Source: an optimization exercise on an open RTL-to-GDS flow (aim: a short achievable clock period and few clock cycles). Production flows keep margins and buffers that such runs may drop. In this exercise RTL edits were held to simulation tests only and were not proved equivalent to the original. Some runs may be left out. An edit can pass the tests and still lose a function that they never use. Power figures rest on the tool's default switching activity, not on a simulated workload.

## flow/config.mk

```make
export PLATFORM = sky130hd
export DESIGN_NAME = DATAPATH_CON_PIPELINE
export DESIGN_NICKNAME = DATAPATH_CON_PIPELINE
export VERILOG_FILES = /design/flow/design.v
export SDC_FILE = /design/flow/constraint.sdc
export NUM_CORES = 4
export LEC_CHECK = 0
export CAP_MARGIN = 20
export CORE_MARGIN = 2
export CORE_UTILIZATION = 40
export SLEW_MARGIN = 20
```

## flow/constraint.sdc

```tcl
create_clock -name core_clock -period 7.5 [get_ports {clk}]
set_input_delay 1.5000 -clock core_clock [delete_from_list [all_inputs] [get_ports {clk}]]
set_output_delay 1.5000 -clock core_clock [all_outputs]
set_load 0.01 [all_outputs]
```

## flow/design.v

```verilog
module Adder (input [31:0] a,input [31:0] b,
output [31:0] y);
assign y = a + b;
endmodule
module adder_pc(pc,pc_add);
input [31:0] pc;
output [31:0] pc_add;
assign pc_add = pc + 32'd4;
endmodule
module mux2_1(a,b,sel,out);
input [31:0] a,b;
input sel;
output [31:0]out;
assign out = (sel==1'b1) ? a : b;
endmodule
module mux2_1_5(a,b,sel,out);
input [4:0] a,b;
input sel;
output [4:0] out;
assign out= (sel) ? a : b;
endmodule
module mux_forwarding(input [31:0] Reg1,input [31:0] Alu_result,input [31:0] WB_result,input [1:0] signal_forwarding,output [31:0] result);
assign result = ( signal_forwarding== 2'b00 )? Reg1  : (signal_forwarding==2'b01) ? Alu_result : WB_result;
endmodule
module SignExtend(a,zero_ext,b);
input[15:0] a;
input zero_ext;
output reg [31:0] b;
always@(*)
begin
	b = {{16{a[15] & ~zero_ext}},{a}};
end
endmodule
module Shift_Left_Branch(input [31:0] imm,output reg [31:0]  branch_address);
always@(*)
begin
  branch_address = imm << 2;
end
endmodule 
module Shift_Left_Jump(imm, PC, jump);
input[25:0] imm;
input[3:0] PC;
output [31:0] jump;
assign jump = {PC, imm, 2'b00};
endmodule
module PC #(parameter WIDTH=8)(input clk,input  reset,input en,input [WIDTH-1:0] d,output reg [WIDTH-1:0] q); 
always @ (posedge clk)
if (reset==1'b1) 
q <= 0;
else if (en)
q <= d;
endmodule
module ALU(entr1,entr2,alu_ctrl,alu_result,zero);
input [31:0] entr1, entr2;
input [3:0] alu_ctrl;
output zero;
output reg [31:0] alu_result;
assign zero = (entr1 == entr2);
always@(*)
begin
  case(alu_ctrl) 
    4'b0000:
	    alu_result = entr1 + entr2;
    4'b0001: 
	    alu_result = entr1 - entr2;
    4'b0010: 
	    alu_result = entr1 & entr2;
    4'b0011: 
        alu_result = ~(entr1 | entr2);
    4'b0100:
        alu_result = entr1 | entr2;
    4'b0101:
        alu_result = {31'b0, ($signed(entr1) < $signed(entr2))};
    4'b0110:
        alu_result = {entr2[15:0], 16'b0};
    default:
        alu_result = entr1 + entr2;
  endcase
end
endmodule
module ALU_Control(aluOp,func,out);
input wire [3:0] aluOp;
input wire [5:0] func;
output reg [3:0] out;
always @(*)
begin
case (aluOp)
	4'b0000:  
	begin
	case (func)
	6'b100000: out = 4'b0000;  
	6'b100010: out = 4'b0001;  
	6'b100100: out = 4'b0010;  
	6'b100111: out = 4'b0011;  
	6'b100101: out = 4'b0100;  
	6'b101010: out = 4'b0101;  
	default:   out = 4'b0000;
	endcase  
	end
	4'b0100:  
	out = 4'b0000;  
	4'b0010:  
	out = 4'b0101;  
	4'b1100:  
	out = 4'b0010;  
	4'b1110:  
	out = 4'b0100;  
	4'b0001:  
	out = 4'b0110;  
	4'b0101:  
	out = 4'b0001;  
	default:
	out = 4'b0000;
endcase
end
endmodule
module Control(hazard_detected,Instruction,RegDst,Jump,Branch,BranchNe,MemRead,MemtoReg,ALUOp,MemWrite,ALUSrc,RegWrite,ZeroExt);
input hazard_detected;
input [5:0] Instruction;
output reg RegDst,Branch,BranchNe,Jump,MemtoReg,ALUSrc,RegWrite,ZeroExt;
output reg MemRead, MemWrite;
output reg [3:0] ALUOp;
always @(*)
begin
  RegDst = 1'b0;
  Jump = 1'b0;
  Branch = 1'b0;
  BranchNe = 1'b0;
  MemRead = 1'b0;
  MemtoReg = 1'b0;
  ALUOp = 4'b0100;
  MemWrite = 1'b0;
  ALUSrc = 1'b0;
  RegWrite = 1'b0;
  ZeroExt = 1'b0;
  if(hazard_detected)
  begin
  end
  else
  case (Instruction)
  6'b000000:  
  begin
    RegDst = 1'b1;
    ALUOp = 4'b0000;
    RegWrite = 1'b1;
  end
  6'b100011:  
  begin
    MemRead = 1'b1;
    MemtoReg = 1'b1;
    ALUSrc = 1'b1;
    RegWrite = 1'b1;
  end
  6'b101011:  
  begin
    MemWrite = 1'b1;
    ALUSrc = 1'b1;
  end
  6'b001010:  
  begin
    ALUOp = 4'b0010;
    ALUSrc = 1'b1;
    RegWrite = 1'b1;
  end
  6'b001111:  
  begin
    ALUOp = 4'b0001;
    ALUSrc = 1'b1;
    RegWrite = 1'b1;
  end
  6'b001000:  
  begin
    ALUSrc = 1'b1;
    RegWrite = 1'b1;
  end
  6'b001100:  
  begin
    ALUOp = 4'b1100;
    ALUSrc = 1'b1;
    RegWrite = 1'b1;
    ZeroExt = 1'b1;
  end
  6'b001101:  
  begin
    ALUOp = 4'b1110;
    ALUSrc = 1'b1;
    RegWrite = 1'b1;
    ZeroExt = 1'b1;
  end
  6'b000100:  
  begin
    Branch = 1'b1;
    ALUOp = 4'b0101;
  end
  6'b000101:  
  begin
    Branch = 1'b1;
    BranchNe = 1'b1;
    ALUOp = 4'b0101;
  end
  6'b000010:  
  begin
    Jump = 1'b1;
  end
  default: ;
  endcase
end
endmodule
module Register_File(clk, readreg1, readreg2, writereg, writedata, read_data1, read_data2, regwrite);
input clk;
input [4:0] readreg1, readreg2, writereg;  
input [31:0] writedata;  
input regwrite;  
output [31:0] read_data1, read_data2;
reg [31:0]reg_set[1:31];  
assign read_data1 = (readreg1 == 5'd0) ? 32'd0 :
                    (regwrite && writereg == readreg1) ? writedata : reg_set[readreg1];
assign read_data2 = (readreg2 == 5'd0) ? 32'd0 :
                    (regwrite && writereg == readreg2) ? writedata : reg_set[readreg2];
always @ (posedge clk) 
  if (regwrite && writereg != 5'd0) 
  reg_set[writereg] <= writedata;
endmodule
module hazard_detection(input use_src1,input use_src2,input [4:0] src1_ID,input [4:0] src2_ID,input [4:0] dest_d_e,
input mem_read_d_e,output hazard_detected);
wire exe_hazard;
assign exe_hazard = mem_read_d_e && (dest_d_e != 5'd0) &&
                    ((use_src1 && src1_ID == dest_d_e) || (use_src2 && src2_ID == dest_d_e));
assign hazard_detected = exe_hazard;
endmodule
module forwarding_EXE (input [4:0] src1_d_e,input [4:0] src2_d_e,input [4:0] dest_MEM,input [4:0] dest_WB,input WB_EN_MEM, WB_EN_WB,
output reg [1:0] val1_sel, val2_sel);
always @ (*) 
begin
  {val1_sel, val2_sel} = 0;
    if (WB_EN_MEM && dest_MEM != 5'd0 && src1_d_e == dest_MEM) val1_sel = 2'b01;
    else if (WB_EN_WB && dest_WB != 5'd0 && src1_d_e == dest_WB) val1_sel = 2'b10;
    if (WB_EN_MEM && dest_MEM != 5'd0 && src2_d_e == dest_MEM) val2_sel = 2'b01;
    else if (WB_EN_WB && dest_WB != 5'd0 && src2_d_e == dest_WB) val2_sel = 2'b10;
end
endmodule
module F_D (input clk,input rst,input STALL,input FLUSH,input [31:0] PCIn,input [31:0] instructionIn,output reg [31:0] PC,output reg [31:0] instruction);
always @ (posedge clk) begin
  if (rst || FLUSH)
  begin
    PC <= 0;
    instruction <= 0;
  end
  else 
  begin
    if (STALL)
    begin
    end
    else 
    begin
      instruction <= instructionIn;
      PC <= PCIn;
    end
  end
end 
endmodule
module D_EX(input clk,rst,flush,input [4:0] src_1,input [4:0] src_2,input [4:0] dest_in,input [31:0] Reg1_in,
input [31:0] Reg2_in,input [31:0] imm_in,input Branch_in,input BranchNe_in,
input MemtoReg_in,input MemRead_in,input MemWrite_in,input RegWrite_in,input ALUSrc_in,
input [3:0] alu_control_out_in,
input [31:0] branch_pc_in,output reg [4:0] src_1_out,output reg [4:0] src_2_out,output reg [4:0] dest_out,
output reg [31:0] Reg1_out,output reg [31:0] Reg2_out,
output reg [31:0] imm_out,output reg Branch_out,output reg BranchNe_out,
output reg MemtoReg_out,output reg MemRead_out,output reg MemWrite_out,output reg RegWrite_out,output reg ALUSrc_out,
output reg [3:0] alu_control_out_out,
output reg [31:0] branch_pc_out);
always @(posedge clk)
begin
    if (rst || flush) 
        begin
        src_1_out<=0;
        src_2_out<=0;        
        Reg1_out<=0;
        Reg2_out<=0;
        dest_out<=0;
        imm_out<=0;
        Branch_out<=0;
        BranchNe_out<=0;
        MemtoReg_out<=0;
        MemRead_out<=0;
        MemWrite_out<=0;
        RegWrite_out<=0;
        ALUSrc_out<=0;
        alu_control_out_out<=0;
        branch_pc_out<=0;
        end
    else
        begin
        src_1_out<=src_1;
        src_2_out<=src_2;
        Reg1_out<=Reg1_in;
        Reg2_out<=Reg2_in;
        dest_out<=dest_in;
        imm_out<=imm_in;
        Branch_out<=Branch_in;
        BranchNe_out<=BranchNe_in;
        MemtoReg_out<=MemtoReg_in;
        MemRead_out<=MemRead_in;
        MemWrite_out<=MemWrite_in;
        RegWrite_out<=RegWrite_in;
        ALUSrc_out<=ALUSrc_in;
        alu_control_out_out<=alu_control_out_in;
        branch_pc_out<=branch_pc_in;
        end
end
endmodule
module EX_MEM(input clk,input rst,input [4:0] dest,input memwrite,input memtoreg,input regwrite,
input [31:0] alu_result,input [31:0] store_data,
output reg [4:0] dest_out,output reg memwrite_out,output reg memtoreg_out,output reg regwrite_out,
output reg [31:0] alu_result_out,output reg [31:0] store_data_out);
always @(posedge clk)
begin
if (rst) begin
    dest_out<=0;
    memwrite_out<=0;
    memtoreg_out<=0;
    regwrite_out<=0;
    alu_result_out<=0;
    store_data_out<=0;
end
else
begin
    dest_out<=dest;
    memwrite_out<=memwrite;
    memtoreg_out<=memtoreg;
    regwrite_out<=regwrite;
    alu_result_out<=alu_result;
    store_data_out<=store_data;
end
end
endmodule
module MEM_WB(input clk,input rst,input [4:0] dest,input regwrite,input [31:0] result,
output reg [4:0] dest_out,output reg regwrite_out,output reg [31:0] result_out);
always @(posedge clk)
begin
if (rst) begin
    dest_out<=0;
    regwrite_out<=0;
    result_out<=0;
end
else
begin
    dest_out<=dest;
    regwrite_out<=regwrite;
    result_out<=result;
end
end
endmodule
module DATAPATH_CON_PIPELINE(clk,reset,imem_addr,imem_rdata,dmem_addr,dmem_wdata,dmem_we,dmem_rdata);
input clk; 
input reset;
output [31:0] imem_addr;
input  [31:0] imem_rdata;
output [31:0] dmem_addr;
output [31:0] dmem_wdata;
output dmem_we;
input  [31:0] dmem_rdata;
wire [31:0] address_final; 
wire [31:0] Out_PC; 
wire [31:0] next_pc;
wire [31:0] Instruction; 
wire RegDst,Jump,MemtoReg,ALUsrc,RegWrite,Branch,BranchNe,ZeroExt; 
wire MemRead, MemWrite; 
wire [3:0] ALUOP;
wire [4:0] writereg;
wire [31:0] read_data1,read_data2;
wire [31:0] sign_extended;
wire [3:0] alucontrol;
wire [31:0] mux_alu;
wire [31:0] alu_result;
wire zero; 
wire [31:0] Jump_address;
wire [31:0] shift_left_branch;
wire [31:0] branch_pc;
wire [31:0] mux_branch_out;
wire [31:0] DM_mux;
wire [4:0] src_1_d_e,src_2_d_e;
wire [4:0] dest_d_e;
wire [31:0] reg1_d_e;
wire [31:0] reg2_d_e;
wire [31:0] imm_d_e;
wire branch_d_e,branchne_d_e;
wire MemtoReg_d_e,MemRead_d_e,MemWrite_d_e,RegWrite_d_e,ALUsrc_d_e;
wire [3:0] alucontrol_d_e;
wire [31:0] branch_pc_d_e;
wire [4:0] dest_e_m;
wire MemWrite_e_m,MemtoReg_e_m,RegWrite_e_m;
wire [31:0] alu_result_e_m,store_data_e_m;
wire [4:0] dest_m_w;
wire RegWrite_m_w;
wire [31:0] result_m_w;
wire [31:0] PC_F_D,inst_F_D;
wire [1:0] val1,val2;
wire hazard_detected;
wire [31:0] val_1_mux_forw,val_2_mux_forw;
wire branch_taken;
wire use_src1,use_src2;
assign imem_addr = Out_PC;
assign Instruction = imem_rdata;
PC #(32)call_pc(.clk(clk),.reset(reset),.en(~hazard_detected | branch_taken),.d(next_pc),.q(Out_PC));
adder_pc call_adder_pc(.pc(Out_PC),.pc_add(address_final));
mux2_1 call_mux2_1_jump(.a(Jump_address),.b(address_final),.sel(Jump),.out(mux_branch_out));
mux2_1 call_mux2_1_branch(.a(branch_pc_d_e),.b(mux_branch_out),.sel(branch_taken),.out(next_pc));
F_D call_F_D(.clk(clk),.rst(reset),.STALL(hazard_detected),.FLUSH(branch_taken | Jump),.PCIn(address_final),.instructionIn(Instruction),.PC(PC_F_D),.instruction(inst_F_D));
Register_File call_RF(.clk(clk),.readreg1(inst_F_D[25:21]),.readreg2(inst_F_D[20:16]),
.writereg(dest_m_w),.writedata(result_m_w),.read_data1(read_data1),.read_data2(read_data2),.regwrite(RegWrite_m_w));
assign use_src1 = (inst_F_D[31:26] != 6'b000010) && (inst_F_D[31:26] != 6'b001111);
assign use_src2 = (inst_F_D[31:26] == 6'b000000) || (inst_F_D[31:26] == 6'b101011) ||
                  (inst_F_D[31:26] == 6'b000100) || (inst_F_D[31:26] == 6'b000101);
hazard_detection call_hazard(.use_src1(use_src1),.use_src2(use_src2),.src1_ID(inst_F_D[25:21]),.src2_ID(inst_F_D[20:16]),.dest_d_e(dest_d_e),
.mem_read_d_e(MemRead_d_e),.hazard_detected(hazard_detected));
Control call_Control(.hazard_detected(hazard_detected),.Instruction(inst_F_D[31:26]),.RegDst(RegDst),.Jump(Jump),.Branch(Branch),.BranchNe(BranchNe),.MemRead(MemRead),
.MemtoReg(MemtoReg),.ALUOp(ALUOP),.MemWrite(MemWrite),.ALUSrc(ALUsrc),.RegWrite(RegWrite),.ZeroExt(ZeroExt));
mux2_1_5 call_mux2_1_5bits(.a(inst_F_D[15:11]),.b(inst_F_D[20:16]),.sel(RegDst),.out(writereg));
SignExtend call_Signextend(.a(inst_F_D[15:0]),.zero_ext(ZeroExt),.b(sign_extended));
ALU_Control call_alu_control(.aluOp(ALUOP),.func(inst_F_D[5:0]),.out(alucontrol));
Shift_Left_Jump call_shift_jump(.imm(inst_F_D[25:0]),.PC(PC_F_D[31:28]),.jump(Jump_address));
Shift_Left_Branch call_shift_branch(.imm(sign_extended),.branch_address(shift_left_branch));
Adder call_adder(.a(PC_F_D),.b(shift_left_branch),.y(branch_pc));
D_EX ID_IE(.clk(clk),.rst(reset),.flush(branch_taken),.src_1(inst_F_D[25:21]),.src_2(inst_F_D[20:16]),.dest_in(writereg),
.Reg1_in(read_data1),.Reg2_in(read_data2),.imm_in(sign_extended),.Branch_in(Branch),.BranchNe_in(BranchNe),
.MemtoReg_in(MemtoReg),.MemRead_in(MemRead),.MemWrite_in(MemWrite),.RegWrite_in(RegWrite),.ALUSrc_in(ALUsrc),
.alu_control_out_in(alucontrol),.branch_pc_in(branch_pc),
.src_1_out(src_1_d_e),.src_2_out(src_2_d_e),.dest_out(dest_d_e),
.Reg1_out(reg1_d_e),.Reg2_out(reg2_d_e),.imm_out(imm_d_e),.Branch_out(branch_d_e),.BranchNe_out(branchne_d_e),
.MemtoReg_out(MemtoReg_d_e),.MemRead_out(MemRead_d_e),.MemWrite_out(MemWrite_d_e),.RegWrite_out(RegWrite_d_e),.ALUSrc_out(ALUsrc_d_e),
.alu_control_out_out(alucontrol_d_e),.branch_pc_out(branch_pc_d_e));
forwarding_EXE call_forwarding(.src1_d_e(src_1_d_e),.src2_d_e(src_2_d_e),
.dest_MEM(dest_e_m),.dest_WB(dest_m_w),.WB_EN_MEM(RegWrite_e_m),.WB_EN_WB(RegWrite_m_w),.val1_sel(val1),.val2_sel(val2));
mux_forwarding call_3_forwarding_1(.Reg1(reg1_d_e),.Alu_result(alu_result_e_m),.WB_result(result_m_w),.signal_forwarding(val1),.result(val_1_mux_forw));
mux_forwarding call_3_forwarding_2(.Reg1(reg2_d_e),.Alu_result(alu_result_e_m),.WB_result(result_m_w),.signal_forwarding(val2),.result(val_2_mux_forw));
mux2_1 mux_antes_del_alu(.a(imm_d_e),.b(val_2_mux_forw),.sel(ALUsrc_d_e),.out(mux_alu));
ALU call_ALU(.entr1(val_1_mux_forw),.entr2(mux_alu),.alu_ctrl(alucontrol_d_e),.alu_result(alu_result),.zero(zero));
assign branch_taken = branch_d_e & (zero ^ branchne_d_e);
EX_MEM call_ex_mem(.clk(clk),.rst(reset),.dest(dest_d_e),.memwrite(MemWrite_d_e),.memtoreg(MemtoReg_d_e),.regwrite(RegWrite_d_e),
.alu_result(alu_result),.store_data(val_2_mux_forw),
.dest_out(dest_e_m),.memwrite_out(MemWrite_e_m),.memtoreg_out(MemtoReg_e_m),.regwrite_out(RegWrite_e_m),
.alu_result_out(alu_result_e_m),.store_data_out(store_data_e_m));
assign dmem_addr  = alu_result_e_m;
assign dmem_wdata = store_data_e_m;
assign dmem_we    = MemWrite_e_m;
mux2_1 call_mux_data_memory(.a(dmem_rdata),.b(alu_result_e_m),.sel(MemtoReg_e_m),.out(DM_mux));
MEM_WB call_mem_wb(.clk(clk),.rst(reset),.dest(dest_e_m),.regwrite(RegWrite_e_m),.result(DM_mux),
.dest_out(dest_m_w),.regwrite_out(RegWrite_m_w),.result_out(result_m_w));
endmodule
```

## flow/run.sh

```bash
#!/bin/bash
# synth_recipe.tcl (not shown) runs the flow's synth.tcl, then flattens the netlist and writes it again
# the make line also repeats each setting of config.mk as NAME=value (left out here)
make -C /OpenROAD-flow-scripts/flow DESIGN_CONFIG=/design/flow/config.mk WORK_HOME=/design/flow/orfs CLKGATE_MAP_FILE= SYNTH_SCRIPT=/design/flow/synth_recipe.tcl finish
```

### Cell outlines without signal wires, run 1

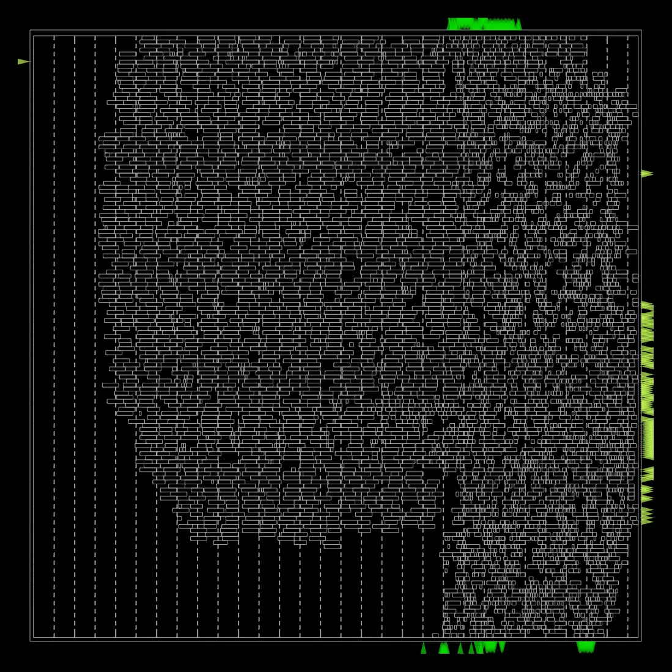
tap cells: 2189
Core Region: 0.165 mm^2

### I/O pins on the die edge, run 1

Scale: 1 px per um. Pins as bars across the die edge, other pins in grey.
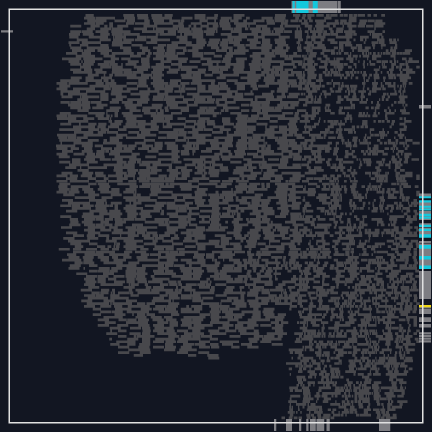
Key: dmem_rdata = cyan [pins 32, direction input, edge 16 right, 16 top]; reset = yellow [pins 1, direction input, edge right]
All pins by edge: 80 right, 50 top, 32 bottom, 1 left.
I/O Buffers: 162
Die W: 412 um
y dimension of the die: 412 um

==> summary.txt, run 1 <==
Starting Density=40.3%; Max clock buf depth=3; sequential fraction of the synthesis area=55.1%; DR vias/cell=~6.2; GRT Util Overall=around a quarter; Finish-stage setup viols=0; # rows=149; CP max stage delay=around 0.84 ns; # DRC=0; Inserted Diodes=0; Max IR drop VDD=about 0.25 mV; RSZ-0062 raised after global routing=no; status=complete, no violations; Tcrit/Tclk final=~87%; cell count after synthesis=4678; DRT iter0 DRCs=roughly 5400; Fin. Hold Viols=0; largest area contributor in the netlist=edfxtp_1; ys async rst share=0%; Root Buffer=clkbuf_16; Post-synth EDFFs=approximately 1000; # Max-Cap Violations=0; Crit Path Category=reg2reg; Slew Viols, Final=0; crit path time final=6.50 ns; Synth Net Count=roughly 4900; initial antenna violation count=3; CP cell instances=or4_1 -> o21ai_1 -> or4_2 -> buf_4 -> o21ai_0 -> o21ai_0 -> inv_1 -> ha_1 -> nor4_1 -> nand3_1 -> nor3_1 -> xor2_1 -> nand2_2 -> nand2_1 -> or3_1 -> nor3b_1; Yosys reg bits=~1300; Rel. slew slack=approximately 28%; DR WL/cell=29.7 um; remaining antenna violation count=0; most common cell after layout, fill and taps aside=edfxtp_1; nets=4939; cts hold-fix bufs=0; fmax=approximately 150 MHz; WP buf/inv=2; Post-CTS Setup Repair Bufs=0; Hold Path Class=reg2reg; Placed Area=0.0707 mm^2; clk sinks=1335; most frequent cells in the layout=edfxtp_1, mux4_2, nor2_1, dfxtp_1, a21oi_1; CP required=between 8 and 9 ns; Worst setup SP type=register; Worst EP arrival=just over 7 ns; Final TNS setup=0 ns; largest delay contributor family on the critical path=simple AND/OR/NAND/NOR gates; post_cts resized=0; Layout area overhead=13.6%; Max FO, Critical Path=between 40 and 50; layout cell share with drive strength beyond 1=roughly a fifth; Via Count=approximately 43000; number of global-route vias before repair=roughly 43000; H-Tree Depth=4; Top cell by count, worst path=o21ai_0; Routed WL=between 200 and 250 mm; gpl congestion=0.979; top cells by area, synth=edfxtp_1, mux4_2, dfxtp_1, mux2i_1, nor2_1; top-area cell type share of the netlist area=~45%; largest net degree at the start of global routing=115; die footprint=about 0.17 mm^2; Synth warnings=12; grt total ovfl=0; leakage power=about 0.025 uW; Main synth FF type=edfxtp_1; Slowest cell on crit path=o21ai_0; CTS tree=yes; I/O pins=around 160; DP HPWL=around 130 mm; Reg clk slew, reported paths=approximately 0.06 ns; post-synthesis area per instance=14.2 um^2; Netlist Area Pre-Place=~0.067 mm^2; first-pass GRT wire length=301 mm; 1st-pass router iterations=6; final instance area=0.0756 mm^2; slew at the pin closest to its max-slew limit=about 1.1 ns; PwrDens=about 240 mW/mm^2; Crit. End Element=register; Yosys cell types=100
Testbench counts for the RTL of run 1, summed over its fixed seeds: cycles 84,878.
### Clock routing, run 1

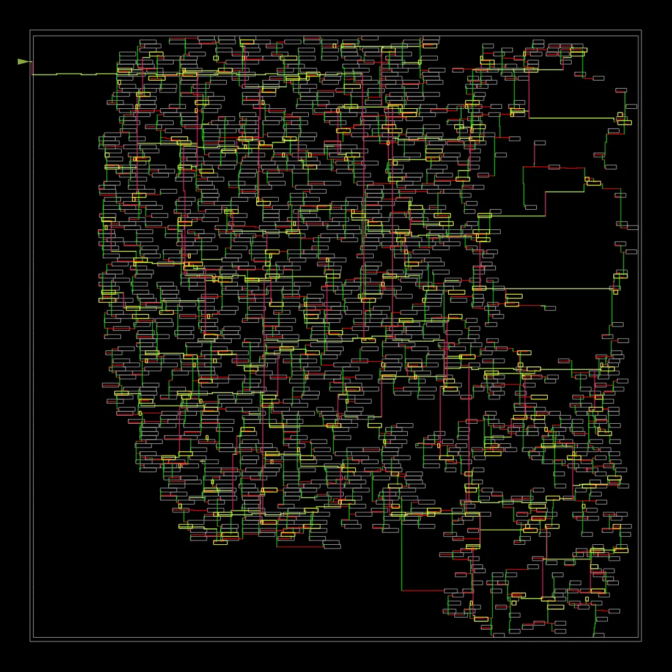
Fin Clk Skew: 0.0252 ns
cts bufs inserted: 144
later-pin clock latency in the skew report: 0.81 ns
Seq cells: 1335

[run 1: registers in the layout, summed over array words and instances (netlist names), 17 cells and up]
signal / flops
ID_IE.Reg1_out: 32
ID_IE.Reg2_out: 32
ID_IE.branch_pc_out: 32
ID_IE.imm_out: 17
call_F_D.PC: 32
call_F_D.instruction: 32
call_RF.reg_set: 992
call_ex_mem.alu_result_out: 32
call_ex_mem.store_data_out: 32
call_mem_wb.result_out: 32
call_pc.q: 32
[run 1: final timing paths]
check	endpoint	start	cells after the start	slack (ns)
hold / removal	call_pc.q[24]	ID_IE.branch_pc_out[24]	2	0.43
setup / recovery	ID_IE.MemtoReg_out	call_ex_mem.dest_out[1]	16	1.00
setup reg to reg	ID_IE.MemtoReg_out	call_ex_mem.dest_out[1]	16	1.00
hold reg to reg	call_pc.q[24]	ID_IE.branch_pc_out[24]	2	0.43
[run 1: report_power, final]
group | total [uW] | internal, uW | switching (uW)
clock | 7340 | 4240 | 3100
combinational | 2300 | 964 | 1330
sequential | 8380 | 8130 | 253
[run 1: worst register-to-register path: stages (launching register included)]
cell and delay, ns:
dfxtp_1 0.34, or4_1 0.53, o21ai_1 0.19, or4_2 0.75, buf_4 0.40, o21ai_0 0.13
o21ai_0 0.84, inv_1 0.17, ha_1 0.44, nor4_1 0.42, nand3_1 0.12, nor3_1 0.52
xor2_1 0.17, nand2_2 0.14, nand2_1 0.45, or3_1 0.54, nor3b_1 0.24
[run 1: Yosys cell counts, types with 85 or more instances]
master      n
a211oi_1  132
a21oi_1   266
buf_2      85
clkbuf_1  228
dfxtp_1   343
edfxtp_1  992
ha_1      126
inv_1     119
mux2i_1   241
mux4_2    577
nand2_1   250
nor2_1    438
o21ai_0   115
[run 1: kinds of logic after synthesis]
family | after synthesis | share of synthesized area [%]
AO/OA/AOI/OAI | 818 | 8.06
multiplexers | 824 | 23.3
buffers and inverters | 474 | 2.91
XOR/XNOR | 127 | 1.68
flip-flops | 1335 | 55.1
adder cells (fa/ha/maj) | 130 | 2.47
AND/OR/NAND/NOR | 970 | 6.57
[run 1: stage by stage]
| stage | util [%] | power (uW) | setup WS [ns] | hold slack (ns) | instances |
|---|---|---|---|---|---|
| finish | 45.8 | 18000 | 1.00 | 0.434 | 7049 |
| global route | 45.8 | 18600 | 0.738 | 0.443 | 7049 |
| CTS | 45.8 | 18100 | 1.11 | 0.433 | 7048 |
| floorplan | - | 9930 | 2.83 | 0.414 | 4678 |
| detailed placement | 42.8 | 10800 | 1.16 | 0.426 | 6786 |
| global placement | 42.8 | 10800 | 1.13 | 0.420 | 6786 |
[run 1: metal layers]
layer / GRT usage (%) / vias to the layer above / wire length, um
met3: 4.69 / 378 / 18400
met2: 37.9 / 2018 / 96300
met1: 34.3 / 22500 / 87200
met5: 0 / - / 13
li1: - / 18500 / -
met4: 8.83 / 2 / 7480
[run 1: layout make-up]
type / instances / area, um^2
Fill cell: 14400 / 89600
Clock inverter: 78 / 975
Clock buffer: 184 / 3870
Tap cell: 2189 / 2740
Inverter: 124 / 465
Multi-Input combinational cell: 2869 / 28300
Timing Repair Buffer: 270 / 2530
Sequential cell: 1335 / 36700
### Port wiring, run 1

Scale: 1.5 px per um.
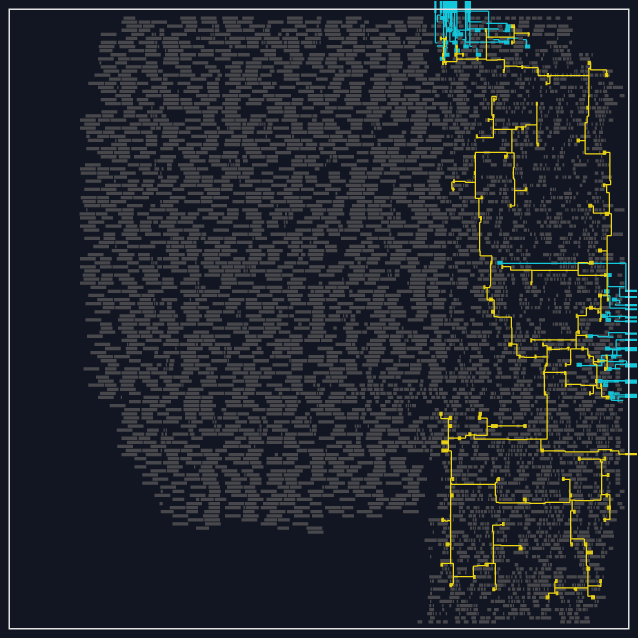

==> run 2: a larger rewrite; changed files in full <==
==> flow/design.v <==
module DATAPATH_CON_PIPELINE(clk,reset,imem_addr,imem_rdata,dmem_addr,dmem_wdata,dmem_we,dmem_rdata);
input clk;
input reset;
output [31:0] imem_addr;
input  [31:0] imem_rdata;
output [31:0] dmem_addr;
output [31:0] dmem_wdata;
output dmem_we;
input  [31:0] dmem_rdata;
localparam OP_R = 6'b000000, OP_ADDI = 6'b001000, OP_SLTI = 6'b001010, OP_ANDI = 6'b001100,
           OP_ORI = 6'b001101, OP_LUI = 6'b001111, OP_LW = 6'b100011, OP_SW = 6'b101011,
           OP_BEQ = 6'b000100, OP_BNE = 6'b000101, OP_J = 6'b000010;
localparam FN_ADD = 6'b100000, FN_SUB = 6'b100010, FN_AND = 6'b100100, FN_OR = 6'b100101,
           FN_NOR = 6'b100111, FN_SLT = 6'b101010;
reg  [31:0] pc;
reg  [31:0] d_inst;
reg  [31:0] d_pc4;
reg         d_valid;
reg  [31:0] x_a, x_b, x_imm, x_alt;
reg         x_a_reg, x_a_mem, x_a_wb;             
reg         x_b_imm, x_b_reg, x_b_mem, x_b_wb;    
reg         x_t_mem, x_t_wb;                      
reg         x_sub;                                
reg         x_r_sum, x_r_and, x_r_or, x_r_nor, x_r_slt;
reg         x_regwrite, x_load, x_store, x_branch, x_bne, x_pred;
reg  [4:0]  x_dest;
reg  [31:0] m_res, m_sd;
reg         m_regwrite, m_load, m_store;
reg  [4:0]  m_dest;
reg  [31:0] w_res;
reg         w_regwrite;
reg  [4:0]  w_dest;
reg  [31:0] rf [1:31];
assign imem_addr = pc;
wire [31:0] pc4 = pc + 32'd4;
wire [5:0] op = d_inst[31:26];
wire [5:0] fn = d_inst[5:0];
wire [4:0] rs = d_inst[25:21];
wire [4:0] rt = d_inst[20:16];
wire [4:0] rd = d_inst[15:11];
wire [15:0] imm16 = d_inst[15:0];
wire is_r    = (op == OP_R);
wire is_addi = (op == OP_ADDI);
wire is_slti = (op == OP_SLTI);
wire is_andi = (op == OP_ANDI);
wire is_ori  = (op == OP_ORI);
wire is_lui  = (op == OP_LUI);
wire is_lw   = (op == OP_LW);
wire is_sw   = (op == OP_SW);
wire is_beq  = (op == OP_BEQ);
wire is_bne  = (op == OP_BNE);
wire is_j    = (op == OP_J);
wire is_br   = is_beq | is_bne;
wire f_add = is_r & (fn == FN_ADD);
wire f_sub = is_r & (fn == FN_SUB);
wire f_and = is_r & (fn == FN_AND);
wire f_or  = is_r & (fn == FN_OR);
wire f_nor = is_r & (fn == FN_NOR);
wire f_slt = is_r & (fn == FN_SLT);
wire use_rs = ~is_lui & ~is_j;
wire use_rt = is_r | is_sw | is_br;
wire [4:0] dest = is_r ? rd : rt;
wire regwrite = is_r | is_addi | is_slti | is_andi | is_ori | is_lui | is_lw;
wire [31:0] rf_rs = (rs == 5'd0) ? 32'd0 : (w_regwrite && w_dest == rs) ? w_res : rf[rs];
wire [31:0] rf_rt = (rt == 5'd0) ? 32'd0 : (w_regwrite && w_dest == rt) ? w_res : rf[rt];
wire [31:0] sext = {{16{imm16[15]}}, imm16};
wire [31:0] imm_val = is_lui ? {imm16, 16'd0} : (is_andi | is_ori) ? {16'd0, imm16} : sext;
wire rs_x = (rs != 5'd0) && (rs == x_dest);
wire rt_x = (rt != 5'd0) && (rt == x_dest);
wire stall = d_valid & x_load & ((use_rs & rs_x) | (use_rt & rt_x));
wire rs_m = (rs != 5'd0) && (rs == m_dest);
wire rt_m = (rt != 5'd0) && (rt == m_dest);
wire a_mem = x_regwrite & rs_x;
wire a_wb  = ~a_mem & m_regwrite & rs_m;
wire t_mem = x_regwrite & rt_x;
wire t_wb  = ~t_mem & m_regwrite & rt_m;
wire [31:0] br_target = d_pc4 + {sext[29:0], 2'b00};
wire [31:0] j_target  = {d_pc4[31:28], d_inst[25:0], 2'b00};
wire same_src = (rs == rt);
wire pred = (is_bne & ~same_src) | (is_beq & (same_src | imm16[15]));
wire [31:0] opa = ({32{x_a_reg}} & x_a) | ({32{x_a_mem}} & m_res) | ({32{x_a_wb}} & w_res);
wire [31:0] opt = ({32{~x_t_mem & ~x_t_wb}} & x_b) | ({32{x_t_mem}} & m_res) | ({32{x_t_wb}} & w_res);
wire [31:0] opb = ({32{x_b_imm}} & x_imm) | ({32{x_b_reg}} & x_b) | ({32{x_b_mem}} & m_res) | ({32{x_b_wb}} & w_res);
wire [31:0] opb_x = opb ^ {32{x_sub}};
wire [32:0] sum = {1'b0, opa} + {1'b0, opb_x} + {32'd0, x_sub};
wire lt = (opa[31] ^ opb[31]) ? opa[31] : sum[31];
wire [31:0] alu = ({32{x_r_sum}} & sum[31:0]) | ({32{x_r_and}} & (opa & opb)) |
                  ({32{x_r_or}} & (opa | opb)) | ({32{x_r_nor}} & ~(opa | opb)) |
                  {31'd0, x_r_slt & lt};
wire eq = (opa == opt);
wire taken = x_bne ? ~eq : eq;
wire ex_redirect = x_branch & (taken ^ x_pred);
wire id_redirect = d_valid & ~stall & (is_j | (is_br & pred));
wire [31:0] id_target = is_j ? j_target : br_target;
always @(posedge clk) begin
  if (reset) pc <= 32'd0;
  else if (ex_redirect) pc <= x_alt;
  else if (stall) pc <= pc;
  else if (id_redirect) pc <= id_target;
  else pc <= pc4;
  if (reset | ex_redirect | id_redirect) d_valid <= 1'b0;
  else if (!stall) d_valid <= 1'b1;
  if (!stall) begin
    d_inst <= imem_rdata;
    d_pc4  <= pc4;
  end
  x_a     <= rf_rs;
  x_b     <= rf_rt;
  x_imm   <= imm_val;
  x_alt   <= pred ? d_pc4 : br_target;
  x_dest  <= dest;
  x_a_reg <= use_rs & ~a_mem & ~a_wb;
  x_a_mem <= use_rs & a_mem;
  x_a_wb  <= use_rs & a_wb;
  x_b_imm <= ~is_r;
  x_b_reg <= is_r & ~t_mem & ~t_wb;
  x_b_mem <= is_r & t_mem;
  x_b_wb  <= is_r & t_wb;
  x_t_mem <= t_mem;
  x_t_wb  <= t_wb;
  x_sub   <= f_sub | f_slt | is_slti;
  x_r_sum <= f_add | f_sub | is_addi | is_lui | is_lw | is_sw;
  x_r_and <= f_and | is_andi;
  x_r_or  <= f_or | is_ori;
  x_r_nor <= f_nor;
  x_r_slt <= f_slt | is_slti;
  x_bne   <= is_bne;
  x_pred  <= pred;
  if (reset | ex_redirect | stall | ~d_valid) begin
    x_regwrite <= 1'b0;
    x_load     <= 1'b0;
    x_store    <= 1'b0;
    x_branch   <= 1'b0;
  end else begin
    x_regwrite <= regwrite & (dest != 5'd0);
    x_load     <= is_lw;
    x_store    <= is_sw;
    x_branch   <= is_br;
  end
  m_res  <= alu;
  m_sd   <= opt;
  m_dest <= x_dest;
  if (reset) begin
    m_regwrite <= 1'b0;
    m_load     <= 1'b0;
    m_store    <= 1'b0;
  end else begin
    m_regwrite <= x_regwrite;
    m_load     <= x_load;
    m_store    <= x_store;
  end
  w_res  <= m_load ? dmem_rdata : m_res;
  w_dest <= m_dest;
  if (reset) w_regwrite <= 1'b0;
  else w_regwrite <= m_regwrite;
  if (w_regwrite) rf[w_dest] <= w_res;
end
assign dmem_addr  = m_res;
assign dmem_wdata = m_sd;
assign dmem_we    = m_store;
endmodule
==> flow/config.mk <==
export PLATFORM = sky130hd
export DESIGN_NAME = DATAPATH_CON_PIPELINE
export DESIGN_NICKNAME = DATAPATH_CON_PIPELINE
export VERILOG_FILES = /design/flow/design.v
export SDC_FILE = /design/flow/constraint.sdc
export NUM_CORES = 4
export LEC_CHECK = 0
export ABC_CLOCK_PERIOD_IN_PS = 2500
export CAP_MARGIN = 20
export CORE_MARGIN = 2
export CORE_UTILIZATION = 40
export SETUP_SLACK_MARGIN = 4.7
export SLEW_MARGIN = 20
export TNS_END_PERCENT = 100
### Port wiring, run 2

Scale: 1.5 px per um.
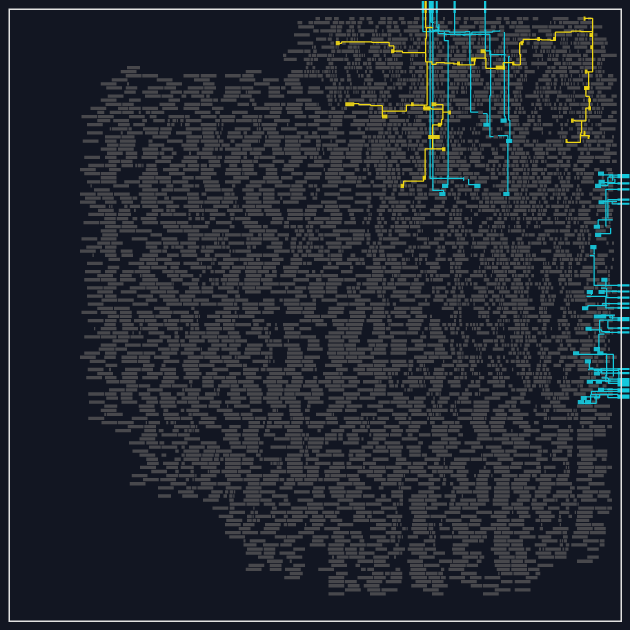
Key: dmem_rdata = cyan [direction input, edge 25 right, 7 top, end cells 32, buffers 32, wire 1580 um]; reset = yellow [direction input, edge top, end cells 32, buffers 2, wire 607 um]
I/O pins: 163

==> summary.txt, run 2 <==
status=complete, no violations; Fin. Hold Viols=0 (unchanged); H-Tree Depth=4 (unchanged); Max IR drop VDD=0.245 mV (-3.2%); hold_sp=d_pc4[0]; DRT iter0 DRCs=6710 (+24%); CP required=8.23 ns (+0.03 ns); most common cell after layout, fill and taps aside=edfxtp_1; most frequent cells in the layout=edfxtp_1, mux4_2, buf_4, nor2_1, a211oi_1; Synth Net Count=4476 (-8.1%); Post-synth EDFFs=1056 (+6.5%); Synth warnings=1 (-11); Root Buffer=clkbuf_16; total power draw=18000 uW (-0.12%); RR Startpoint=x_t_wb; number of global-route vias before repair=43100 (+1.2%); GRT Util Overall=26.7% (+2.3 points); crit path time final=3.72 ns (-2.78 ns); non-filler instance count after layout=7032 (-0.24%); Synth top cells by count=edfxtp_1, mux4_2, dfxtp_1; cts hold-fix bufs=0 (unchanged); R2R depth=12 (-4); CP max stage delay=0.55 ns (-0.29 ns); DP Cell Count=6448 (-5.0%); cell count after synthesis=4346 (-7.1%); Core Region=0.161 mm^2 (-2.6%); clk sinks=1353 (+1.3%); remaining antenna violation count=0 (unchanged); Fin Clk Skew=0.0295 ns (+0.00437 ns); Hold Path Class=reg2reg; Final TNS setup=0 ns (unchanged); Fillers=13400 (-7.3%); Starting Density=40.4% (+0.047 points); nets=4877 (-1.3%); Slew Viols, Final=0 (unchanged); 1st-pass router iterations=10 (+4); Finish-stage setup viols=0 (unchanged); # DRC=0 (unchanged); WP buf/inv=3 (+1); post-synthesis area per instance=14.9 um^2 (+5.0%); Layout area overhead=23.2%; Tcrit/Tclk final=49.6% (-37 points); Slowest cell on crit path=o21ai_0; Crit. End Element=register; ys async rst share=0% (unchanged); DP HPWL=120 mm (-4.2%); Die W=407 um (-1.2%); CP cell instances=clkbuf_8 -> a22o_1 -> o21ai_0 -> nand4_1 -> nor4_1 -> nand4_1 -> xnor2_2 -> buf_12 -> nor2_4 -> buf_12 -> or4_1 -> a21oi_2; cell with the most instances after synthesis=edfxtp_1; largest delay contributor family on the critical path=simple AND/OR/NAND/NOR gates; Routed WL=230 mm (+9.7%); # Max-Cap Violations=0 (unchanged); slew at the pin closest to its max-slew limit=1.03 ns (-0.0293 ns); Max FO, Critical Path=64 (+42%); Max clock buf depth=3 (unchanged); PwrDens=225 mW/mm^2 (-5.6%); DR vias/cell=6.44 (+4.6%); layout cell share with drive strength beyond 1=34.4% (+14 points); leakage power=0.0282 uW (+12%); grt total ovfl=0 (unchanged); Netlist Area Pre-Place=0.0649 mm^2 (-2.5%); WP depth=12 (-4); Worst setup SP type=register; initial antenna violation count=12 (+9); top-area cell type share of the netlist area=48.8% (+4.1 points); Rel. slew slack=31.1% (+2.7 points); largest area contributor in the netlist=edfxtp_1; Reg clk slew, reported paths=0.06 ns (about the same); first-pass GRT wire length=316 mm (+5.0%); # rows=147 (-1.3%); Largest register FFs=992 (unchanged); gpl congestion=0.938 (-4.1%); later-pin clock latency in the skew report=0.81 ns (about the same); Via Count=45300 (+4.4%); I/O Buffers=162 (unchanged); fmax=269 MHz (+75%); Main synth FF type=edfxtp_1; Setup crit start=x_t_wb; y dimension of the die=407 um (-1.2%); DR WL/cell=32.7 um (+10%); largest net degree at the start of global routing=71 (-38%); die footprint=0.166 mm^2 (-2.4%); hold path cells=0 (-2); Worst EP arrival=4.46 ns (-2.74 ns); Yosys reg bits=1353 (+1.3%); top cells by area, synth=edfxtp_1, mux4_2, dfxtp_1, mux2i_1, a211oi_1; Crit Path Category=reg2reg; CTS tree=yes; Yosys cell types=74 (-26%); RSZ-0062 raised after global routing=yes; sequential fraction of the synthesis area=58.0% (+2.9 points)
Testbench counts for the RTL of run 2, summed over its fixed seeds: cycles 82,901.
### Clock routing, run 2

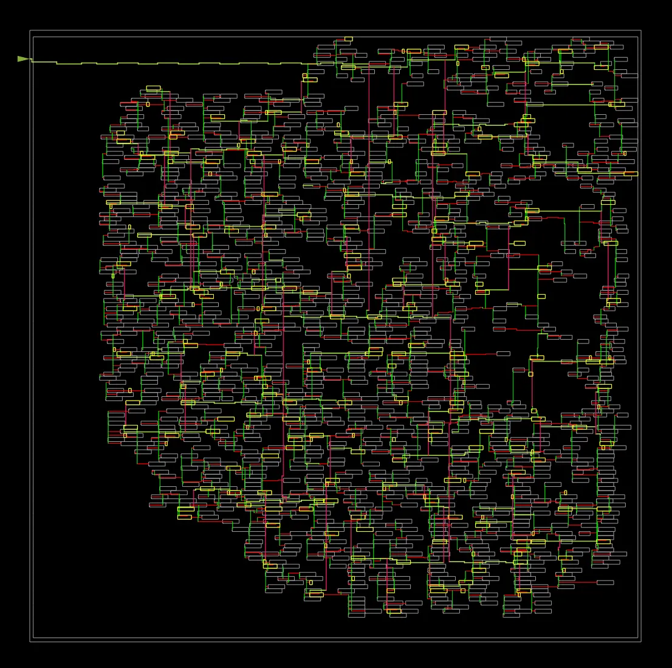
clock buffer count: 194
cts bufs inserted: 146

-- run 2: changes by cell type after synthesis, sizes merged, moves of 51 or more --
cell,before,now
mux4,577,512
inv,120,69
nor2,439,258
ha,126,62
a21oi,267,145
a211oi,133,232
edfxtp,992,1056
-- run 2: report_power, final --
group / internal [uW] / switching, uW
Combinational: 1040 / 1170
Sequential: 8210 / 233
Clock: 4260 / 3080
Total: 13500 / 4480
-- run 2: kinds of logic (layout without fill, tap and decap cells) --
logic type,count (synthesis),count (layout),share of synthesized area (%)
AO/OA/AOI/OAI,800,800,8.71
buffers and inverters,394,911,2.38
multiplexers,748,748,21.5
flip-flops,1353,1353,58.0
other,0,6,0
adder cells (fa/ha/maj),65,65,1.27
XOR/XNOR,147,147,1.98
AND/OR/NAND/NOR,839,842,6.21
-- run 2: per-layer routing --
metal	vias to the layer above	share of wire [%]	GRT usage (%)
met2	2980	45	41.1
met4	0	3.8	9.66
met5	-	0	0
li1	18400	-	-
met1	23400	39	37.2
met3	477	12	6.09
-- run 2: path summary, 6_finish.rpt --
| path | slack [ns] | to |
|---|---|---|
| setup / recovery | 3.78 | pc[17] |
| hold / removal | 0.37 | x_alt[0] |
| setup reg to reg | 3.78 | pc[17] |
| hold reg to reg | 0.37 | x_alt[0] |
-- run 2: cell type report --
cell class / count / area (um^2) / area share [%]
repair buffers: 573 / 6570 / 8.21
repair inverters: 2 / 20.0 / 0.0250
clock inverters: 73 / 732 / 0.915
flip-flops and latches: 1353 / 38000 / 47.5
clock buffers: 194 / 4090 / 5.11
inverters: 69 / 280 / 0.350
well taps: 2160 / 2700 / 3.38
diodes: 6 / 15.0 / 0.0188
multi-input cells: 2602 / 27600 / 34.5
-- run 2: through the flow --
step	hold slack [ns]	utilization [%]	setup WS, ns	instance area, um^2
detailed placement	0.358	43.2	2.91	69500
floorplan	0.348	-	4.05	65400
global route	0.392	49.7	3.79	80000
global placement	0.351	43.2	2.99	69500
finish	0.370	49.7	3.78	80000
CTS	0.372	48.6	3.94	78200
-- run 2: what timing repair did --
item | CTS | global route
pin swaps | 98 | 80
gates resized for setup | 853 | 175
setup endpoints to repair | 441 | 402
gates cloned | 31 | 19
buffers inserted | 182 | 79
### Cell outlines without signal wires, run 2

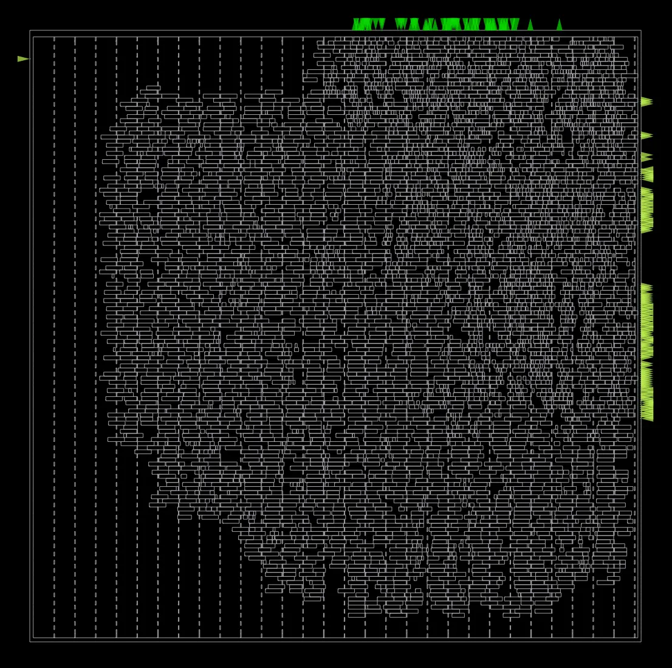

--- run 3 (changed files replaced; the others as in run 2) ---
==> flow/design.v <==
module ks_adder32(input [31:0] a, input [31:0] b, input [31:0] an, input [31:0] bn,
                  input cin, output [31:0] sum, output [31:0] g, output [31:0] t);
assign g = ~(an | bn);      
assign t = ~(an & bn);      
wire [31:0] h = a ^ b;
wire [31:0] g1, p1, g2, p2, g3, p3, g4, p4, g5, p5;
wire [31:0] gin = {g[31:1], g[0] | (t[0] & cin)};
genvar i;
generate
  for (i = 0; i < 32; i = i + 1) begin : lv
    if (i >= 1) begin : l1
      assign g1[i] = gin[i] | (t[i] & gin[i-1]);
      assign p1[i] = t[i] & t[i-1];
    end else begin : l1b
      assign g1[i] = gin[i];
      assign p1[i] = t[i];
    end
    if (i >= 2) begin : l2
      assign g2[i] = g1[i] | (p1[i] & g1[i-2]);
      assign p2[i] = p1[i] & p1[i-2];
    end else begin : l2b
      assign g2[i] = g1[i];
      assign p2[i] = p1[i];
    end
    if (i >= 4) begin : l3
      assign g3[i] = g2[i] | (p2[i] & g2[i-4]);
      assign p3[i] = p2[i] & p2[i-4];
    end else begin : l3b
      assign g3[i] = g2[i];
      assign p3[i] = p2[i];
    end
    if (i >= 8) begin : l4
      assign g4[i] = g3[i] | (p3[i] & g3[i-8]);
      assign p4[i] = p3[i] & p3[i-8];
    end else begin : l4b
      assign g4[i] = g3[i];
      assign p4[i] = p3[i];
    end
    if (i >= 16) begin : l5
      assign g5[i] = g4[i] | (p4[i] & g4[i-16]);
      assign p5[i] = p4[i] & p4[i-16];
    end else begin : l5b
      assign g5[i] = g4[i];
      assign p5[i] = p4[i];
    end
  end
endgenerate
assign sum = h ^ {g5[30:0], cin};
endmodule
module ks_adder16(input [15:0] a, input [15:0] b, output [15:0] sum, output cout);
wire [15:0] g0 = a & b;
wire [15:0] p0 = a ^ b;
wire [15:0] g1, p1, g2, p2, g3, p3, g4, p4;
genvar i;
generate
  for (i = 0; i < 16; i = i + 1) begin : lv
    if (i >= 1) begin : l1
      assign g1[i] = g0[i] | (p0[i] & g0[i-1]);
      assign p1[i] = p0[i] & p0[i-1];
    end else begin : l1b
      assign g1[i] = g0[i];
      assign p1[i] = p0[i];
    end
    if (i >= 2) begin : l2
      assign g2[i] = g1[i] | (p1[i] & g1[i-2]);
      assign p2[i] = p1[i] & p1[i-2];
    end else begin : l2b
      assign g2[i] = g1[i];
      assign p2[i] = p1[i];
    end
    if (i >= 4) begin : l3
      assign g3[i] = g2[i] | (p2[i] & g2[i-4]);
      assign p3[i] = p2[i] & p2[i-4];
    end else begin : l3b
      assign g3[i] = g2[i];
      assign p3[i] = p2[i];
    end
    if (i >= 8) begin : l4
      assign g4[i] = g3[i] | (p3[i] & g3[i-8]);
      assign p4[i] = p3[i] & p3[i-8];
    end else begin : l4b
      assign g4[i] = g3[i];
      assign p4[i] = p3[i];
    end
  end
endgenerate
assign sum = p0 ^ {g4[14:0], 1'b0};
assign cout = g4[15];
endmodule
module DATAPATH_CON_PIPELINE(clk,reset,imem_addr,imem_rdata,dmem_addr,dmem_wdata,dmem_we,dmem_rdata);
input clk;
input reset;
output [31:0] imem_addr;
input  [31:0] imem_rdata;
output [31:0] dmem_addr;
output [31:0] dmem_wdata;
output dmem_we;
input  [31:0] dmem_rdata;
localparam OP_R = 6'b000000, OP_ADDI = 6'b001000, OP_SLTI = 6'b001010, OP_ANDI = 6'b001100,
           OP_ORI = 6'b001101, OP_LUI = 6'b001111, OP_LW = 6'b100011, OP_SW = 6'b101011,
           OP_BEQ = 6'b000100, OP_BNE = 6'b000101, OP_J = 6'b000010;
localparam FN_ADD = 6'b100000, FN_SUB = 6'b100010, FN_AND = 6'b100100, FN_OR = 6'b100101,
           FN_NOR = 6'b100111, FN_SLT = 6'b101010;
reg  [31:0] pc;
reg  [31:0] d_inst;
reg  [31:0] d_pc4;
reg  [31:0] d_tgt;       
reg         d_pred;      
reg         d_valid;
reg  [31:0] x_a;         
reg  [31:0] x_an;        
reg  [31:0] x_b;         
reg  [31:0] x_opb;       
reg  [31:0] x_opbn;      
reg  [31:0] x_alt;       
reg         x_sub;       
reg         x_r_sum, x_r_and, x_r_or, x_r_nor, x_r_slt, x_r_b;
reg         x_regwrite, x_load, x_store, x_branch, x_bne, x_pred;
reg  [4:0]  x_dest;
reg  [31:0] m_res, m_sd;
reg         m_regwrite, m_load, m_store;
reg  [4:0]  m_dest;
reg  [31:0] w_res;
reg         w_regwrite;
reg  [4:0]  w_dest;
reg  [31:0] rf [1:31];
assign imem_addr = pc;
wire [31:0] pc4 = pc + 32'd4;
wire [5:0]  f_op = imem_rdata[31:26];
wire [15:0] f_imm = imem_rdata[15:0];
wire f_j   = (f_op == OP_J);
wire f_beq = (f_op == OP_BEQ);
wire f_bne = (f_op == OP_BNE);
wire f_same = (imem_rdata[25:21] == imem_rdata[20:16]);
wire f_pred = (f_bne & ~f_same) | (f_beq & (f_same | f_imm[15]));
wire [31:0] f_tgt  = pc4 + {{14{f_imm[15]}}, f_imm, 2'b00};
wire [31:0] f_jtgt = {pc4[31:28], imem_rdata[25:0], 2'b00};
wire [5:0] op = d_inst[31:26];
wire [5:0] fn = d_inst[5:0];
wire [4:0] rs = d_inst[25:21];
wire [4:0] rt = d_inst[20:16];
wire [4:0] rd = d_inst[15:11];
wire [15:0] imm16 = d_inst[15:0];
wire is_r    = (op == OP_R);
wire is_addi = (op == OP_ADDI);
wire is_slti = (op == OP_SLTI);
wire is_andi = (op == OP_ANDI);
wire is_ori  = (op == OP_ORI);
wire is_lui  = (op == OP_LUI);
wire is_lw   = (op == OP_LW);
wire is_sw   = (op == OP_SW);
wire is_beq  = (op == OP_BEQ);
wire is_bne  = (op == OP_BNE);
wire is_br   = is_beq | is_bne;
wire f_add = is_r & (fn == FN_ADD);
wire f_sub = is_r & (fn == FN_SUB);
wire f_and = is_r & (fn == FN_AND);
wire f_or  = is_r & (fn == FN_OR);
wire f_nor = is_r & (fn == FN_NOR);
wire f_slt = is_r & (fn == FN_SLT);
wire use_rs = ~is_lui & (op != OP_J);
wire use_rt = is_r | is_sw | is_br;
wire [4:0] dest = is_r ? rd : rt;
wire regwrite = is_r | is_addi | is_slti | is_andi | is_ori | is_lui | is_lw;
wire [31:0] rf_rs = (rs == 5'd0) ? 32'd0 : (w_regwrite && w_dest == rs) ? w_res : rf[rs];
wire [31:0] rf_rt = (rt == 5'd0) ? 32'd0 : (w_regwrite && w_dest == rt) ? w_res : rf[rt];
wire [31:0] imm_val = is_lui ? {imm16, 16'd0} :
                      (is_andi | is_ori) ? {16'd0, imm16} : {{16{imm16[15]}}, imm16};
wire rs_x = (rs != 5'd0) && (rs == x_dest);
wire rt_x = (rt != 5'd0) && (rt == x_dest);
wire rs_m = (rs != 5'd0) && (rs == m_dest);
wire rt_m = (rt != 5'd0) && (rt == m_dest);
wire stall = d_valid & x_load & ((use_rs & rs_x) | (use_rt & rt_x));
wire [31:0] m_val = m_load ? dmem_rdata : m_res;
wire a_ex = x_regwrite & rs_x;
wire t_ex = x_regwrite & rt_x;
wire [31:0] a_other = (m_regwrite & rs_m) ? m_val : rf_rs;
wire [31:0] t_other = (m_regwrite & rt_m) ? m_val : rf_rt;
wire [31:0] b_other = is_r ? t_other : imm_val;
wire sub = f_sub | f_slt | is_slti;
wire [31:0] sum, a_and_b, a_or_b;
ks_adder32 u_add(.a(x_a), .b(x_opb), .an(x_an), .bn(x_opbn), .cin(x_sub), .sum(sum), .g(a_and_b), .t(a_or_b));
wire lt = (x_an[31] ^ x_opbn[31]) ? sum[31] : ~x_an[31];
wire [31:0] alu = ({32{x_r_sum}} & sum) | ({32{x_r_and}} & a_and_b) |
                  ({32{x_r_or}} & a_or_b) | ({32{x_r_nor}} & ~a_or_b) |
                  ({32{x_r_b}} & x_opb) | {31'd0, x_r_slt & lt};
wire eq = (x_a == x_b);
wire mispredict = x_branch & ((eq ^ x_bne) ^ x_pred);
always @(posedge clk) begin
  if (reset) pc <= 32'd0;
  else if (mispredict) pc <= x_alt;
  else if (stall) pc <= pc;
  else if (f_j) pc <= f_jtgt;
  else if (f_pred) pc <= f_tgt;
  else pc <= pc4;
  if (reset | mispredict) d_valid <= 1'b0;
  else if (!stall) d_valid <= 1'b1;
  if (!stall) begin
    d_inst <= imem_rdata;
    d_pc4  <= pc4;
    d_tgt  <= f_tgt;
    d_pred <= f_pred;
  end
  x_a     <= a_ex ? alu : (use_rs ? a_other : 32'd0);
  x_an    <= ~(a_ex ? alu : (use_rs ? a_other : 32'd0));
  x_b     <= t_ex ? alu : t_other;
  x_opb   <= (is_r & t_ex) ? (sub ? ~alu : alu) : (sub ? ~b_other : b_other);
  x_opbn  <= (is_r & t_ex) ? (sub ? alu : ~alu) : (sub ? b_other : ~b_other);
  x_alt   <= d_pred ? d_pc4 : d_tgt;
  x_dest  <= dest;
  x_sub   <= sub;
  x_r_sum <= f_add | f_sub | is_addi | is_lw | is_sw;
  x_r_and <= f_and | is_andi;
  x_r_or  <= f_or | is_ori;
  x_r_nor <= f_nor;
  x_r_slt <= f_slt | is_slti;
  x_r_b   <= is_lui;
  x_bne   <= is_bne;
  x_pred  <= d_pred;
  if (reset | mispredict | stall | ~d_valid) begin
    x_regwrite <= 1'b0;
    x_load     <= 1'b0;
    x_store    <= 1'b0;
    x_branch   <= 1'b0;
  end else begin
    x_regwrite <= regwrite & (dest != 5'd0);
    x_load     <= is_lw;
    x_store    <= is_sw;
    x_branch   <= is_br;
  end
  m_res  <= alu;
  m_sd   <= x_b;
  m_dest <= x_dest;
  if (reset) begin
    m_regwrite <= 1'b0;
    m_load     <= 1'b0;
    m_store    <= 1'b0;
  end else begin
    m_regwrite <= x_regwrite;
    m_load     <= x_load;
    m_store    <= x_store;
  end
  w_res  <= m_val;
  w_dest <= m_dest;
  if (reset) w_regwrite <= 1'b0;
  else w_regwrite <= m_regwrite;
  if (w_regwrite) rf[w_dest] <= w_res;
end
assign dmem_addr  = m_res;
assign dmem_wdata = m_sd;
assign dmem_we    = m_store;
endmodule
### Cell outlines without signal wires, run 3

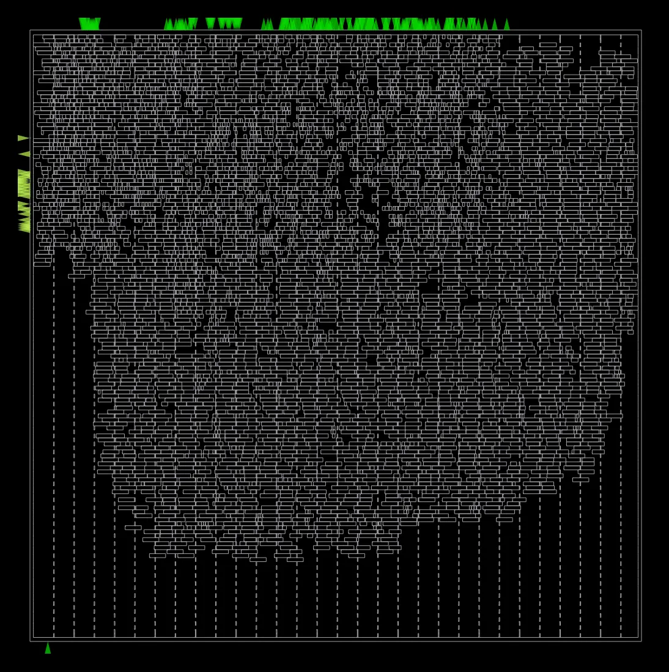
final design utilization: 52.1%
# rows: 151
tap cells: 2218
Core Region: 0.169 mm^2

### Clock routing, run 3

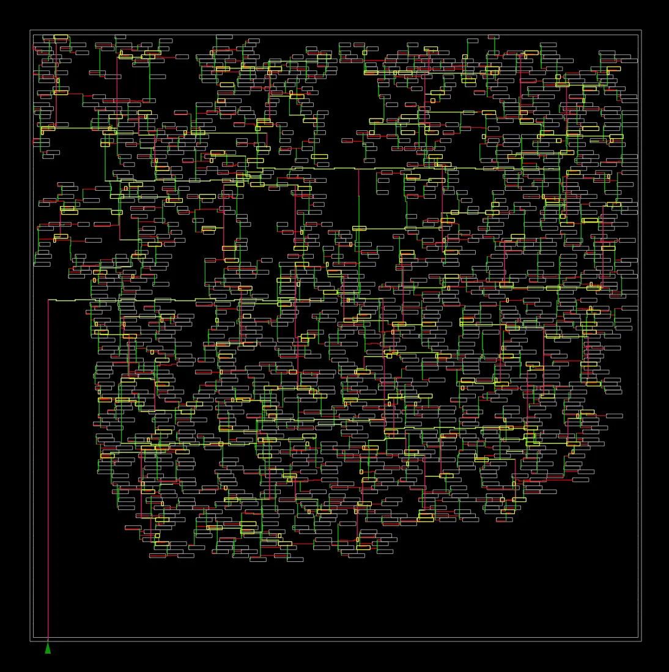
clk sinks: 1450
Seq cells: 1450

==> summary.txt, run 3 <==
Finish-stage setup viols=0 (unchanged); largest family of logic cells by synthesized area=multiplexers; # Max-Cap Violations=0 (unchanged); Fin. Hold Viols=0 (unchanged); PwrDens=220 mW/mm^2 (-2.3%); layout cell share with drive strength beyond 1=43.2% (+8.8 points); Fin Clk Skew=0.0280 ns (-0.00152 ns); ys async rst share=0% (unchanged); y dimension of the die=417 um (+2.4%); 1st-pass router iterations=6 (-4); Setup crit start=pc[4]; Rel. slew slack=21.6% (-9.5 points); Max clock buf depth=3 (unchanged); RR Startpoint=pc[4]; post-synthesis area per instance=15.0 um^2 (+0.58%); first-pass GRT wire length=342 mm (+8.4%); FF-to-FF End=pc[30]; most frequent cells in the layout=edfxtp_1, mux4_2, buf_4, dfxtp_1, nand2_1; total power draw=19400 uW (+7.6%); Main synth FF type=edfxtp_1; Worst EP arrival=4.38 ns (-0.08 ns); R2R depth=17 (+5); status=complete, no violations; sequential fraction of the synthesis area=58.6% (+0.58 points); Final TNS setup=0 ns (unchanged); H-Tree Depth=4 (unchanged); fmax=273 MHz (+1.6%); Routed WL=247 mm (+7.5%); CP required=8.22 ns (about the same); GRT Util Overall=27.6% (+0.92 points); Post-synth EDFFs=1087 (+2.9%); top cells by area, synth=edfxtp_1, mux4_2, dfxtp_1, mux2i_1, xnor2_1; Yosys reg bits=1450 (+7.2%); Synth Area in Simple Gates=5.03% (-1.2 points); largest area contributor in the netlist=edfxtp_1; Via Count=47300 (+4.5%); nets=5265 (+8.0%); Placed Area=0.0726 mm^2 (+4.4%); Worst setup endpoint=pc[30]; CTS tree=yes; Synth top cells by count=edfxtp_1, mux4_2, dfxtp_1; number of global-route vias before repair=46400 (+7.6%); crit path time final=3.66 ns (-0.0599 ns); Slew Viols, Final=0 (unchanged); most common cell after layout, fill and taps aside=edfxtp_1; Most flops, register=rf; multiplexer area fraction after synthesis=21.4% (-0.092 points); largest net degree at the start of global routing=65 (-8.5%); Max FO, Critical Path=5 (-92%); Reg clk slew, reported paths=0.06 ns (about the same); final instance area=0.0881 mm^2 (+10%); cell count after synthesis=4534 (+4.3%); initial antenna violation count=3 (-9); Synth Net Count=4640 (+3.7%); leakage power=0.0309 uW (+9.8%); Synth warnings=1 (unchanged); cts bufs inserted=151 (+3.4%); Largest register FFs=992 (unchanged); DP HPWL=135 mm (+12%); grt total ovfl=0 (unchanged); Netlist Area Pre-Place=0.0681 mm^2 (+4.9%); Root Buffer=clkbuf_16; adder-cell area share of the yosys netlist=1.01% (-0.26 points); Starting Density=40.3% (-0.099 points); remaining antenna violation count=0 (unchanged); DRT iter0 DRCs=6258 (-6.7%); Worst setup SP type=register; die footprint=0.174 mm^2 (+4.9%); cell with the most instances after synthesis=edfxtp_1; Reg2Reg Setup Slack=3.84 ns (+0.06 ns); I/O Buffers=162 (unchanged); I/O pins=163 (unchanged); Layout area overhead=29.3%; Post-Synth XOR/XNOR Area=3.10% (+1.1 points); # DRC=0 (unchanged); RSZ-0062 raised after global routing=yes; Hold Path Class=reg2reg; slew at the pin closest to its max-slew limit=1.18 ns (+0.142 ns); Die W=417 um (+2.4%); Fillers=13600 (+2.0%); Crit. End Element=register; Crit Path Category=reg2reg; gpl congestion=0.972 (+3.6%); DR vias/cell=6.31 (-2.0%); Yosys cell types=100 (+35%); Max IR drop VDD=0.260 mV (+6.0%); DR WL/cell=32.9 um (+0.74%); later-pin clock latency in the skew report=0.79 ns (-0.02 ns); Tcrit/Tclk final=48.8% (-0.80 points); top-area cell type share of the netlist area=47.9% (-0.93 points); Compound-Gate Fraction of Synth Area=8.10% (-0.62 points)
Testbench counts for the RTL of run 3, summed over its fixed seeds: cycles 77,897.
==> run 3: layout make-up <==
type	count	area, um^2	share of cell area (%)
clock buffer	196	4120	4.68
clock inverter	79	848	0.963
sequential	1450	40200	45.6
multi-input combinational	2648	30300	34.4
antenna	2	5.00	0.00568
timing repair inverter	2	17.5	0.0199
inverter	121	505	0.574
timing repair buffer	785	9400	10.7
tap	2218	2780	3.15
==> run 3: logic make-up (layout without fill, tap and decap cells) <==
kind of cell	Yosys count	after routing
buffers and inverters	439	1183
other	0	2
and+or+nand+nor	761	764
AOI/OAI and AO/OA	827	827
adders and majority gates	58	58
xor gates and xnor gates	240	240
DFF	1450	1450
muxes	759	759
==> run 3: where the power goes <==
part | internal [uW] | leakage, uW | switching, uW
Sequential | 8840 | 0.0131 | 304
Clock | 4320 | 0.00241 | 3280
Combinational | 1270 | 0.0154 | 1350
Total | 14400 | 0.0309 | 4930
==> run 3: critical path, cell delays in order (launching register included) <==
cell and delay (ns):
dfxtp_4 0.35, and4_4 0.24, and3_4 0.22, buf_4 0.12
and4_4 0.25, nand3_2 0.09, xnor2_2 0.18, buf_4 0.16
ha_4 0.27, o21a_1 0.17, nand3_2 0.14, nand2_2 0.11
a32oi_2 0.14, a21o_4 0.30, a2111oi_4 0.41, nor3_4 0.05
o31a_1 0.27, o21ai_1 0.10
==> run 3: layer usage <==
metal	track usage, %	wire length (um)	up-vias
met5	0	77	-
met4	12.1	12700	4
met3	5.54	23600	577
met2	44.7	117000	2843
met1	36.3	93200	24600
li1	-	-	19300
==> run 3: worst min-delay path by stage <==
stage                     startpoint       end  cells past startpoint
after detailed placement    d_pc4[1]  x_alt[1]                      0
final                       d_pc4[1]  x_alt[1]                      0
after global routing        d_pc4[1]  x_alt[1]                      0
after global placement      d_pc4[0]  x_alt[0]                      0
after CTS                   d_pc4[1]  x_alt[1]                      0
after floorplan               x_b[0]   m_sd[0]                      0
==> run 3: through the flow <==
stage / std cells / worst slack (ns) / hold WS, ns
global placement: 6695 / 2.44 / 0.325
global route: 7501 / 3.74 / 0.358
finish: 7501 / 3.84 / 0.342
CTS: 7341 / 3.84 / 0.344
floorplan: 4534 / 3.75 / 0.349
detailed placement: 6695 / 2.44 / 0.344
==> run 3: what timing repair did <==
action	CTS	global route
pin swaps	212	230
endpoints found under the setup margin	668	349
hold buffers	0	0
buffers inserted	319	147
resized for setup	1304	307
gates cloned	52	10
### Routed clock nets over the placement, run 3

Scale: 1.5 px per um.
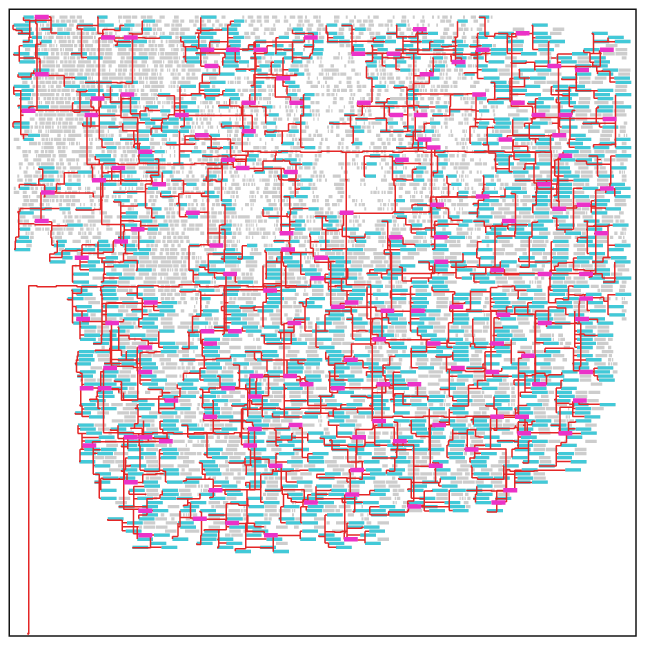

==> run 4: a larger rewrite; changed files in full <==
==> flow/design.v <==
module ks_adder32(input [31:0] a, input [31:0] b, input [31:0] an, input [31:0] bn,
                  input cin, output [31:0] sum, output [31:0] g, output [31:0] t);
assign g = ~(an | bn);      
assign t = ~(an & bn);      
wire [31:0] h = a ^ b;
wire [31:0] g1, p1, g2, p2, g3, p3, g4, p4, g5, p5;
wire [31:0] gin = {g[31:1], g[0] | (t[0] & cin)};
genvar i;
generate
  for (i = 0; i < 32; i = i + 1) begin : lv
    if (i >= 1) begin : l1
      assign g1[i] = gin[i] | (t[i] & gin[i-1]);
      assign p1[i] = t[i] & t[i-1];
    end else begin : l1b
      assign g1[i] = gin[i];
      assign p1[i] = t[i];
    end
    if (i >= 2) begin : l2
      assign g2[i] = g1[i] | (p1[i] & g1[i-2]);
      assign p2[i] = p1[i] & p1[i-2];
    end else begin : l2b
      assign g2[i] = g1[i];
      assign p2[i] = p1[i];
    end
    if (i >= 4) begin : l3
      assign g3[i] = g2[i] | (p2[i] & g2[i-4]);
      assign p3[i] = p2[i] & p2[i-4];
    end else begin : l3b
      assign g3[i] = g2[i];
      assign p3[i] = p2[i];
    end
    if (i >= 8) begin : l4
      assign g4[i] = g3[i] | (p3[i] & g3[i-8]);
      assign p4[i] = p3[i] & p3[i-8];
    end else begin : l4b
      assign g4[i] = g3[i];
      assign p4[i] = p3[i];
    end
    if (i >= 16) begin : l5
      assign g5[i] = g4[i] | (p4[i] & g4[i-16]);
      assign p5[i] = p4[i] & p4[i-16];
    end else begin : l5b
      assign g5[i] = g4[i];
      assign p5[i] = p4[i];
    end
  end
endgenerate
assign sum = h ^ {g5[30:0], cin};
endmodule
module ks_add #(parameter N = 30, parameter L = 5) (input [N-1:0] a, input [N-1:0] b, input cin, output [N-1:0] sum);
wire [N-1:0] gg [0:L];
wire [N-1:0] pp [0:L];
wire [N-1:0] t = a | b;
assign gg[0] = {a[N-1:1] & b[N-1:1], (a[0] & b[0]) | (t[0] & cin)};
assign pp[0] = t;
genvar k, i;
generate
  for (k = 0; k < L; k = k + 1) begin : lvl
    for (i = 0; i < N; i = i + 1) begin : bt
      if (i >= (1 << k)) begin : comb
        assign gg[k+1][i] = gg[k][i] | (pp[k][i] & gg[k][i - (1 << k)]);
        assign pp[k+1][i] = pp[k][i] & pp[k][i - (1 << k)];
      end else begin : pass
        assign gg[k+1][i] = gg[k][i];
        assign pp[k+1][i] = pp[k][i];
      end
    end
  end
endgenerate
wire [N-1:0] c = {gg[L][N-2:0], cin};
wire [N-1:0] ac = a ^ c;
assign sum = (b & ~ac) | (~b & ac);
endmodule
module DATAPATH_CON_PIPELINE(clk,reset,imem_addr,imem_rdata,dmem_addr,dmem_wdata,dmem_we,dmem_rdata);
input clk;
input reset;
output [31:0] imem_addr;
input  [31:0] imem_rdata;
output [31:0] dmem_addr;
output [31:0] dmem_wdata;
output dmem_we;
input  [31:0] dmem_rdata;
localparam OP_R = 6'b000000, OP_ADDI = 6'b001000, OP_SLTI = 6'b001010, OP_ANDI = 6'b001100,
           OP_ORI = 6'b001101, OP_LUI = 6'b001111, OP_LW = 6'b100011, OP_SW = 6'b101011,
           OP_BEQ = 6'b000100, OP_BNE = 6'b000101, OP_J = 6'b000010;
localparam FN_ADD = 6'b100000, FN_SUB = 6'b100010, FN_AND = 6'b100100, FN_OR = 6'b100101,
           FN_NOR = 6'b100111, FN_SLT = 6'b101010;
reg  [31:0] pc;
reg  [31:0] pc_n;
reg  [31:0] d_inst;
reg  [31:1] d_rs_oh, d_rt_oh;    
reg  [31:0] d_pc4;
reg         d_valid;
reg  [31:0] x_a;         
reg  [31:0] x_an;        
reg  [31:0] x_b;         
reg  [31:0] x_opb;       
reg  [31:0] x_opbn;      
reg  [31:0] x_alt;       
reg         x_sub;       
reg         x_r_sum, x_r_and, x_r_or, x_r_nor, x_r_slt, x_r_b;
reg         x_regwrite, x_load, x_store, x_branch, x_bne, x_pred;
reg  [4:0]  x_dest;
reg  [31:0] m_res, m_sd;       
reg  [31:0] m_res_n;           
reg         m_regwrite, m_load, m_store;
reg  [4:0]  m_dest;
reg  [31:0] w_res;
reg         w_regwrite;
reg  [4:0]  w_dest;
reg  [31:0] rf [1:31];
assign imem_addr = pc;
wire [31:0] pc_i = ~pc_n;
wire [31:0] pc4 = pc_i + 32'd4;
wire [5:0]  f_op = imem_rdata[31:26];
wire f_j   = (f_op == OP_J);
wire [31:1] f_rs_oh, f_rt_oh;
genvar gi;
generate
  for (gi = 1; gi < 32; gi = gi + 1) begin : dec
    assign f_rs_oh[gi] = (imem_rdata[25:21] == gi);
    assign f_rt_oh[gi] = (imem_rdata[20:16] == gi);
  end
endgenerate
wire [31:0] f_jtgt = {pc4[31:28], imem_rdata[25:0], 2'b00};
wire [5:0] op = d_inst[31:26];
wire [5:0] fn = d_inst[5:0];
wire [4:0] rs = d_inst[25:21];
wire [4:0] rt = d_inst[20:16];
wire [4:0] rd = d_inst[15:11];
wire [31:0] d_tgt = d_pc4 + {{14{d_inst[15]}}, d_inst[15:0], 2'b00};
wire same_src = (d_inst[25:21] == d_inst[20:16]);
wire d_pred = ((op == OP_BNE) & ~same_src) | ((op == OP_BEQ) & (same_src | d_inst[15]));
wire [15:0] imm16 = d_inst[15:0];
wire is_r    = (op == OP_R);
wire is_addi = (op == OP_ADDI);
wire is_slti = (op == OP_SLTI);
wire is_andi = (op == OP_ANDI);
wire is_ori  = (op == OP_ORI);
wire is_lui  = (op == OP_LUI);
wire is_lw   = (op == OP_LW);
wire is_sw   = (op == OP_SW);
wire is_beq  = (op == OP_BEQ);
wire is_bne  = (op == OP_BNE);
wire is_br   = is_beq | is_bne;
wire f_add = is_r & (fn == FN_ADD);
wire f_sub = is_r & (fn == FN_SUB);
wire f_and = is_r & (fn == FN_AND);
wire f_or  = is_r & (fn == FN_OR);
wire f_nor = is_r & (fn == FN_NOR);
wire f_slt = is_r & (fn == FN_SLT);
wire use_rs = ~is_lui & (op != OP_J);
wire use_rt = is_r | is_sw | is_br;
wire [4:0] dest = is_r ? rd : rt;
wire regwrite = is_r | is_addi | is_slti | is_andi | is_ori | is_lui | is_lw;
reg  [31:0] rd_rs, rd_rt;
integer ri;
always @(*) begin
  rd_rs = 32'd0;
  rd_rt = 32'd0;
  for (ri = 1; ri < 32; ri = ri + 1) begin
    rd_rs = rd_rs | ({32{d_rs_oh[ri]}} & rf[ri]);
    rd_rt = rd_rt | ({32{d_rt_oh[ri]}} & rf[ri]);
  end
end
wire [31:0] rf_rs = (w_regwrite && w_dest == rs) ? w_res : rd_rs;
wire [31:0] rf_rt = (w_regwrite && w_dest == rt) ? w_res : rd_rt;
wire [31:0] imm_val = is_lui ? {imm16, 16'd0} :
                      (is_andi | is_ori) ? {16'd0, imm16} : {{16{imm16[15]}}, imm16};
wire rs_x = (rs != 5'd0) && (rs == x_dest);
wire rt_x = (rt != 5'd0) && (rt == x_dest);
wire rs_m = (rs != 5'd0) && (rs == m_dest);
wire rt_m = (rt != 5'd0) && (rt == m_dest);
wire stall = d_valid & x_load & ((use_rs & rs_x) | (use_rt & rt_x));
wire id_redirect = d_valid & ~stall & d_pred;
wire [31:0] m_val = m_load ? dmem_rdata : ~m_res_n;
wire a_ex = x_regwrite & rs_x;
wire t_ex = x_regwrite & rt_x;
wire [31:0] a_other = (m_regwrite & rs_m) ? m_val : rf_rs;
wire [31:0] t_other = (m_regwrite & rt_m) ? m_val : rf_rt;
wire [31:0] b_other = is_r ? t_other : imm_val;
wire sub = f_sub | f_slt | is_slti;
wire [31:0] sum, a_and_b, a_or_b;
ks_adder32 u_add(.a(x_a), .b(x_opb), .an(x_an), .bn(x_opbn), .cin(x_sub), .sum(sum), .g(a_and_b), .t(a_or_b));
wire lt = (x_an[31] ^ x_opbn[31]) ? sum[31] : ~x_an[31];
wire [31:0] alu = ({32{x_r_sum}} & sum) | ({32{x_r_and}} & a_and_b) |
                  ({32{x_r_or}} & a_or_b) | ({32{x_r_nor}} & ~a_or_b) |
                  ({32{x_r_b}} & x_opb) | {31'd0, x_r_slt & lt};
wire eq = (x_a == x_b);
wire mispredict = x_branch & ((eq ^ x_bne) ^ x_pred);
always @(posedge clk) begin
  if (reset) pc <= 32'd0;
  else if (mispredict) pc <= x_alt;
  else if (stall) pc <= pc;
  else if (id_redirect) pc <= d_tgt;
  else if (f_j) pc <= f_jtgt;
  else pc <= pc4;
  if (reset) pc_n <= ~32'd0;
  else if (mispredict) pc_n <= ~x_alt;
  else if (stall) pc_n <= pc_n;
  else if (id_redirect) pc_n <= ~d_tgt;
  else if (f_j) pc_n <= ~f_jtgt;
  else pc_n <= ~pc4;
  if (reset | mispredict | id_redirect) d_valid <= 1'b0;
  else if (!stall) d_valid <= 1'b1;
  if (!stall) begin
    d_inst <= imem_rdata;
    d_rs_oh <= f_rs_oh;
    d_rt_oh <= f_rt_oh;
    d_pc4  <= pc4;
  end
  x_a     <= a_ex ? alu : (use_rs ? a_other : 32'd0);
  x_an    <= ~(a_ex ? alu : (use_rs ? a_other : 32'd0));
  x_b     <= t_ex ? alu : t_other;
  x_opb   <= (is_r & t_ex) ? (sub ? ~alu : alu) : (sub ? ~b_other : b_other);
  x_opbn  <= (is_r & t_ex) ? (sub ? alu : ~alu) : (sub ? b_other : ~b_other);
  x_alt   <= d_pred ? d_pc4 : d_tgt;
  x_dest  <= dest;
  x_sub   <= sub;
  x_r_sum <= f_add | f_sub | is_addi | is_lw | is_sw;
  x_r_and <= f_and | is_andi;
  x_r_or  <= f_or | is_ori;
  x_r_nor <= f_nor;
  x_r_slt <= f_slt | is_slti;
  x_r_b   <= is_lui;
  x_bne   <= is_bne;
  x_pred  <= d_pred;
  if (reset | mispredict | stall | ~d_valid) begin
    x_regwrite <= 1'b0;
    x_load     <= 1'b0;
    x_store    <= 1'b0;
    x_branch   <= 1'b0;
  end else begin
    x_regwrite <= regwrite & (dest != 5'd0);
    x_load     <= is_lw;
    x_store    <= is_sw;
    x_branch   <= is_br;
  end
  m_res  <= alu;
  m_res_n <= ~alu;
  m_sd   <= x_b;
  m_dest <= x_dest;
  if (reset) begin
    m_regwrite <= 1'b0;
    m_load     <= 1'b0;
    m_store    <= 1'b0;
  end else begin
    m_regwrite <= x_regwrite;
    m_load     <= x_load;
    m_store    <= x_store;
  end
  w_res  <= m_val;
  w_dest <= m_dest;
  if (reset) w_regwrite <= 1'b0;
  else w_regwrite <= m_regwrite;
  if (w_regwrite) rf[w_dest] <= w_res;
end
assign dmem_addr  = m_res;
assign dmem_wdata = m_sd;
assign dmem_we    = m_store;
endmodule
### Routed clock nets over the placement, run 4

Scale: 1.5 px per um.
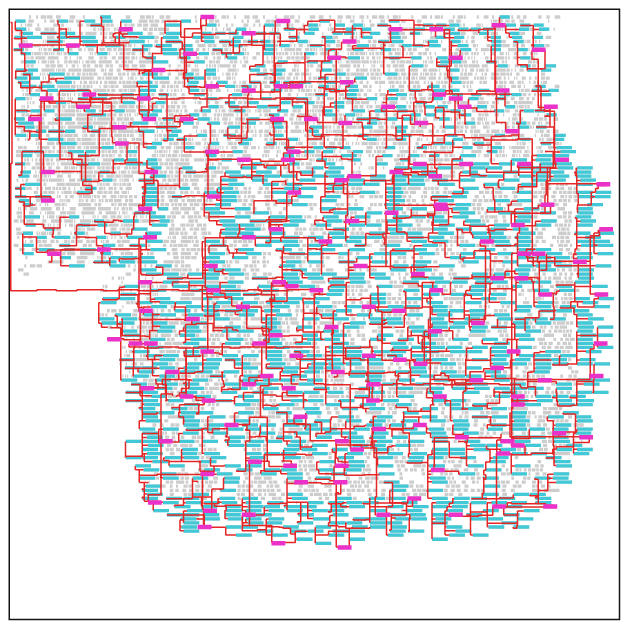
Key: clock wires = red [length 18600 um]; clock-net drivers = magenta [count 157]; flip-flops = cyan [count 1535]
There are 158 routed clock nets. Position of the flops: spread over the die.
Clock power frac: 40.9%
P_clk: 8050 uW
later-pin clock latency in the skew report: 0.82 ns

### Port wiring, run 4

Scale: 1.5 px per um.
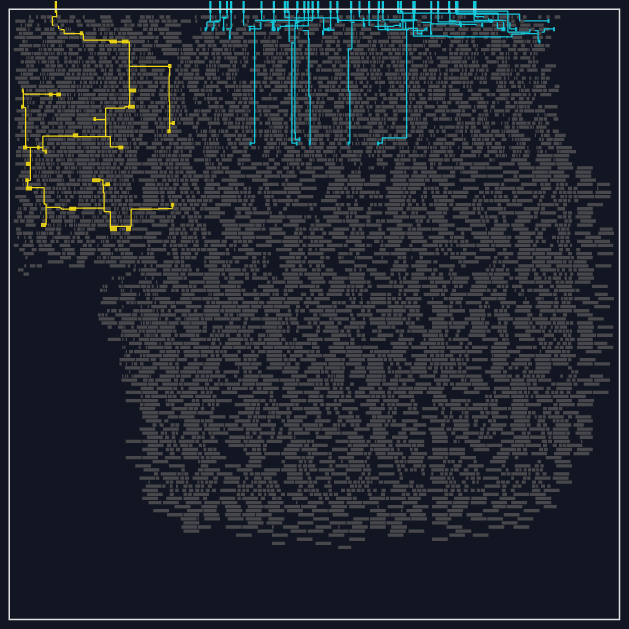
Key: dmem_rdata = cyan [direction input, edge top, end cells 32, buffers 32, wire 1550 um]; reset = yellow [direction input, edge top, end cells 28, buffers 2, wire 593 um]

==> summary.txt, run 4 <==
Rel. slew slack=17.2% (-4.4 points); Synth top cells by count=edfxtp_1, dfxtp_1, a22oi_1; cts hold-fix bufs=0 (unchanged); Post-synth EDFFs=1118 (+2.9%); top cells by area, synth=edfxtp_1, dfxtp_1, a22oi_1, a22o_1, a221oi_1; largest area contributor in the netlist=edfxtp_1; Top cell by count, worst path=a21oi_2; Largest register FFs=992 (unchanged); GRT Util Overall=35.1% (+7.5 points); combinational share of power=10.4% (-3.1 points); Crit Path Category=reg2reg; Int Pwr=14700 uW (+2.1%); Root Buffer=clkbuf_16; CTS tree=yes; hold path cells=0 (unchanged); Worst setup SP type=register; total power draw=19700 uW (+1.7%); number of global-route vias before repair=52400 (+13%); first-pass GRT wire length=405 mm (+18%); Hold Path Class=reg2reg; cell count after synthesis=5100 (+12%); CP required=8.19 ns (-0.03 ns); # DRC=0 (unchanged); I/O Buffers=162 (unchanged); register area=0.0421 mm^2 (+4.9%); Core Region=0.160 mm^2 (-5.3%); Starting Density=40.3% (about the same); cts bufs inserted=157 (+4.0%); CP cell instances=buf_4 -> or4_4 -> o211ai_1 -> buf_4 -> nor4_4 -> o21ai_2 -> nand2_2 -> or2_4 -> buf_12 -> or4_4 -> a21oi_2 -> nor3b_1 -> a21oi_2 -> a21oi_2; y dimension of the die=406 um (-2.6%); Slowest cell on crit path=edfxtp_1; layout cell share with drive strength beyond 1=26.0% (-17 points); Synth warnings=1 (unchanged); 1st-pass router iterations=11 (+5); Yosys reg bits=1535 (+5.9%); I/O pins=163 (unchanged); # rows=147 (-2.6%); sequential share of power=48.7% (+1.5 points); WP buf/inv=3 (+1); Synth Net Count=5199 (+12%); CP max stage delay=0.44 ns (+0.03 ns); largest delay contributor family on the critical path=simple AND/OR/NAND/NOR gates; Crit. End Element=register; leakage power=0.0294 uW (-4.8%); Finish-stage setup viols=0 (unchanged); DP HPWL=162 mm (+20%); most common cell after layout, fill and taps aside=edfxtp_1; R2R depth=14 (-3); # Max-Cap Violations=0 (unchanged); DR vias/cell=7.12 (+13%); most frequent cells in the layout=edfxtp_1, a22oi_1, buf_4, dfxtp_1, a22o_1; Via Count=56300 (+19%); Hold Worst Slack=0.350 ns (+0.00742 ns); Reg clk slew, reported paths=0.07 ns (about the same); Psw=4960 uW (+0.60%); gpl congestion=0.946 (-2.7%); Max IR drop VDD=0.249 mV (-4.1%); clk sinks=1535 (+5.9%); Fillers=13400 (-1.5%); nets=5712 (+8.5%); Yosys cell types=91 (-9.0%); crit path time final=3.19 ns (-0.474 ns); Multi-input gate area=0.0241 mm^2 (-20%); Fin Clk Skew=0.0550 ns (+0.0270 ns); Fin. Hold Viols=0 (unchanged); pre-CTS setup slack=3.46 ns (+1.03 ns); die footprint=0.165 mm^2 (-5.2%); RSZ-0062 raised after global routing=yes; non-filler instance count after layout=7908 (+5.4%); Most flops, register=rf; Die W=406 um (-2.6%); Routed WL=307 mm (+24%); sequential fraction of the synthesis area=64.9% (+6.3 points); status=complete, no violations; fmax=314 MHz (+15%); Max clock buf depth=3 (unchanged); Netlist Area Pre-Place=0.0646 mm^2 (-5.2%); Slew Viols, Final=0 (unchanged); cell with the most instances after synthesis=edfxtp_1; largest net degree at the start of global routing=68 (+4.6%); Main synth FF type=edfxtp_1; DR WL/cell=38.8 um (+18%); grt total ovfl=0 (unchanged); DRT iter0 DRCs=13300 (+110%); Max FO, Critical Path=7 (+2); WP depth=14 (-3); initial antenna violation count=8 (+5); Layout area overhead=27.3%; slew at the pin closest to its max-slew limit=1.24 ns (+0.0647 ns); top-area cell type share of the netlist area=52.0% (+4.1 points); Sw Share=25.2% (-0.28 points); Worst EP arrival=3.88 ns (-0.50 ns); ys async rst share=0% (unchanged); Tcrit/Tclk final=42.5% (-6.3 points); H-Tree Depth=4 (unchanged); PwrDens=240 mW/mm^2 (+9.0%); final setup margin=4.31 ns (+0.474 ns); Final TNS setup=0 ns (unchanged); remaining antenna violation count=0 (unchanged); post-synthesis area per instance=12.7 um^2 (-16%); DP Cell Count=7269 (+8.6%)
Testbench counts for the RTL of run 4, summed over its fixed seeds: cycles 82,054.
-- run 4: worst paths after layout --
path,startpoint,end,slack (ns)
max,d_inst[20],pc[23],4.31
min,x_b[0],m_sd[0],0.35
max reg2reg,d_inst[20],pc[23],4.31
min reg2reg,x_b[0],m_sd[0],0.35
-- run 4: power groups by stage --
| stage | clock (uW) | combinational, uW | sequential, uW |
|---|---|---|---|
| 4_1_cts | 8010 | 1760 | 9580 |
| 3_3_place_gp | 0 | 1450 | 9760 |
| 5_1_grt | 8350 | 2110 | 9620 |
| 2_1_floorplan | 0 | 827 | 9680 |
| 6_report | 8050 | 2050 | 9600 |
| 3_5_place_dp | 0 | 1450 | 9760 |
-- run 4: kinds of logic (layout without fill, tap and decap cells) --
group                      count (synthesis)  after routing  share of synthesized area [%]
AOI/OAI and AO/OA                       1641           1641                           19.4
DFF                                     1535           1535                           64.9
and+or+nand+nor                         1096           1097                           8.07
buffers and inverters                    509           1146                           3.02
xor gates and xnor gates                 227            227                           3.08
adders and majority gates                 47             47                          0.870
muxes                                     45             45                          0.697
other                                      0             10                              0
-- run 4: what timing repair did --
| item | 4_1_cts | 5_1_grt |
|---|---|---|
| resized for setup | 1082 | 421 |
| endpoints found under the setup margin | 563 | 364 |
| buffers inserted | 176 | 131 |
| gates cloned | 17 | 21 |
| pin swaps | 218 | 246 |
-- run 4: cell type report --
cell class / instances / area share, %
timing repair buffer: 691 / 8.96
sequential: 1535 / 51.2
clock inverter: 82 / 1.03
clock buffer: 202 / 5.21
inverter: 167 / 0.828
antenna: 10 / 0.0304
multi-input combinational: 3057 / 29.3
timing repair inverter: 4 / 0.0943
tap: 2160 / 3.29
-- run 4: metrics by stage --
step	utilization (%)	instance area (um^2)
final	51.3	82200
after global routing	51.2	82200
after CTS	49.2	78900
after detailed placement	43.3	69400
after global placement	43.3	69400
after floorplan	-	64700
-- run 4: routing by layer --
metal | GRT usage (%) | wire, um
met4 | 22.7 | 27400
met2 | 48.4 | 121000
met3 | 15.9 | 55900
met1 | 44.3 | 103000
met5 | 0.357 | 284
### I/O pins on the die edge, run 4

Scale: 1 px per um. Pins as bars across the die edge, other pins in grey.
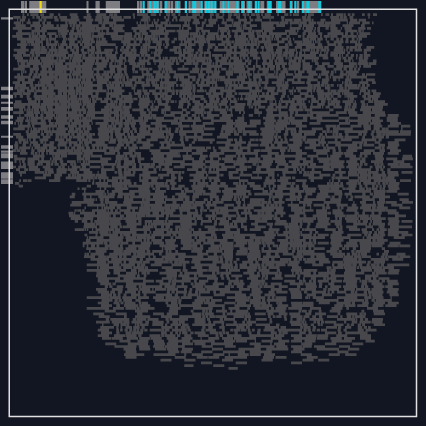

==> run 4 -> run 5 <==
--- a/flow/design.v
+++ b/flow/design.v
@@ -71,6 +71,20 @@
 wire [N-1:0] ac = a ^ c;
 assign sum = (b & ~ac) | (~b & ac);
 endmodule
+module incdec #(parameter N = 14) (input [N-1:0] a, output [N-1:0] inc, output [N-1:0] dec);
+genvar i;
+generate
+  for (i = 0; i < N; i = i + 1) begin : bt
+    if (i == 0) begin : b0
+      assign inc[i] = ~a[i];
+      assign dec[i] = ~a[i];
+    end else begin : bn
+      assign inc[i] = a[i] ^ (&a[i-1:0]);
+      assign dec[i] = a[i] ^ ~(|a[i-1:0]);
+    end
+  end
+endgenerate
+endmodule
 module DATAPATH_CON_PIPELINE(clk,reset,imem_addr,imem_rdata,dmem_addr,dmem_wdata,dmem_we,dmem_rdata);
 input clk;
 input reset;
@@ -86,10 +100,13 @@
 localparam FN_ADD = 6'b100000, FN_SUB = 6'b100010, FN_AND = 6'b100100, FN_OR = 6'b100101,
            FN_NOR = 6'b100111, FN_SLT = 6'b101010;
 reg  [31:0] pc;
-reg  [31:0] pc_n;
+reg  [31:0] pc4;
 reg  [31:0] d_inst;
 reg  [31:1] d_rs_oh, d_rt_oh;    
-reg  [31:0] d_pc4;
+reg         d_haz;               
+reg  [31:0] d_pc4, d_pc8;    
+reg  [15:0] d_tlo;           
+reg         d_tc;            
 reg         d_valid;
 reg  [31:0] x_a;         
 reg  [31:0] x_an;        
@@ -97,6 +114,7 @@
 reg  [31:0] x_opb;       
 reg  [31:0] x_opbn;      
 reg  [31:0] x_alt;       
+reg  [31:0] x_alt4;      
 reg         x_sub;       
 reg         x_r_sum, x_r_and, x_r_or, x_r_nor, x_r_slt, x_r_b;
 reg         x_regwrite, x_load, x_store, x_branch, x_bne, x_pred;
@@ -108,12 +126,17 @@
 reg  [31:0] w_res;
 reg         w_regwrite;
 reg  [4:0]  w_dest;
+reg  [31:1] w_we;        
 reg  [31:0] rf [1:31];
 assign imem_addr = pc;
-wire [31:0] pc_i = ~pc_n;
-wire [31:0] pc4 = pc_i + 32'd4;
+wire [31:0] pc8 = pc4 + 32'd4;
+wire [16:0] f_tlo = {1'b0, pc4[17:2]} + {1'b0, imem_rdata[15:0]};
+wire [31:0] f_jtgt  = {pc4[31:28], imem_rdata[25:0], 2'b00};
+wire [31:0] f_jtgt4 = f_jtgt + 32'd4;
 wire [5:0]  f_op = imem_rdata[31:26];
 wire f_j   = (f_op == OP_J);
+wire f_use_rs = (f_op != OP_LUI) & ~f_j;
+wire f_use_rt = (f_op == OP_R) | (f_op == OP_SW) | (f_op == OP_BEQ) | (f_op == OP_BNE);
 wire [31:1] f_rs_oh, f_rt_oh;
 genvar gi;
 generate
@@ -122,13 +145,16 @@
     assign f_rt_oh[gi] = (imem_rdata[20:16] == gi);
   end
 endgenerate
-wire [31:0] f_jtgt = {pc4[31:28], imem_rdata[25:0], 2'b00};
 wire [5:0] op = d_inst[31:26];
 wire [5:0] fn = d_inst[5:0];
 wire [4:0] rs = d_inst[25:21];
 wire [4:0] rt = d_inst[20:16];
 wire [4:0] rd = d_inst[15:11];
-wire [31:0] d_tgt = d_pc4 + {{14{d_inst[15]}}, d_inst[15:0], 2'b00};
+wire [13:0] d_up = d_pc4[31:18];
+wire [13:0] d_upp, d_upm;
+incdec #(.N(14)) u_up(.a(d_up), .inc(d_upp), .dec(d_upm));
+wire [31:0] d_tgt = {(d_tc == d_inst[15]) ? d_up : d_tc ? d_upp : d_upm, d_tlo, 2'b00};
+wire [31:0] d_tgt4 = d_tgt + 32'd4;
 wire same_src = (d_inst[25:21] == d_inst[20:16]);
 wire d_pred = ((op == OP_BNE) & ~same_src) | ((op == OP_BEQ) & (same_src | d_inst[15]));
 wire [15:0] imm16 = d_inst[15:0];
@@ -171,7 +197,7 @@
 wire rt_x = (rt != 5'd0) && (rt == x_dest);
 wire rs_m = (rs != 5'd0) && (rs == m_dest);
 wire rt_m = (rt != 5'd0) && (rt == m_dest);
-wire stall = d_valid & x_load & ((use_rs & rs_x) | (use_rt & rt_x));
+wire stall = d_valid & x_load & d_haz;
 wire id_redirect = d_valid & ~stall & d_pred;
 wire [31:0] m_val = m_load ? dmem_rdata : ~m_res_n;
 wire a_ex = x_regwrite & rs_x;
@@ -189,25 +215,37 @@
 wire eq = (x_a == x_b);
 wire mispredict = x_branch & ((eq ^ x_bne) ^ x_pred);
 always @(posedge clk) begin
-  if (reset) pc <= 32'd0;
-  else if (mispredict) pc <= x_alt;
-  else if (stall) pc <= pc;
-  else if (id_redirect) pc <= d_tgt;
-  else if (f_j) pc <= f_jtgt;
-  else pc <= pc4;
-  if (reset) pc_n <= ~32'd0;
-  else if (mispredict) pc_n <= ~x_alt;
-  else if (stall) pc_n <= pc_n;
-  else if (id_redirect) pc_n <= ~d_tgt;
-  else if (f_j) pc_n <= ~f_jtgt;
-  else pc_n <= ~pc4;
+  if (reset) begin
+    pc  <= 32'd0;
+    pc4 <= 32'd4;
+  end else if (mispredict) begin
+    pc  <= x_alt;
+    pc4 <= x_alt4;
+  end else if (stall) begin
+    pc  <= pc;
+    pc4 <= pc4;
+  end else if (id_redirect) begin
+    pc  <= d_tgt;
+    pc4 <= d_tgt4;
+  end else if (f_j) begin
+    pc  <= f_jtgt;
+    pc4 <= f_jtgt4;
+  end else begin
+    pc  <= pc4;
+    pc4 <= pc8;
+  end
   if (reset | mispredict | id_redirect) d_valid <= 1'b0;
   else if (!stall) d_valid <= 1'b1;
   if (!stall) begin
     d_inst <= imem_rdata;
     d_rs_oh <= f_rs_oh;
     d_rt_oh <= f_rt_oh;
+    d_haz   <= is_lw & (rt != 5'd0) & ((f_use_rs & (imem_rdata[25:21] == rt)) |
+                                       (f_use_rt & (imem_rdata[20:16] == rt)));
     d_pc4  <= pc4;
+    d_pc8  <= pc8;
+    d_tlo  <= f_tlo[15:0];
+    d_tc   <= f_tlo[16];
   end
   x_a     <= a_ex ? alu : (use_rs ? a_other : 32'd0);
   x_an    <= ~(a_ex ? alu : (use_rs ? a_other : 32'd0));
@@ -215,6 +253,7 @@
   x_opb   <= (is_r & t_ex) ? (sub ? ~alu : alu) : (sub ? ~b_other : b_other);
   x_opbn  <= (is_r & t_ex) ? (sub ? alu : ~alu) : (sub ? b_other : ~b_other);
   x_alt   <= d_pred ? d_pc4 : d_tgt;
+  x_alt4  <= d_pred ? d_pc8 : d_tgt4;
   x_dest  <= dest;
   x_sub   <= sub;
   x_r_sum <= f_add | f_sub | is_addi | is_lw | is_sw;
@@ -253,7 +292,10 @@
   w_dest <= m_dest;
   if (reset) w_regwrite <= 1'b0;
   else w_regwrite <= m_regwrite;
-  if (w_regwrite) rf[w_dest] <= w_res;
+  for (ri = 1; ri < 32; ri = ri + 1)
+    w_we[ri] <= ~reset & m_regwrite & (m_dest == ri);
+  for (ri = 1; ri < 32; ri = ri + 1)
+    if (w_we[ri]) rf[ri] <= w_res;
 end
 assign dmem_addr  = m_res;
 assign dmem_wdata = m_sd;
--- a/flow/config.mk
+++ b/flow/config.mk
@@ -5,7 +5,7 @@
 export SDC_FILE = /design/flow/constraint.sdc
 export NUM_CORES = 4
 export LEC_CHECK = 0
-export ABC_CLOCK_PERIOD_IN_PS = 2500
+export ABC_AREA = 1
 export CAP_MARGIN = 20
 export CORE_MARGIN = 2
 export CORE_UTILIZATION = 40
### I/O pins on the die edge, run 5

Scale: 1 px per um. Pins as bars across the die edge, other pins in grey.
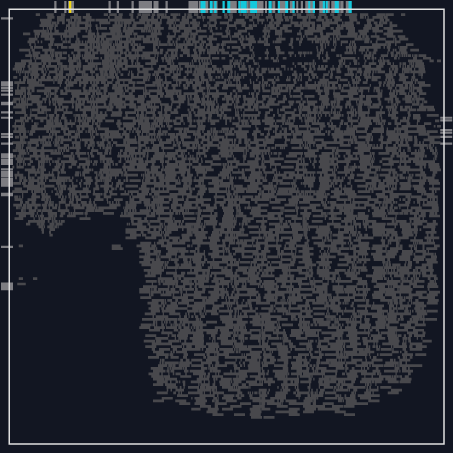
Key: reset = yellow [pins 1, direction input, edge top]; dmem_rdata = cyan [pins 32, direction input, edge top]
Die W: 433 um
y dimension of the die: 433 um

### Port wiring, run 5

Scale: 1.5 px per um.
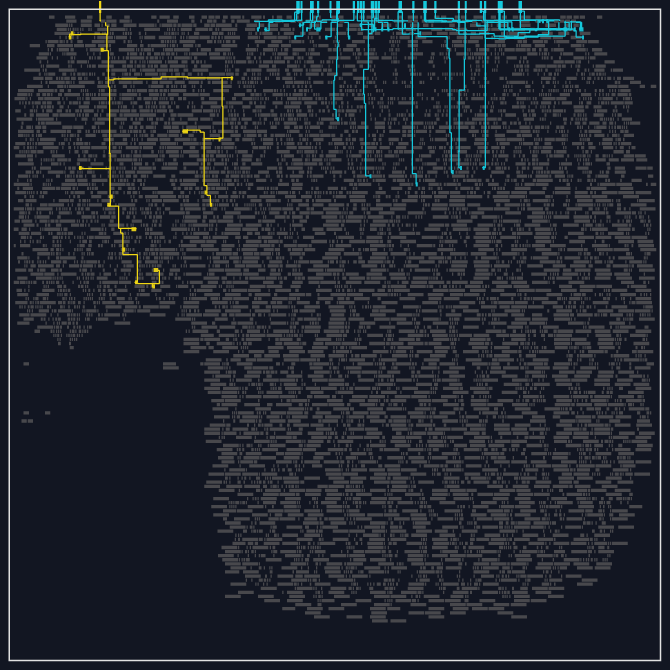
Key: reset = yellow [direction input, edge top, end cells 16, buffers 2, wire 507 um]; dmem_rdata = cyan [direction input, edge top, end cells 32, buffers 32, wire 1830 um]

==> summary.txt, run 5 <==
status=complete, no violations; Synth warnings=2 (+1); DP HPWL=191 mm (+18%); nets=8164 (+43%); Most flops, register=rf; Post-synth EDFFs=1166 (+4.3%); GRT Util Overall=34.1% (-1.0 points); DR vias/cell=6.21 (-13%); sequential fraction of the synthesis area=60.5% (-4.4 points); Largest register FFs=992 (unchanged); Hold Worst Slack=0.354 ns (+0.00394 ns); Multi-input gate area=0.0271 mm^2 (+12%); post-synthesis area per instance=9.47 um^2 (-25%); Rel. slew slack=17.9% (+0.72 points); Max FO, Critical Path=13 (+6); H-Tree Depth=4 (unchanged); 1st-pass router iterations=9 (-2); Netlist Area Pre-Place=0.0737 mm^2 (+14%); leakage power=0.0341 uW (+16%); Max IR drop VDD=0.181 mV (-27%); top-area cell type share of the netlist area=47.5% (-4.4 points); Hold Path Class=reg2reg; layout cell share with drive strength beyond 1=14.5% (-11 points); combinational share of power=9.3% (-1.1 points); Routed WL=333 mm (+8.4%); cts bufs inserted=174 (+11%); final design utilization=48.2% (-3.1 points); grt total ovfl=0 (unchanged); I/O Buffers=162 (unchanged); most frequent cells in the layout=nand2_1, edfxtp_1, inv_1, nand3_1, nor2_1; Slew Viols, Final=0 (unchanged); # rows=157 (+6.8%); I/O pins=163 (unchanged); Worst setup SP type=register; initial antenna violation count=13 (+5); cell with the most instances after synthesis=nand2_1; remaining antenna violation count=0 (unchanged); clk sinks=1644 (+7.1%); Yosys cell types=67 (-26%); RSZ-0062 raised after global routing=yes; DRT iter0 DRCs=11900 (-11%); Synth top cells by count=nand2_1, edfxtp_1, inv_1; register area=0.0448 mm^2 (+6.3%); Clock power frac=41.9% (+1.0 points); Root Buffer=clkbuf_16; largest area contributor in the netlist=edfxtp_1; die footprint=0.188 mm^2 (+14%); most common cell after layout, fill and taps aside=nand2_1; Fin. Hold Viols=0 (unchanged); PwrDens=238 mW/mm^2 (-0.50%); Main synth FF type=edfxtp_1; Finish-stage setup viols=0 (unchanged); Reg clk slew, reported paths=0.06 ns (about the same); CP required=8.26 ns (+0.07 ns); Layout area overhead=19.7%; CTS tree=yes; Sw Share=26.2% (+1.0 points); Crit. End Element=register; Worst EP arrival=3.70 ns (-0.18 ns); Via Count=66400 (+18%); fmax=340 MHz (+8.5%); Yosys reg bits=1644 (+7.1%); total power draw=21000 uW (+6.7%); top cells by area, synth=edfxtp_1, nand2_1, dfxtp_1, nand3_1, inv_1; slew at the pin closest to its max-slew limit=1.23 ns (-0.0107 ns); DR WL/cell=31.1 um (-20%); Crit Path Category=reg2reg; Starting Density=40.2% (-0.043 points); Core Region=0.183 mm^2 (+14%); gpl congestion=0.986 (+4.3%); Max clock buf depth=3 (unchanged); pre-CTS setup slack=2.78 ns (-0.684 ns); later-pin clock latency in the skew report=0.87 ns (+0.05 ns); ys async rst share=0% (unchanged); final setup margin=4.56 ns (+0.250 ns); crit path time final=2.94 ns (-0.250 ns); sequential share of power=48.8% (about the same); Tcrit/Tclk final=39.2% (-3.3 points); Final TNS setup=0 ns (unchanged)
Testbench counts for the RTL of run 5, summed over its fixed seeds: cycles 82,054.
-- run 5: worst paths after layout --
kind,from,to,slack (ns),depth (start not counted)
worst min-delay path,x_b[8],m_sd[8],0.35,0
worst max register to register,d_rt_oh[24],x_opbn[15],4.56,12
worst max-delay path,d_rt_oh[24],x_opbn[15],4.56,12
worst min register to register,x_b[8],m_sd[8],0.35,0
-- run 5: power groups by stage --
stage / combinational, uW / sequential (uW) / clock, uW
2_1_floorplan: 958 / 10400 / 0
3_3_place_gp: 1700 / 10400 / 0
3_5_place_dp: 1710 / 10400 / 0
4_1_cts: 1780 / 10200 / 8810
5_1_grt: 2060 / 10300 / 9170
6_report: 1950 / 10300 / 8820
-- run 5: timing repair --
action | CTS | global route
resized for setup | 850 | 358
endpoints found under the setup margin | 355 | 297
hold buffers | 0 | 0
pin swaps | 26 | 65
buffers inserted | 61 | 67
cloned | 10 | 11
-- run 5: cells by family (layout without fill, tap and decap cells) --
group | after synthesis | after routing | synth area share, %
simple gates | 3968 | 3972 | 22.6
compound gates | 1080 | 1080 | 9.65
other cells | 0 | 14 | 0
buf+inv | 881 | 1321 | 4.66
flops | 1644 | 1644 | 60.5
fa+ha+maj | 22 | 22 | 0.384
xor+xnor | 180 | 180 | 2.14
-- run 5: worst max-delay path, stage by stage (launching register included) --
cell      delay (ns)
edfxtp_1        0.43
buf_12          0.19
buf_16          0.21
nand2_1         0.06
nand4_1         0.15
nor4_4          0.57
nand3_2         0.26
o21ai_2         0.16
a21oi_2         0.09
or2_1           0.23
nand3_1         0.09
nand3_2         0.13
and2_1          0.17
-- run 5: layout make-up --
cell class | instances | area share (%)
Clock buffer | 226 | 5.44
Inverter | 515 | 2.39
Antenna cell | 14 | 0.0397
Clock inverter | 93 | 1.11
Multi-Input combinational cell | 5254 | 30.7
Sequential cell | 1644 | 50.8
Timing Repair inverter | 3 | 0.0397
Tap cell | 2464 | 3.50
Timing Repair Buffer | 484 | 6.00
-- run 5: per-layer routing --
metal | GRT usage (%) | vias up | share of wire [%]
li1 | - | 27500 | -
met1 | 43.5 | 31800 | 35
met2 | 49.5 | 5741 | 42
met3 | 11.3 | 1328 | 15
met4 | 22.1 | 10 | 7.6
met5 | 0 | - | 0.024
-- run 5: metrics by stage --
| stage | instance area, um^2 | std cells |
|---|---|---|
| 6_report | 88200 | 10700 |
| 4_1_cts | 86100 | 10600 |
| 5_1_grt | 88200 | 10700 |
| 2_1_floorplan | 74200 | 7775 |
| 3_5_place_dp | 78600 | 10200 |
| 3_3_place_gp | 78600 | 10200 |
### Cell outlines without signal wires, run 5

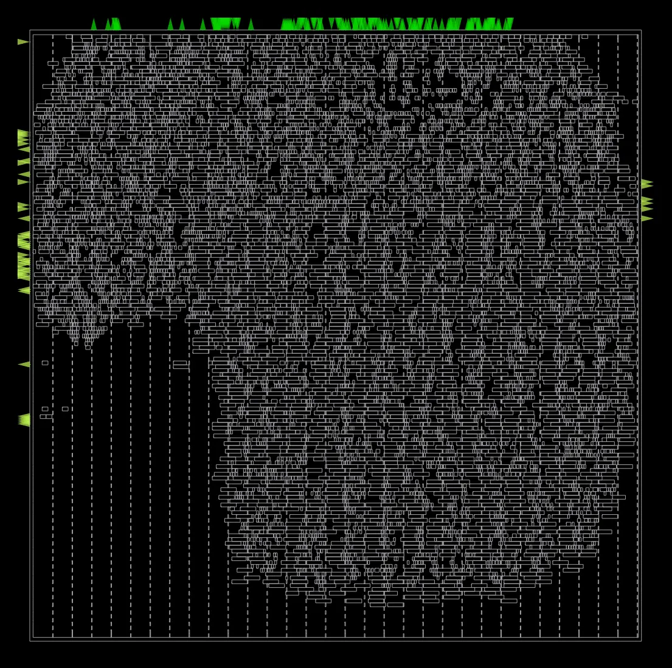

==> run 5 -> run 6 <==
--- a/flow/design.v
+++ b/flow/design.v
@@ -104,6 +104,10 @@
 reg  [31:0] d_inst;
 reg  [31:1] d_rs_oh, d_rt_oh;    
 reg         d_haz;               
+reg         d_rs_x, d_rs_m, d_rs_w;  
+reg         d_rt_x, d_rt_m, d_rt_w;  
+reg         d_ftaken;            
+reg         d_fbad;              
 reg  [31:0] d_pc4, d_pc8;    
 reg  [15:0] d_tlo;           
 reg         d_tc;            
@@ -137,6 +141,16 @@
 wire f_j   = (f_op == OP_J);
 wire f_use_rs = (f_op != OP_LUI) & ~f_j;
 wire f_use_rt = (f_op == OP_R) | (f_op == OP_SW) | (f_op == OP_BEQ) | (f_op == OP_BNE);
+wire [4:0] f_rs = imem_rdata[25:21];
+wire [4:0] f_rt = imem_rdata[20:16];
+wire f_same = (f_rs == f_rt);
+wire f_pred = ((f_op == OP_BNE) & ~f_same) | ((f_op == OP_BEQ) & (f_same | imem_rdata[15]));
+wire f_take = f_pred & (imem_rdata[15:8] == {8{imem_rdata[7]}});
+wire [8:0] f_lo  = {1'b0, pc4[9:2]} + {1'b0, imem_rdata[7:0]};
+wire [8:0] f_lo4 = {1'b0, pc8[9:2]} + {1'b0, imem_rdata[7:0]};
+wire [31:0] f_btgt  = {pc4[31:10], f_lo[7:0], 2'b00};
+wire [31:0] f_btgt4 = {pc8[31:10], f_lo4[7:0], 2'b00};
+wire f_bad = (f_lo[8] != imem_rdata[7]) | (f_lo4[8] != imem_rdata[7]);
 wire [31:1] f_rs_oh, f_rt_oh;
 genvar gi;
 generate
@@ -189,21 +203,17 @@
     rd_rt = rd_rt | ({32{d_rt_oh[ri]}} & rf[ri]);
   end
 end
-wire [31:0] rf_rs = (w_regwrite && w_dest == rs) ? w_res : rd_rs;
-wire [31:0] rf_rt = (w_regwrite && w_dest == rt) ? w_res : rd_rt;
+wire [31:0] rf_rs = (w_regwrite & d_rs_w) ? w_res : rd_rs;
+wire [31:0] rf_rt = (w_regwrite & d_rt_w) ? w_res : rd_rt;
 wire [31:0] imm_val = is_lui ? {imm16, 16'd0} :
                       (is_andi | is_ori) ? {16'd0, imm16} : {{16{imm16[15]}}, imm16};
-wire rs_x = (rs != 5'd0) && (rs == x_dest);
-wire rt_x = (rt != 5'd0) && (rt == x_dest);
-wire rs_m = (rs != 5'd0) && (rs == m_dest);
-wire rt_m = (rt != 5'd0) && (rt == m_dest);
 wire stall = d_valid & x_load & d_haz;
-wire id_redirect = d_valid & ~stall & d_pred;
+wire id_redirect = d_valid & ~stall & d_pred & (~d_ftaken | d_fbad);
 wire [31:0] m_val = m_load ? dmem_rdata : ~m_res_n;
-wire a_ex = x_regwrite & rs_x;
-wire t_ex = x_regwrite & rt_x;
-wire [31:0] a_other = (m_regwrite & rs_m) ? m_val : rf_rs;
-wire [31:0] t_other = (m_regwrite & rt_m) ? m_val : rf_rt;
+wire a_ex = x_regwrite & d_rs_x;
+wire t_ex = x_regwrite & d_rt_x;
+wire [31:0] a_other = (m_regwrite & d_rs_m) ? m_val : rf_rs;
+wire [31:0] t_other = (m_regwrite & d_rt_m) ? m_val : rf_rt;
 wire [31:0] b_other = is_r ? t_other : imm_val;
 wire sub = f_sub | f_slt | is_slti;
 wire [31:0] sum, a_and_b, a_or_b;
@@ -230,6 +240,9 @@
   end else if (f_j) begin
     pc  <= f_jtgt;
     pc4 <= f_jtgt4;
+  end else if (f_take) begin
+    pc  <= f_btgt;
+    pc4 <= f_btgt4;
   end else begin
     pc  <= pc4;
     pc4 <= pc8;
@@ -240,12 +253,26 @@
     d_inst <= imem_rdata;
     d_rs_oh <= f_rs_oh;
     d_rt_oh <= f_rt_oh;
-    d_haz   <= is_lw & (rt != 5'd0) & ((f_use_rs & (imem_rdata[25:21] == rt)) |
-                                       (f_use_rt & (imem_rdata[20:16] == rt)));
+    d_haz   <= is_lw & (rt != 5'd0) & ((f_use_rs & (f_rs == rt)) | (f_use_rt & (f_rt == rt)));
     d_pc4  <= pc4;
     d_pc8  <= pc8;
     d_tlo  <= f_tlo[15:0];
     d_tc   <= f_tlo[16];
+    d_ftaken <= f_take;
+    d_fbad   <= f_bad;
+    d_rs_x <= (f_rs != 5'd0) & (f_rs == dest);
+    d_rt_x <= (f_rt != 5'd0) & (f_rt == dest);
+    d_rs_m <= (f_rs != 5'd0) & (f_rs == x_dest);
+    d_rt_m <= (f_rt != 5'd0) & (f_rt == x_dest);
+    d_rs_w <= (f_rs != 5'd0) & (f_rs == m_dest);
+    d_rt_w <= (f_rt != 5'd0) & (f_rt == m_dest);
+  end else begin
+    d_rs_x <= 1'b0;
+    d_rt_x <= 1'b0;
+    d_rs_m <= d_rs_x;
+    d_rt_m <= d_rt_x;
+    d_rs_w <= d_rs_m;
+    d_rt_w <= d_rt_m;
   end
   x_a     <= a_ex ? alu : (use_rs ? a_other : 32'd0);
   x_an    <= ~(a_ex ? alu : (use_rs ? a_other : 32'd0));
### Cell outlines without signal wires, run 6

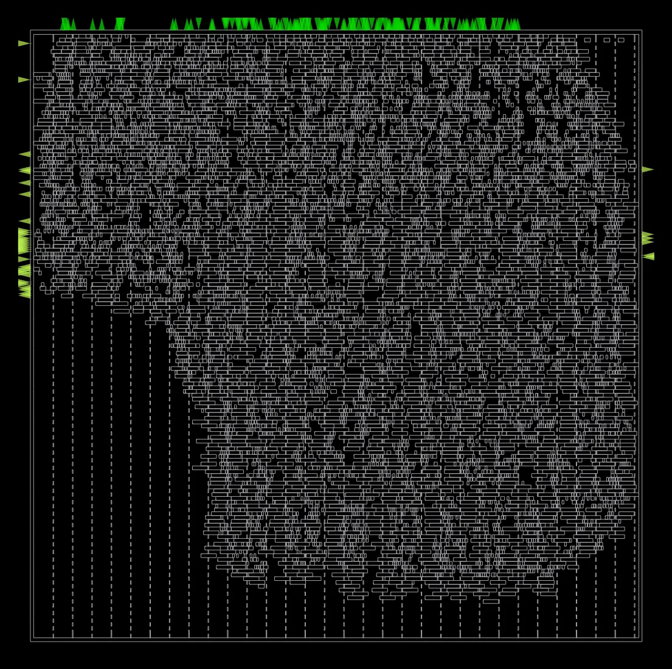
final design utilization: 48.3%
tap cells: 2480
# rows: 158

### Port wiring, run 6

Scale: 1 px per um.
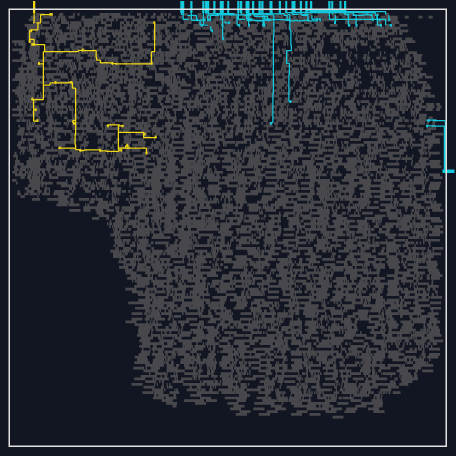
Key: reset = yellow [direction input, edge top, end cells 27, buffers 2, wire 654 um]; dmem_rdata = cyan [direction input, edge 30 top, 2 right, end cells 32, buffers 32, wire 1430 um]

==> summary.txt, run 6 <==
top cells by area, synth=edfxtp_1, nand2_1, dfxtp_1, inv_1, o21ai_0; final instance area=0.0894 mm^2 (+1.4%); later-pin clock latency in the skew report=0.87 ns (about the same); Netlist Area Pre-Place=0.0745 mm^2 (+1.2%); hold_sp=x_b[8]; Die W=436 um (+0.57%); FF-to-FF End=x_opb[15]; Crit. End Element=register; nets=8355 (+2.3%); most frequent cells in the layout=nand2_1, edfxtp_1, inv_1, nor2_1, o21ai_0; Worst setup SP type=register; clk sinks=1647 (+0.18%); 1st-pass router iterations=12 (+3); DRT iter0 DRCs=12800 (+7.7%); largest area contributor in the netlist=edfxtp_1; Crit Path Category=reg2reg; Worst EP arrival=3.68 ns (-0.02 ns); RSZ-0062 raised after global routing=yes; hold endpoint=m_sd[8]; Rel. slew slack=14.8% (-3.1 points); layout cell share with drive strength beyond 1=14.5% (-0.025 points); Core Region=0.185 mm^2 (+1.2%); die footprint=0.190 mm^2 (+1.1%); Slew Viols, Final=0 (unchanged); remaining antenna violation count=0 (unchanged); post-synthesis area per instance=9.39 um^2 (-0.87%); total power draw=21300 uW (+1.4%); slew at the pin closest to its max-slew limit=1.26 ns (+0.0345 ns); top-area cell type share of the netlist area=47.1% (-0.46 points); Fin. Hold Viols=0 (unchanged); DR vias/cell=6.28 (+1.1%); Root Buffer=clkbuf_16; Most flops, register=rf; crit path time final=2.93 ns (-0.00923 ns); DR WL/cell=32.4 um (+4.2%); Max clock buf depth=3 (unchanged); cts hold-fix bufs=0 (unchanged); cts bufs inserted=173 (-0.57%); CP required=8.25 ns (about the same); Max IR drop VDD=0.257 mV (+42%); Starting Density=40.2% (about the same); GRT Util Overall=35.4% (+1.2 points); Layout area overhead=20.0%; Hold Path Class=reg2reg; Reg clk slew, reported paths=0.06 ns (about the same); status=complete, no violations; Placed Area=0.0796 mm^2 (+1.2%); gpl congestion=0.965 (-2.1%); Hold Worst Slack=0.351 ns (-0.00279 ns); Largest register FFs=992 (unchanged); Post-synth EDFFs=1168 (+0.17%); PwrDens=239 mW/mm^2 (about the same); Multi-input gate area=0.0275 mm^2 (+1.4%); R2R depth=13 (+1); sequential fraction of the synthesis area=59.9% (-0.58 points); hold path cells=0 (unchanged); Main synth FF type=edfxtp_1; Reg2Reg Setup Slack=4.57 ns (about the same); Routed WL=354 mm (+6.2%); Final TNS setup=0 ns (unchanged); CTS tree=yes; fmax=341 MHz (+0.31%); Synth top cells by count=nand2_1, edfxtp_1, inv_1; Synth warnings=2 (unchanged); ys async rst share=0% (unchanged); H-Tree Depth=4 (unchanged); y dimension of the die=436 um (+0.57%); I/O pins=163 (unchanged); Yosys cell types=67 (unchanged); Max FO, Critical Path=22 (+9); DP HPWL=200 mm (+4.7%); I/O Buffers=162 (unchanged)
Testbench counts for the RTL of run 6, summed over its fixed seeds: cycles 77,981.
-- run 6: cell count changes in the layout (fill, tap and decap cells not counted), moves of 23 or more --
cell and change:
nand3_1 -117, nor2_1 +87, nand4_1 +68, o21ai_0 +61, inv_1 +53, a211oi_1 -40
a221oi_1 -29, o2111ai_1 +23, o211ai_1 +23
-- run 6: worst max-delay path by stage --
stage,startpoint,to
global route,pc[0],imem_addr[0]
global placement,imem_rdata[21],pc[9]
floorplan,imem_rdata[0],d_tlo[14]
CTS,pc[0],imem_addr[0]
finish,d_rt_oh[11],x_opb[15]
detailed placement,imem_rdata[16],pc[9]
-- run 6: kinds of logic after synthesis --
group	synth area share, %
and+or+nand+nor	22.7
DFF	59.9
AOI/OAI and AO/OA	9.84
buffers and inverters	4.92
xor gates and xnor gates	2.09
adders and majority gates	0.557
-- run 6: layer usage --
layer	wire length [um]	GRT usage, %	vias to the layer above
li1	-	-	28100
met2	143000	49.7	6210
met5	210	0	-
met3	56400	13.2	1481
met4	27800	22.4	12
met1	126000	45.7	32600
-- run 6: per-stage QoR --
stage               instances  util [%]  setup WS (ns)
floorplan                7934         -           4.14
global placement        10400      43.0           2.89
detailed placement      10400      43.0           2.87
CTS                     10800      47.0           4.59
global route            10900      48.2           4.60
finish                  10900      48.3           4.57
-- run 6: power by group --
group | internal [uW] | switching, uW | leakage [uW]
logic | 644 | 1380 | 0.0167
registers | 10000 | 270 | 0.0152
clock network | 5140 | 3880 | 0.00287
total | 15800 | 5530 | 0.0348
-- run 6: area by class of cell --
type,instances,area share (%)
flip-flops and latches,1647,50.2
multi-input cells,5344,30.8
repair buffers,509,6.34
clock buffers,243,5.47
well taps,2480,3.47
inverters,580,2.60
clock inverters,81,1.12
diodes,12,0.0336
repair inverters,2,0.0168
-- run 6: critical path: stages (launching register included) --
cell      delay, ns
edfxtp_1       0.36
buf_4          0.25
buf_8          0.27
a221oi_1       0.41
nand4_1        0.18
nor2_1         0.17
nand2_2        0.22
nand2_1        0.24
nand3_1        0.09
nand2_1        0.19
xor2_1         0.16
nand2_1        0.08
o21ai_2        0.10
inv_2          0.03
-- run 6: what timing repair did --
| item | CTS | global route |
|---|---|---|
| endpoints found under the setup margin | 453 | 314 |
| pin swaps | 16 | 54 |
| hold endpoints to repair | 0 | 0 |
| setup buffers | 48 | 80 |
| resized for setup | 861 | 391 |
| gates cloned | 8 | 18 |

==> layout pictures side by side <==
I/O pins on the die edge.
Scale: 1 px per um. Pins as bars across the die edge, other pins in grey.
image #1
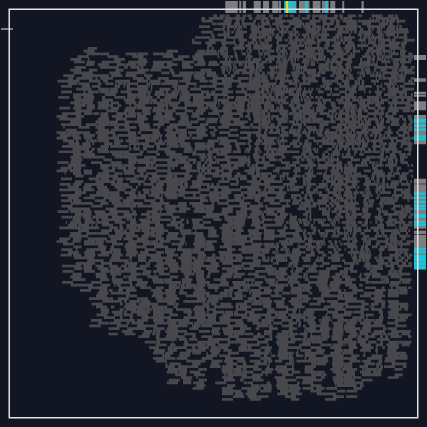
image #2
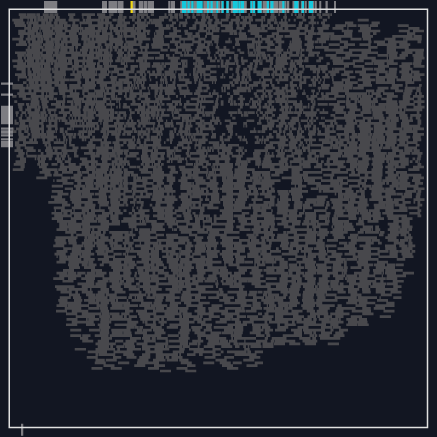
image #3
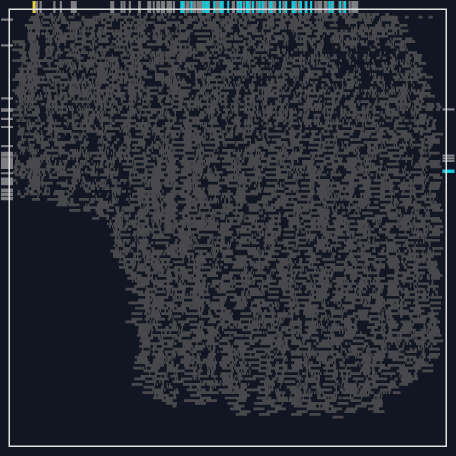
Image #3 is run 6.
Image #1 is run 2.
Image #2 is run 3.

what the ideal ports hide:
In the flow no input, the clock included, has a driving cell. The finished layouts below were timed again as built, in two steps. Step 1, drivers: a clkbuf_16 drives clk and a buf_2 each remaining input, both assumed. Step 2, shift: input delay + t, output delay - t, t = (earliest + latest rising clock arrival at the registers) / 2. This alone moves slack from input paths to output paths. Slacks: ideal / step 1 / step 2; pairs: ideal / step 1.
run | t (ns) | slack for setup (ns) | worst register clock-pin slew, ns | pins driven straight from the clock port
run 1 | 0.885 | 1.001 / 1.001 / 1.001 | 0.07 / 0.07 | 1
run 2 | 0.879 | 3.778 / 3.778 / 3.778 | 0.07 / 0.07 | 1
run 3 | 0.869 | 3.837 / 3.837 / 3.143 | 0.07 / 0.07 | 1
run 4 | 0.873 | 4.312 / 4.312 / 3.757 | 0.07 / 0.07 | 1
run 5 | 0.920 | 4.562 / 4.536 / 3.787 | 0.07 / 0.07 | 1
run 6 | 0.921 | 4.571 / 4.544 / 3.800 | 0.07 / 0.07 | 1
After both steps every run listed still meets setup and hold. For run 5, which loses most, drivers alone change the setup slack by -0.026 ns; drivers and shift together by -0.775 ns.
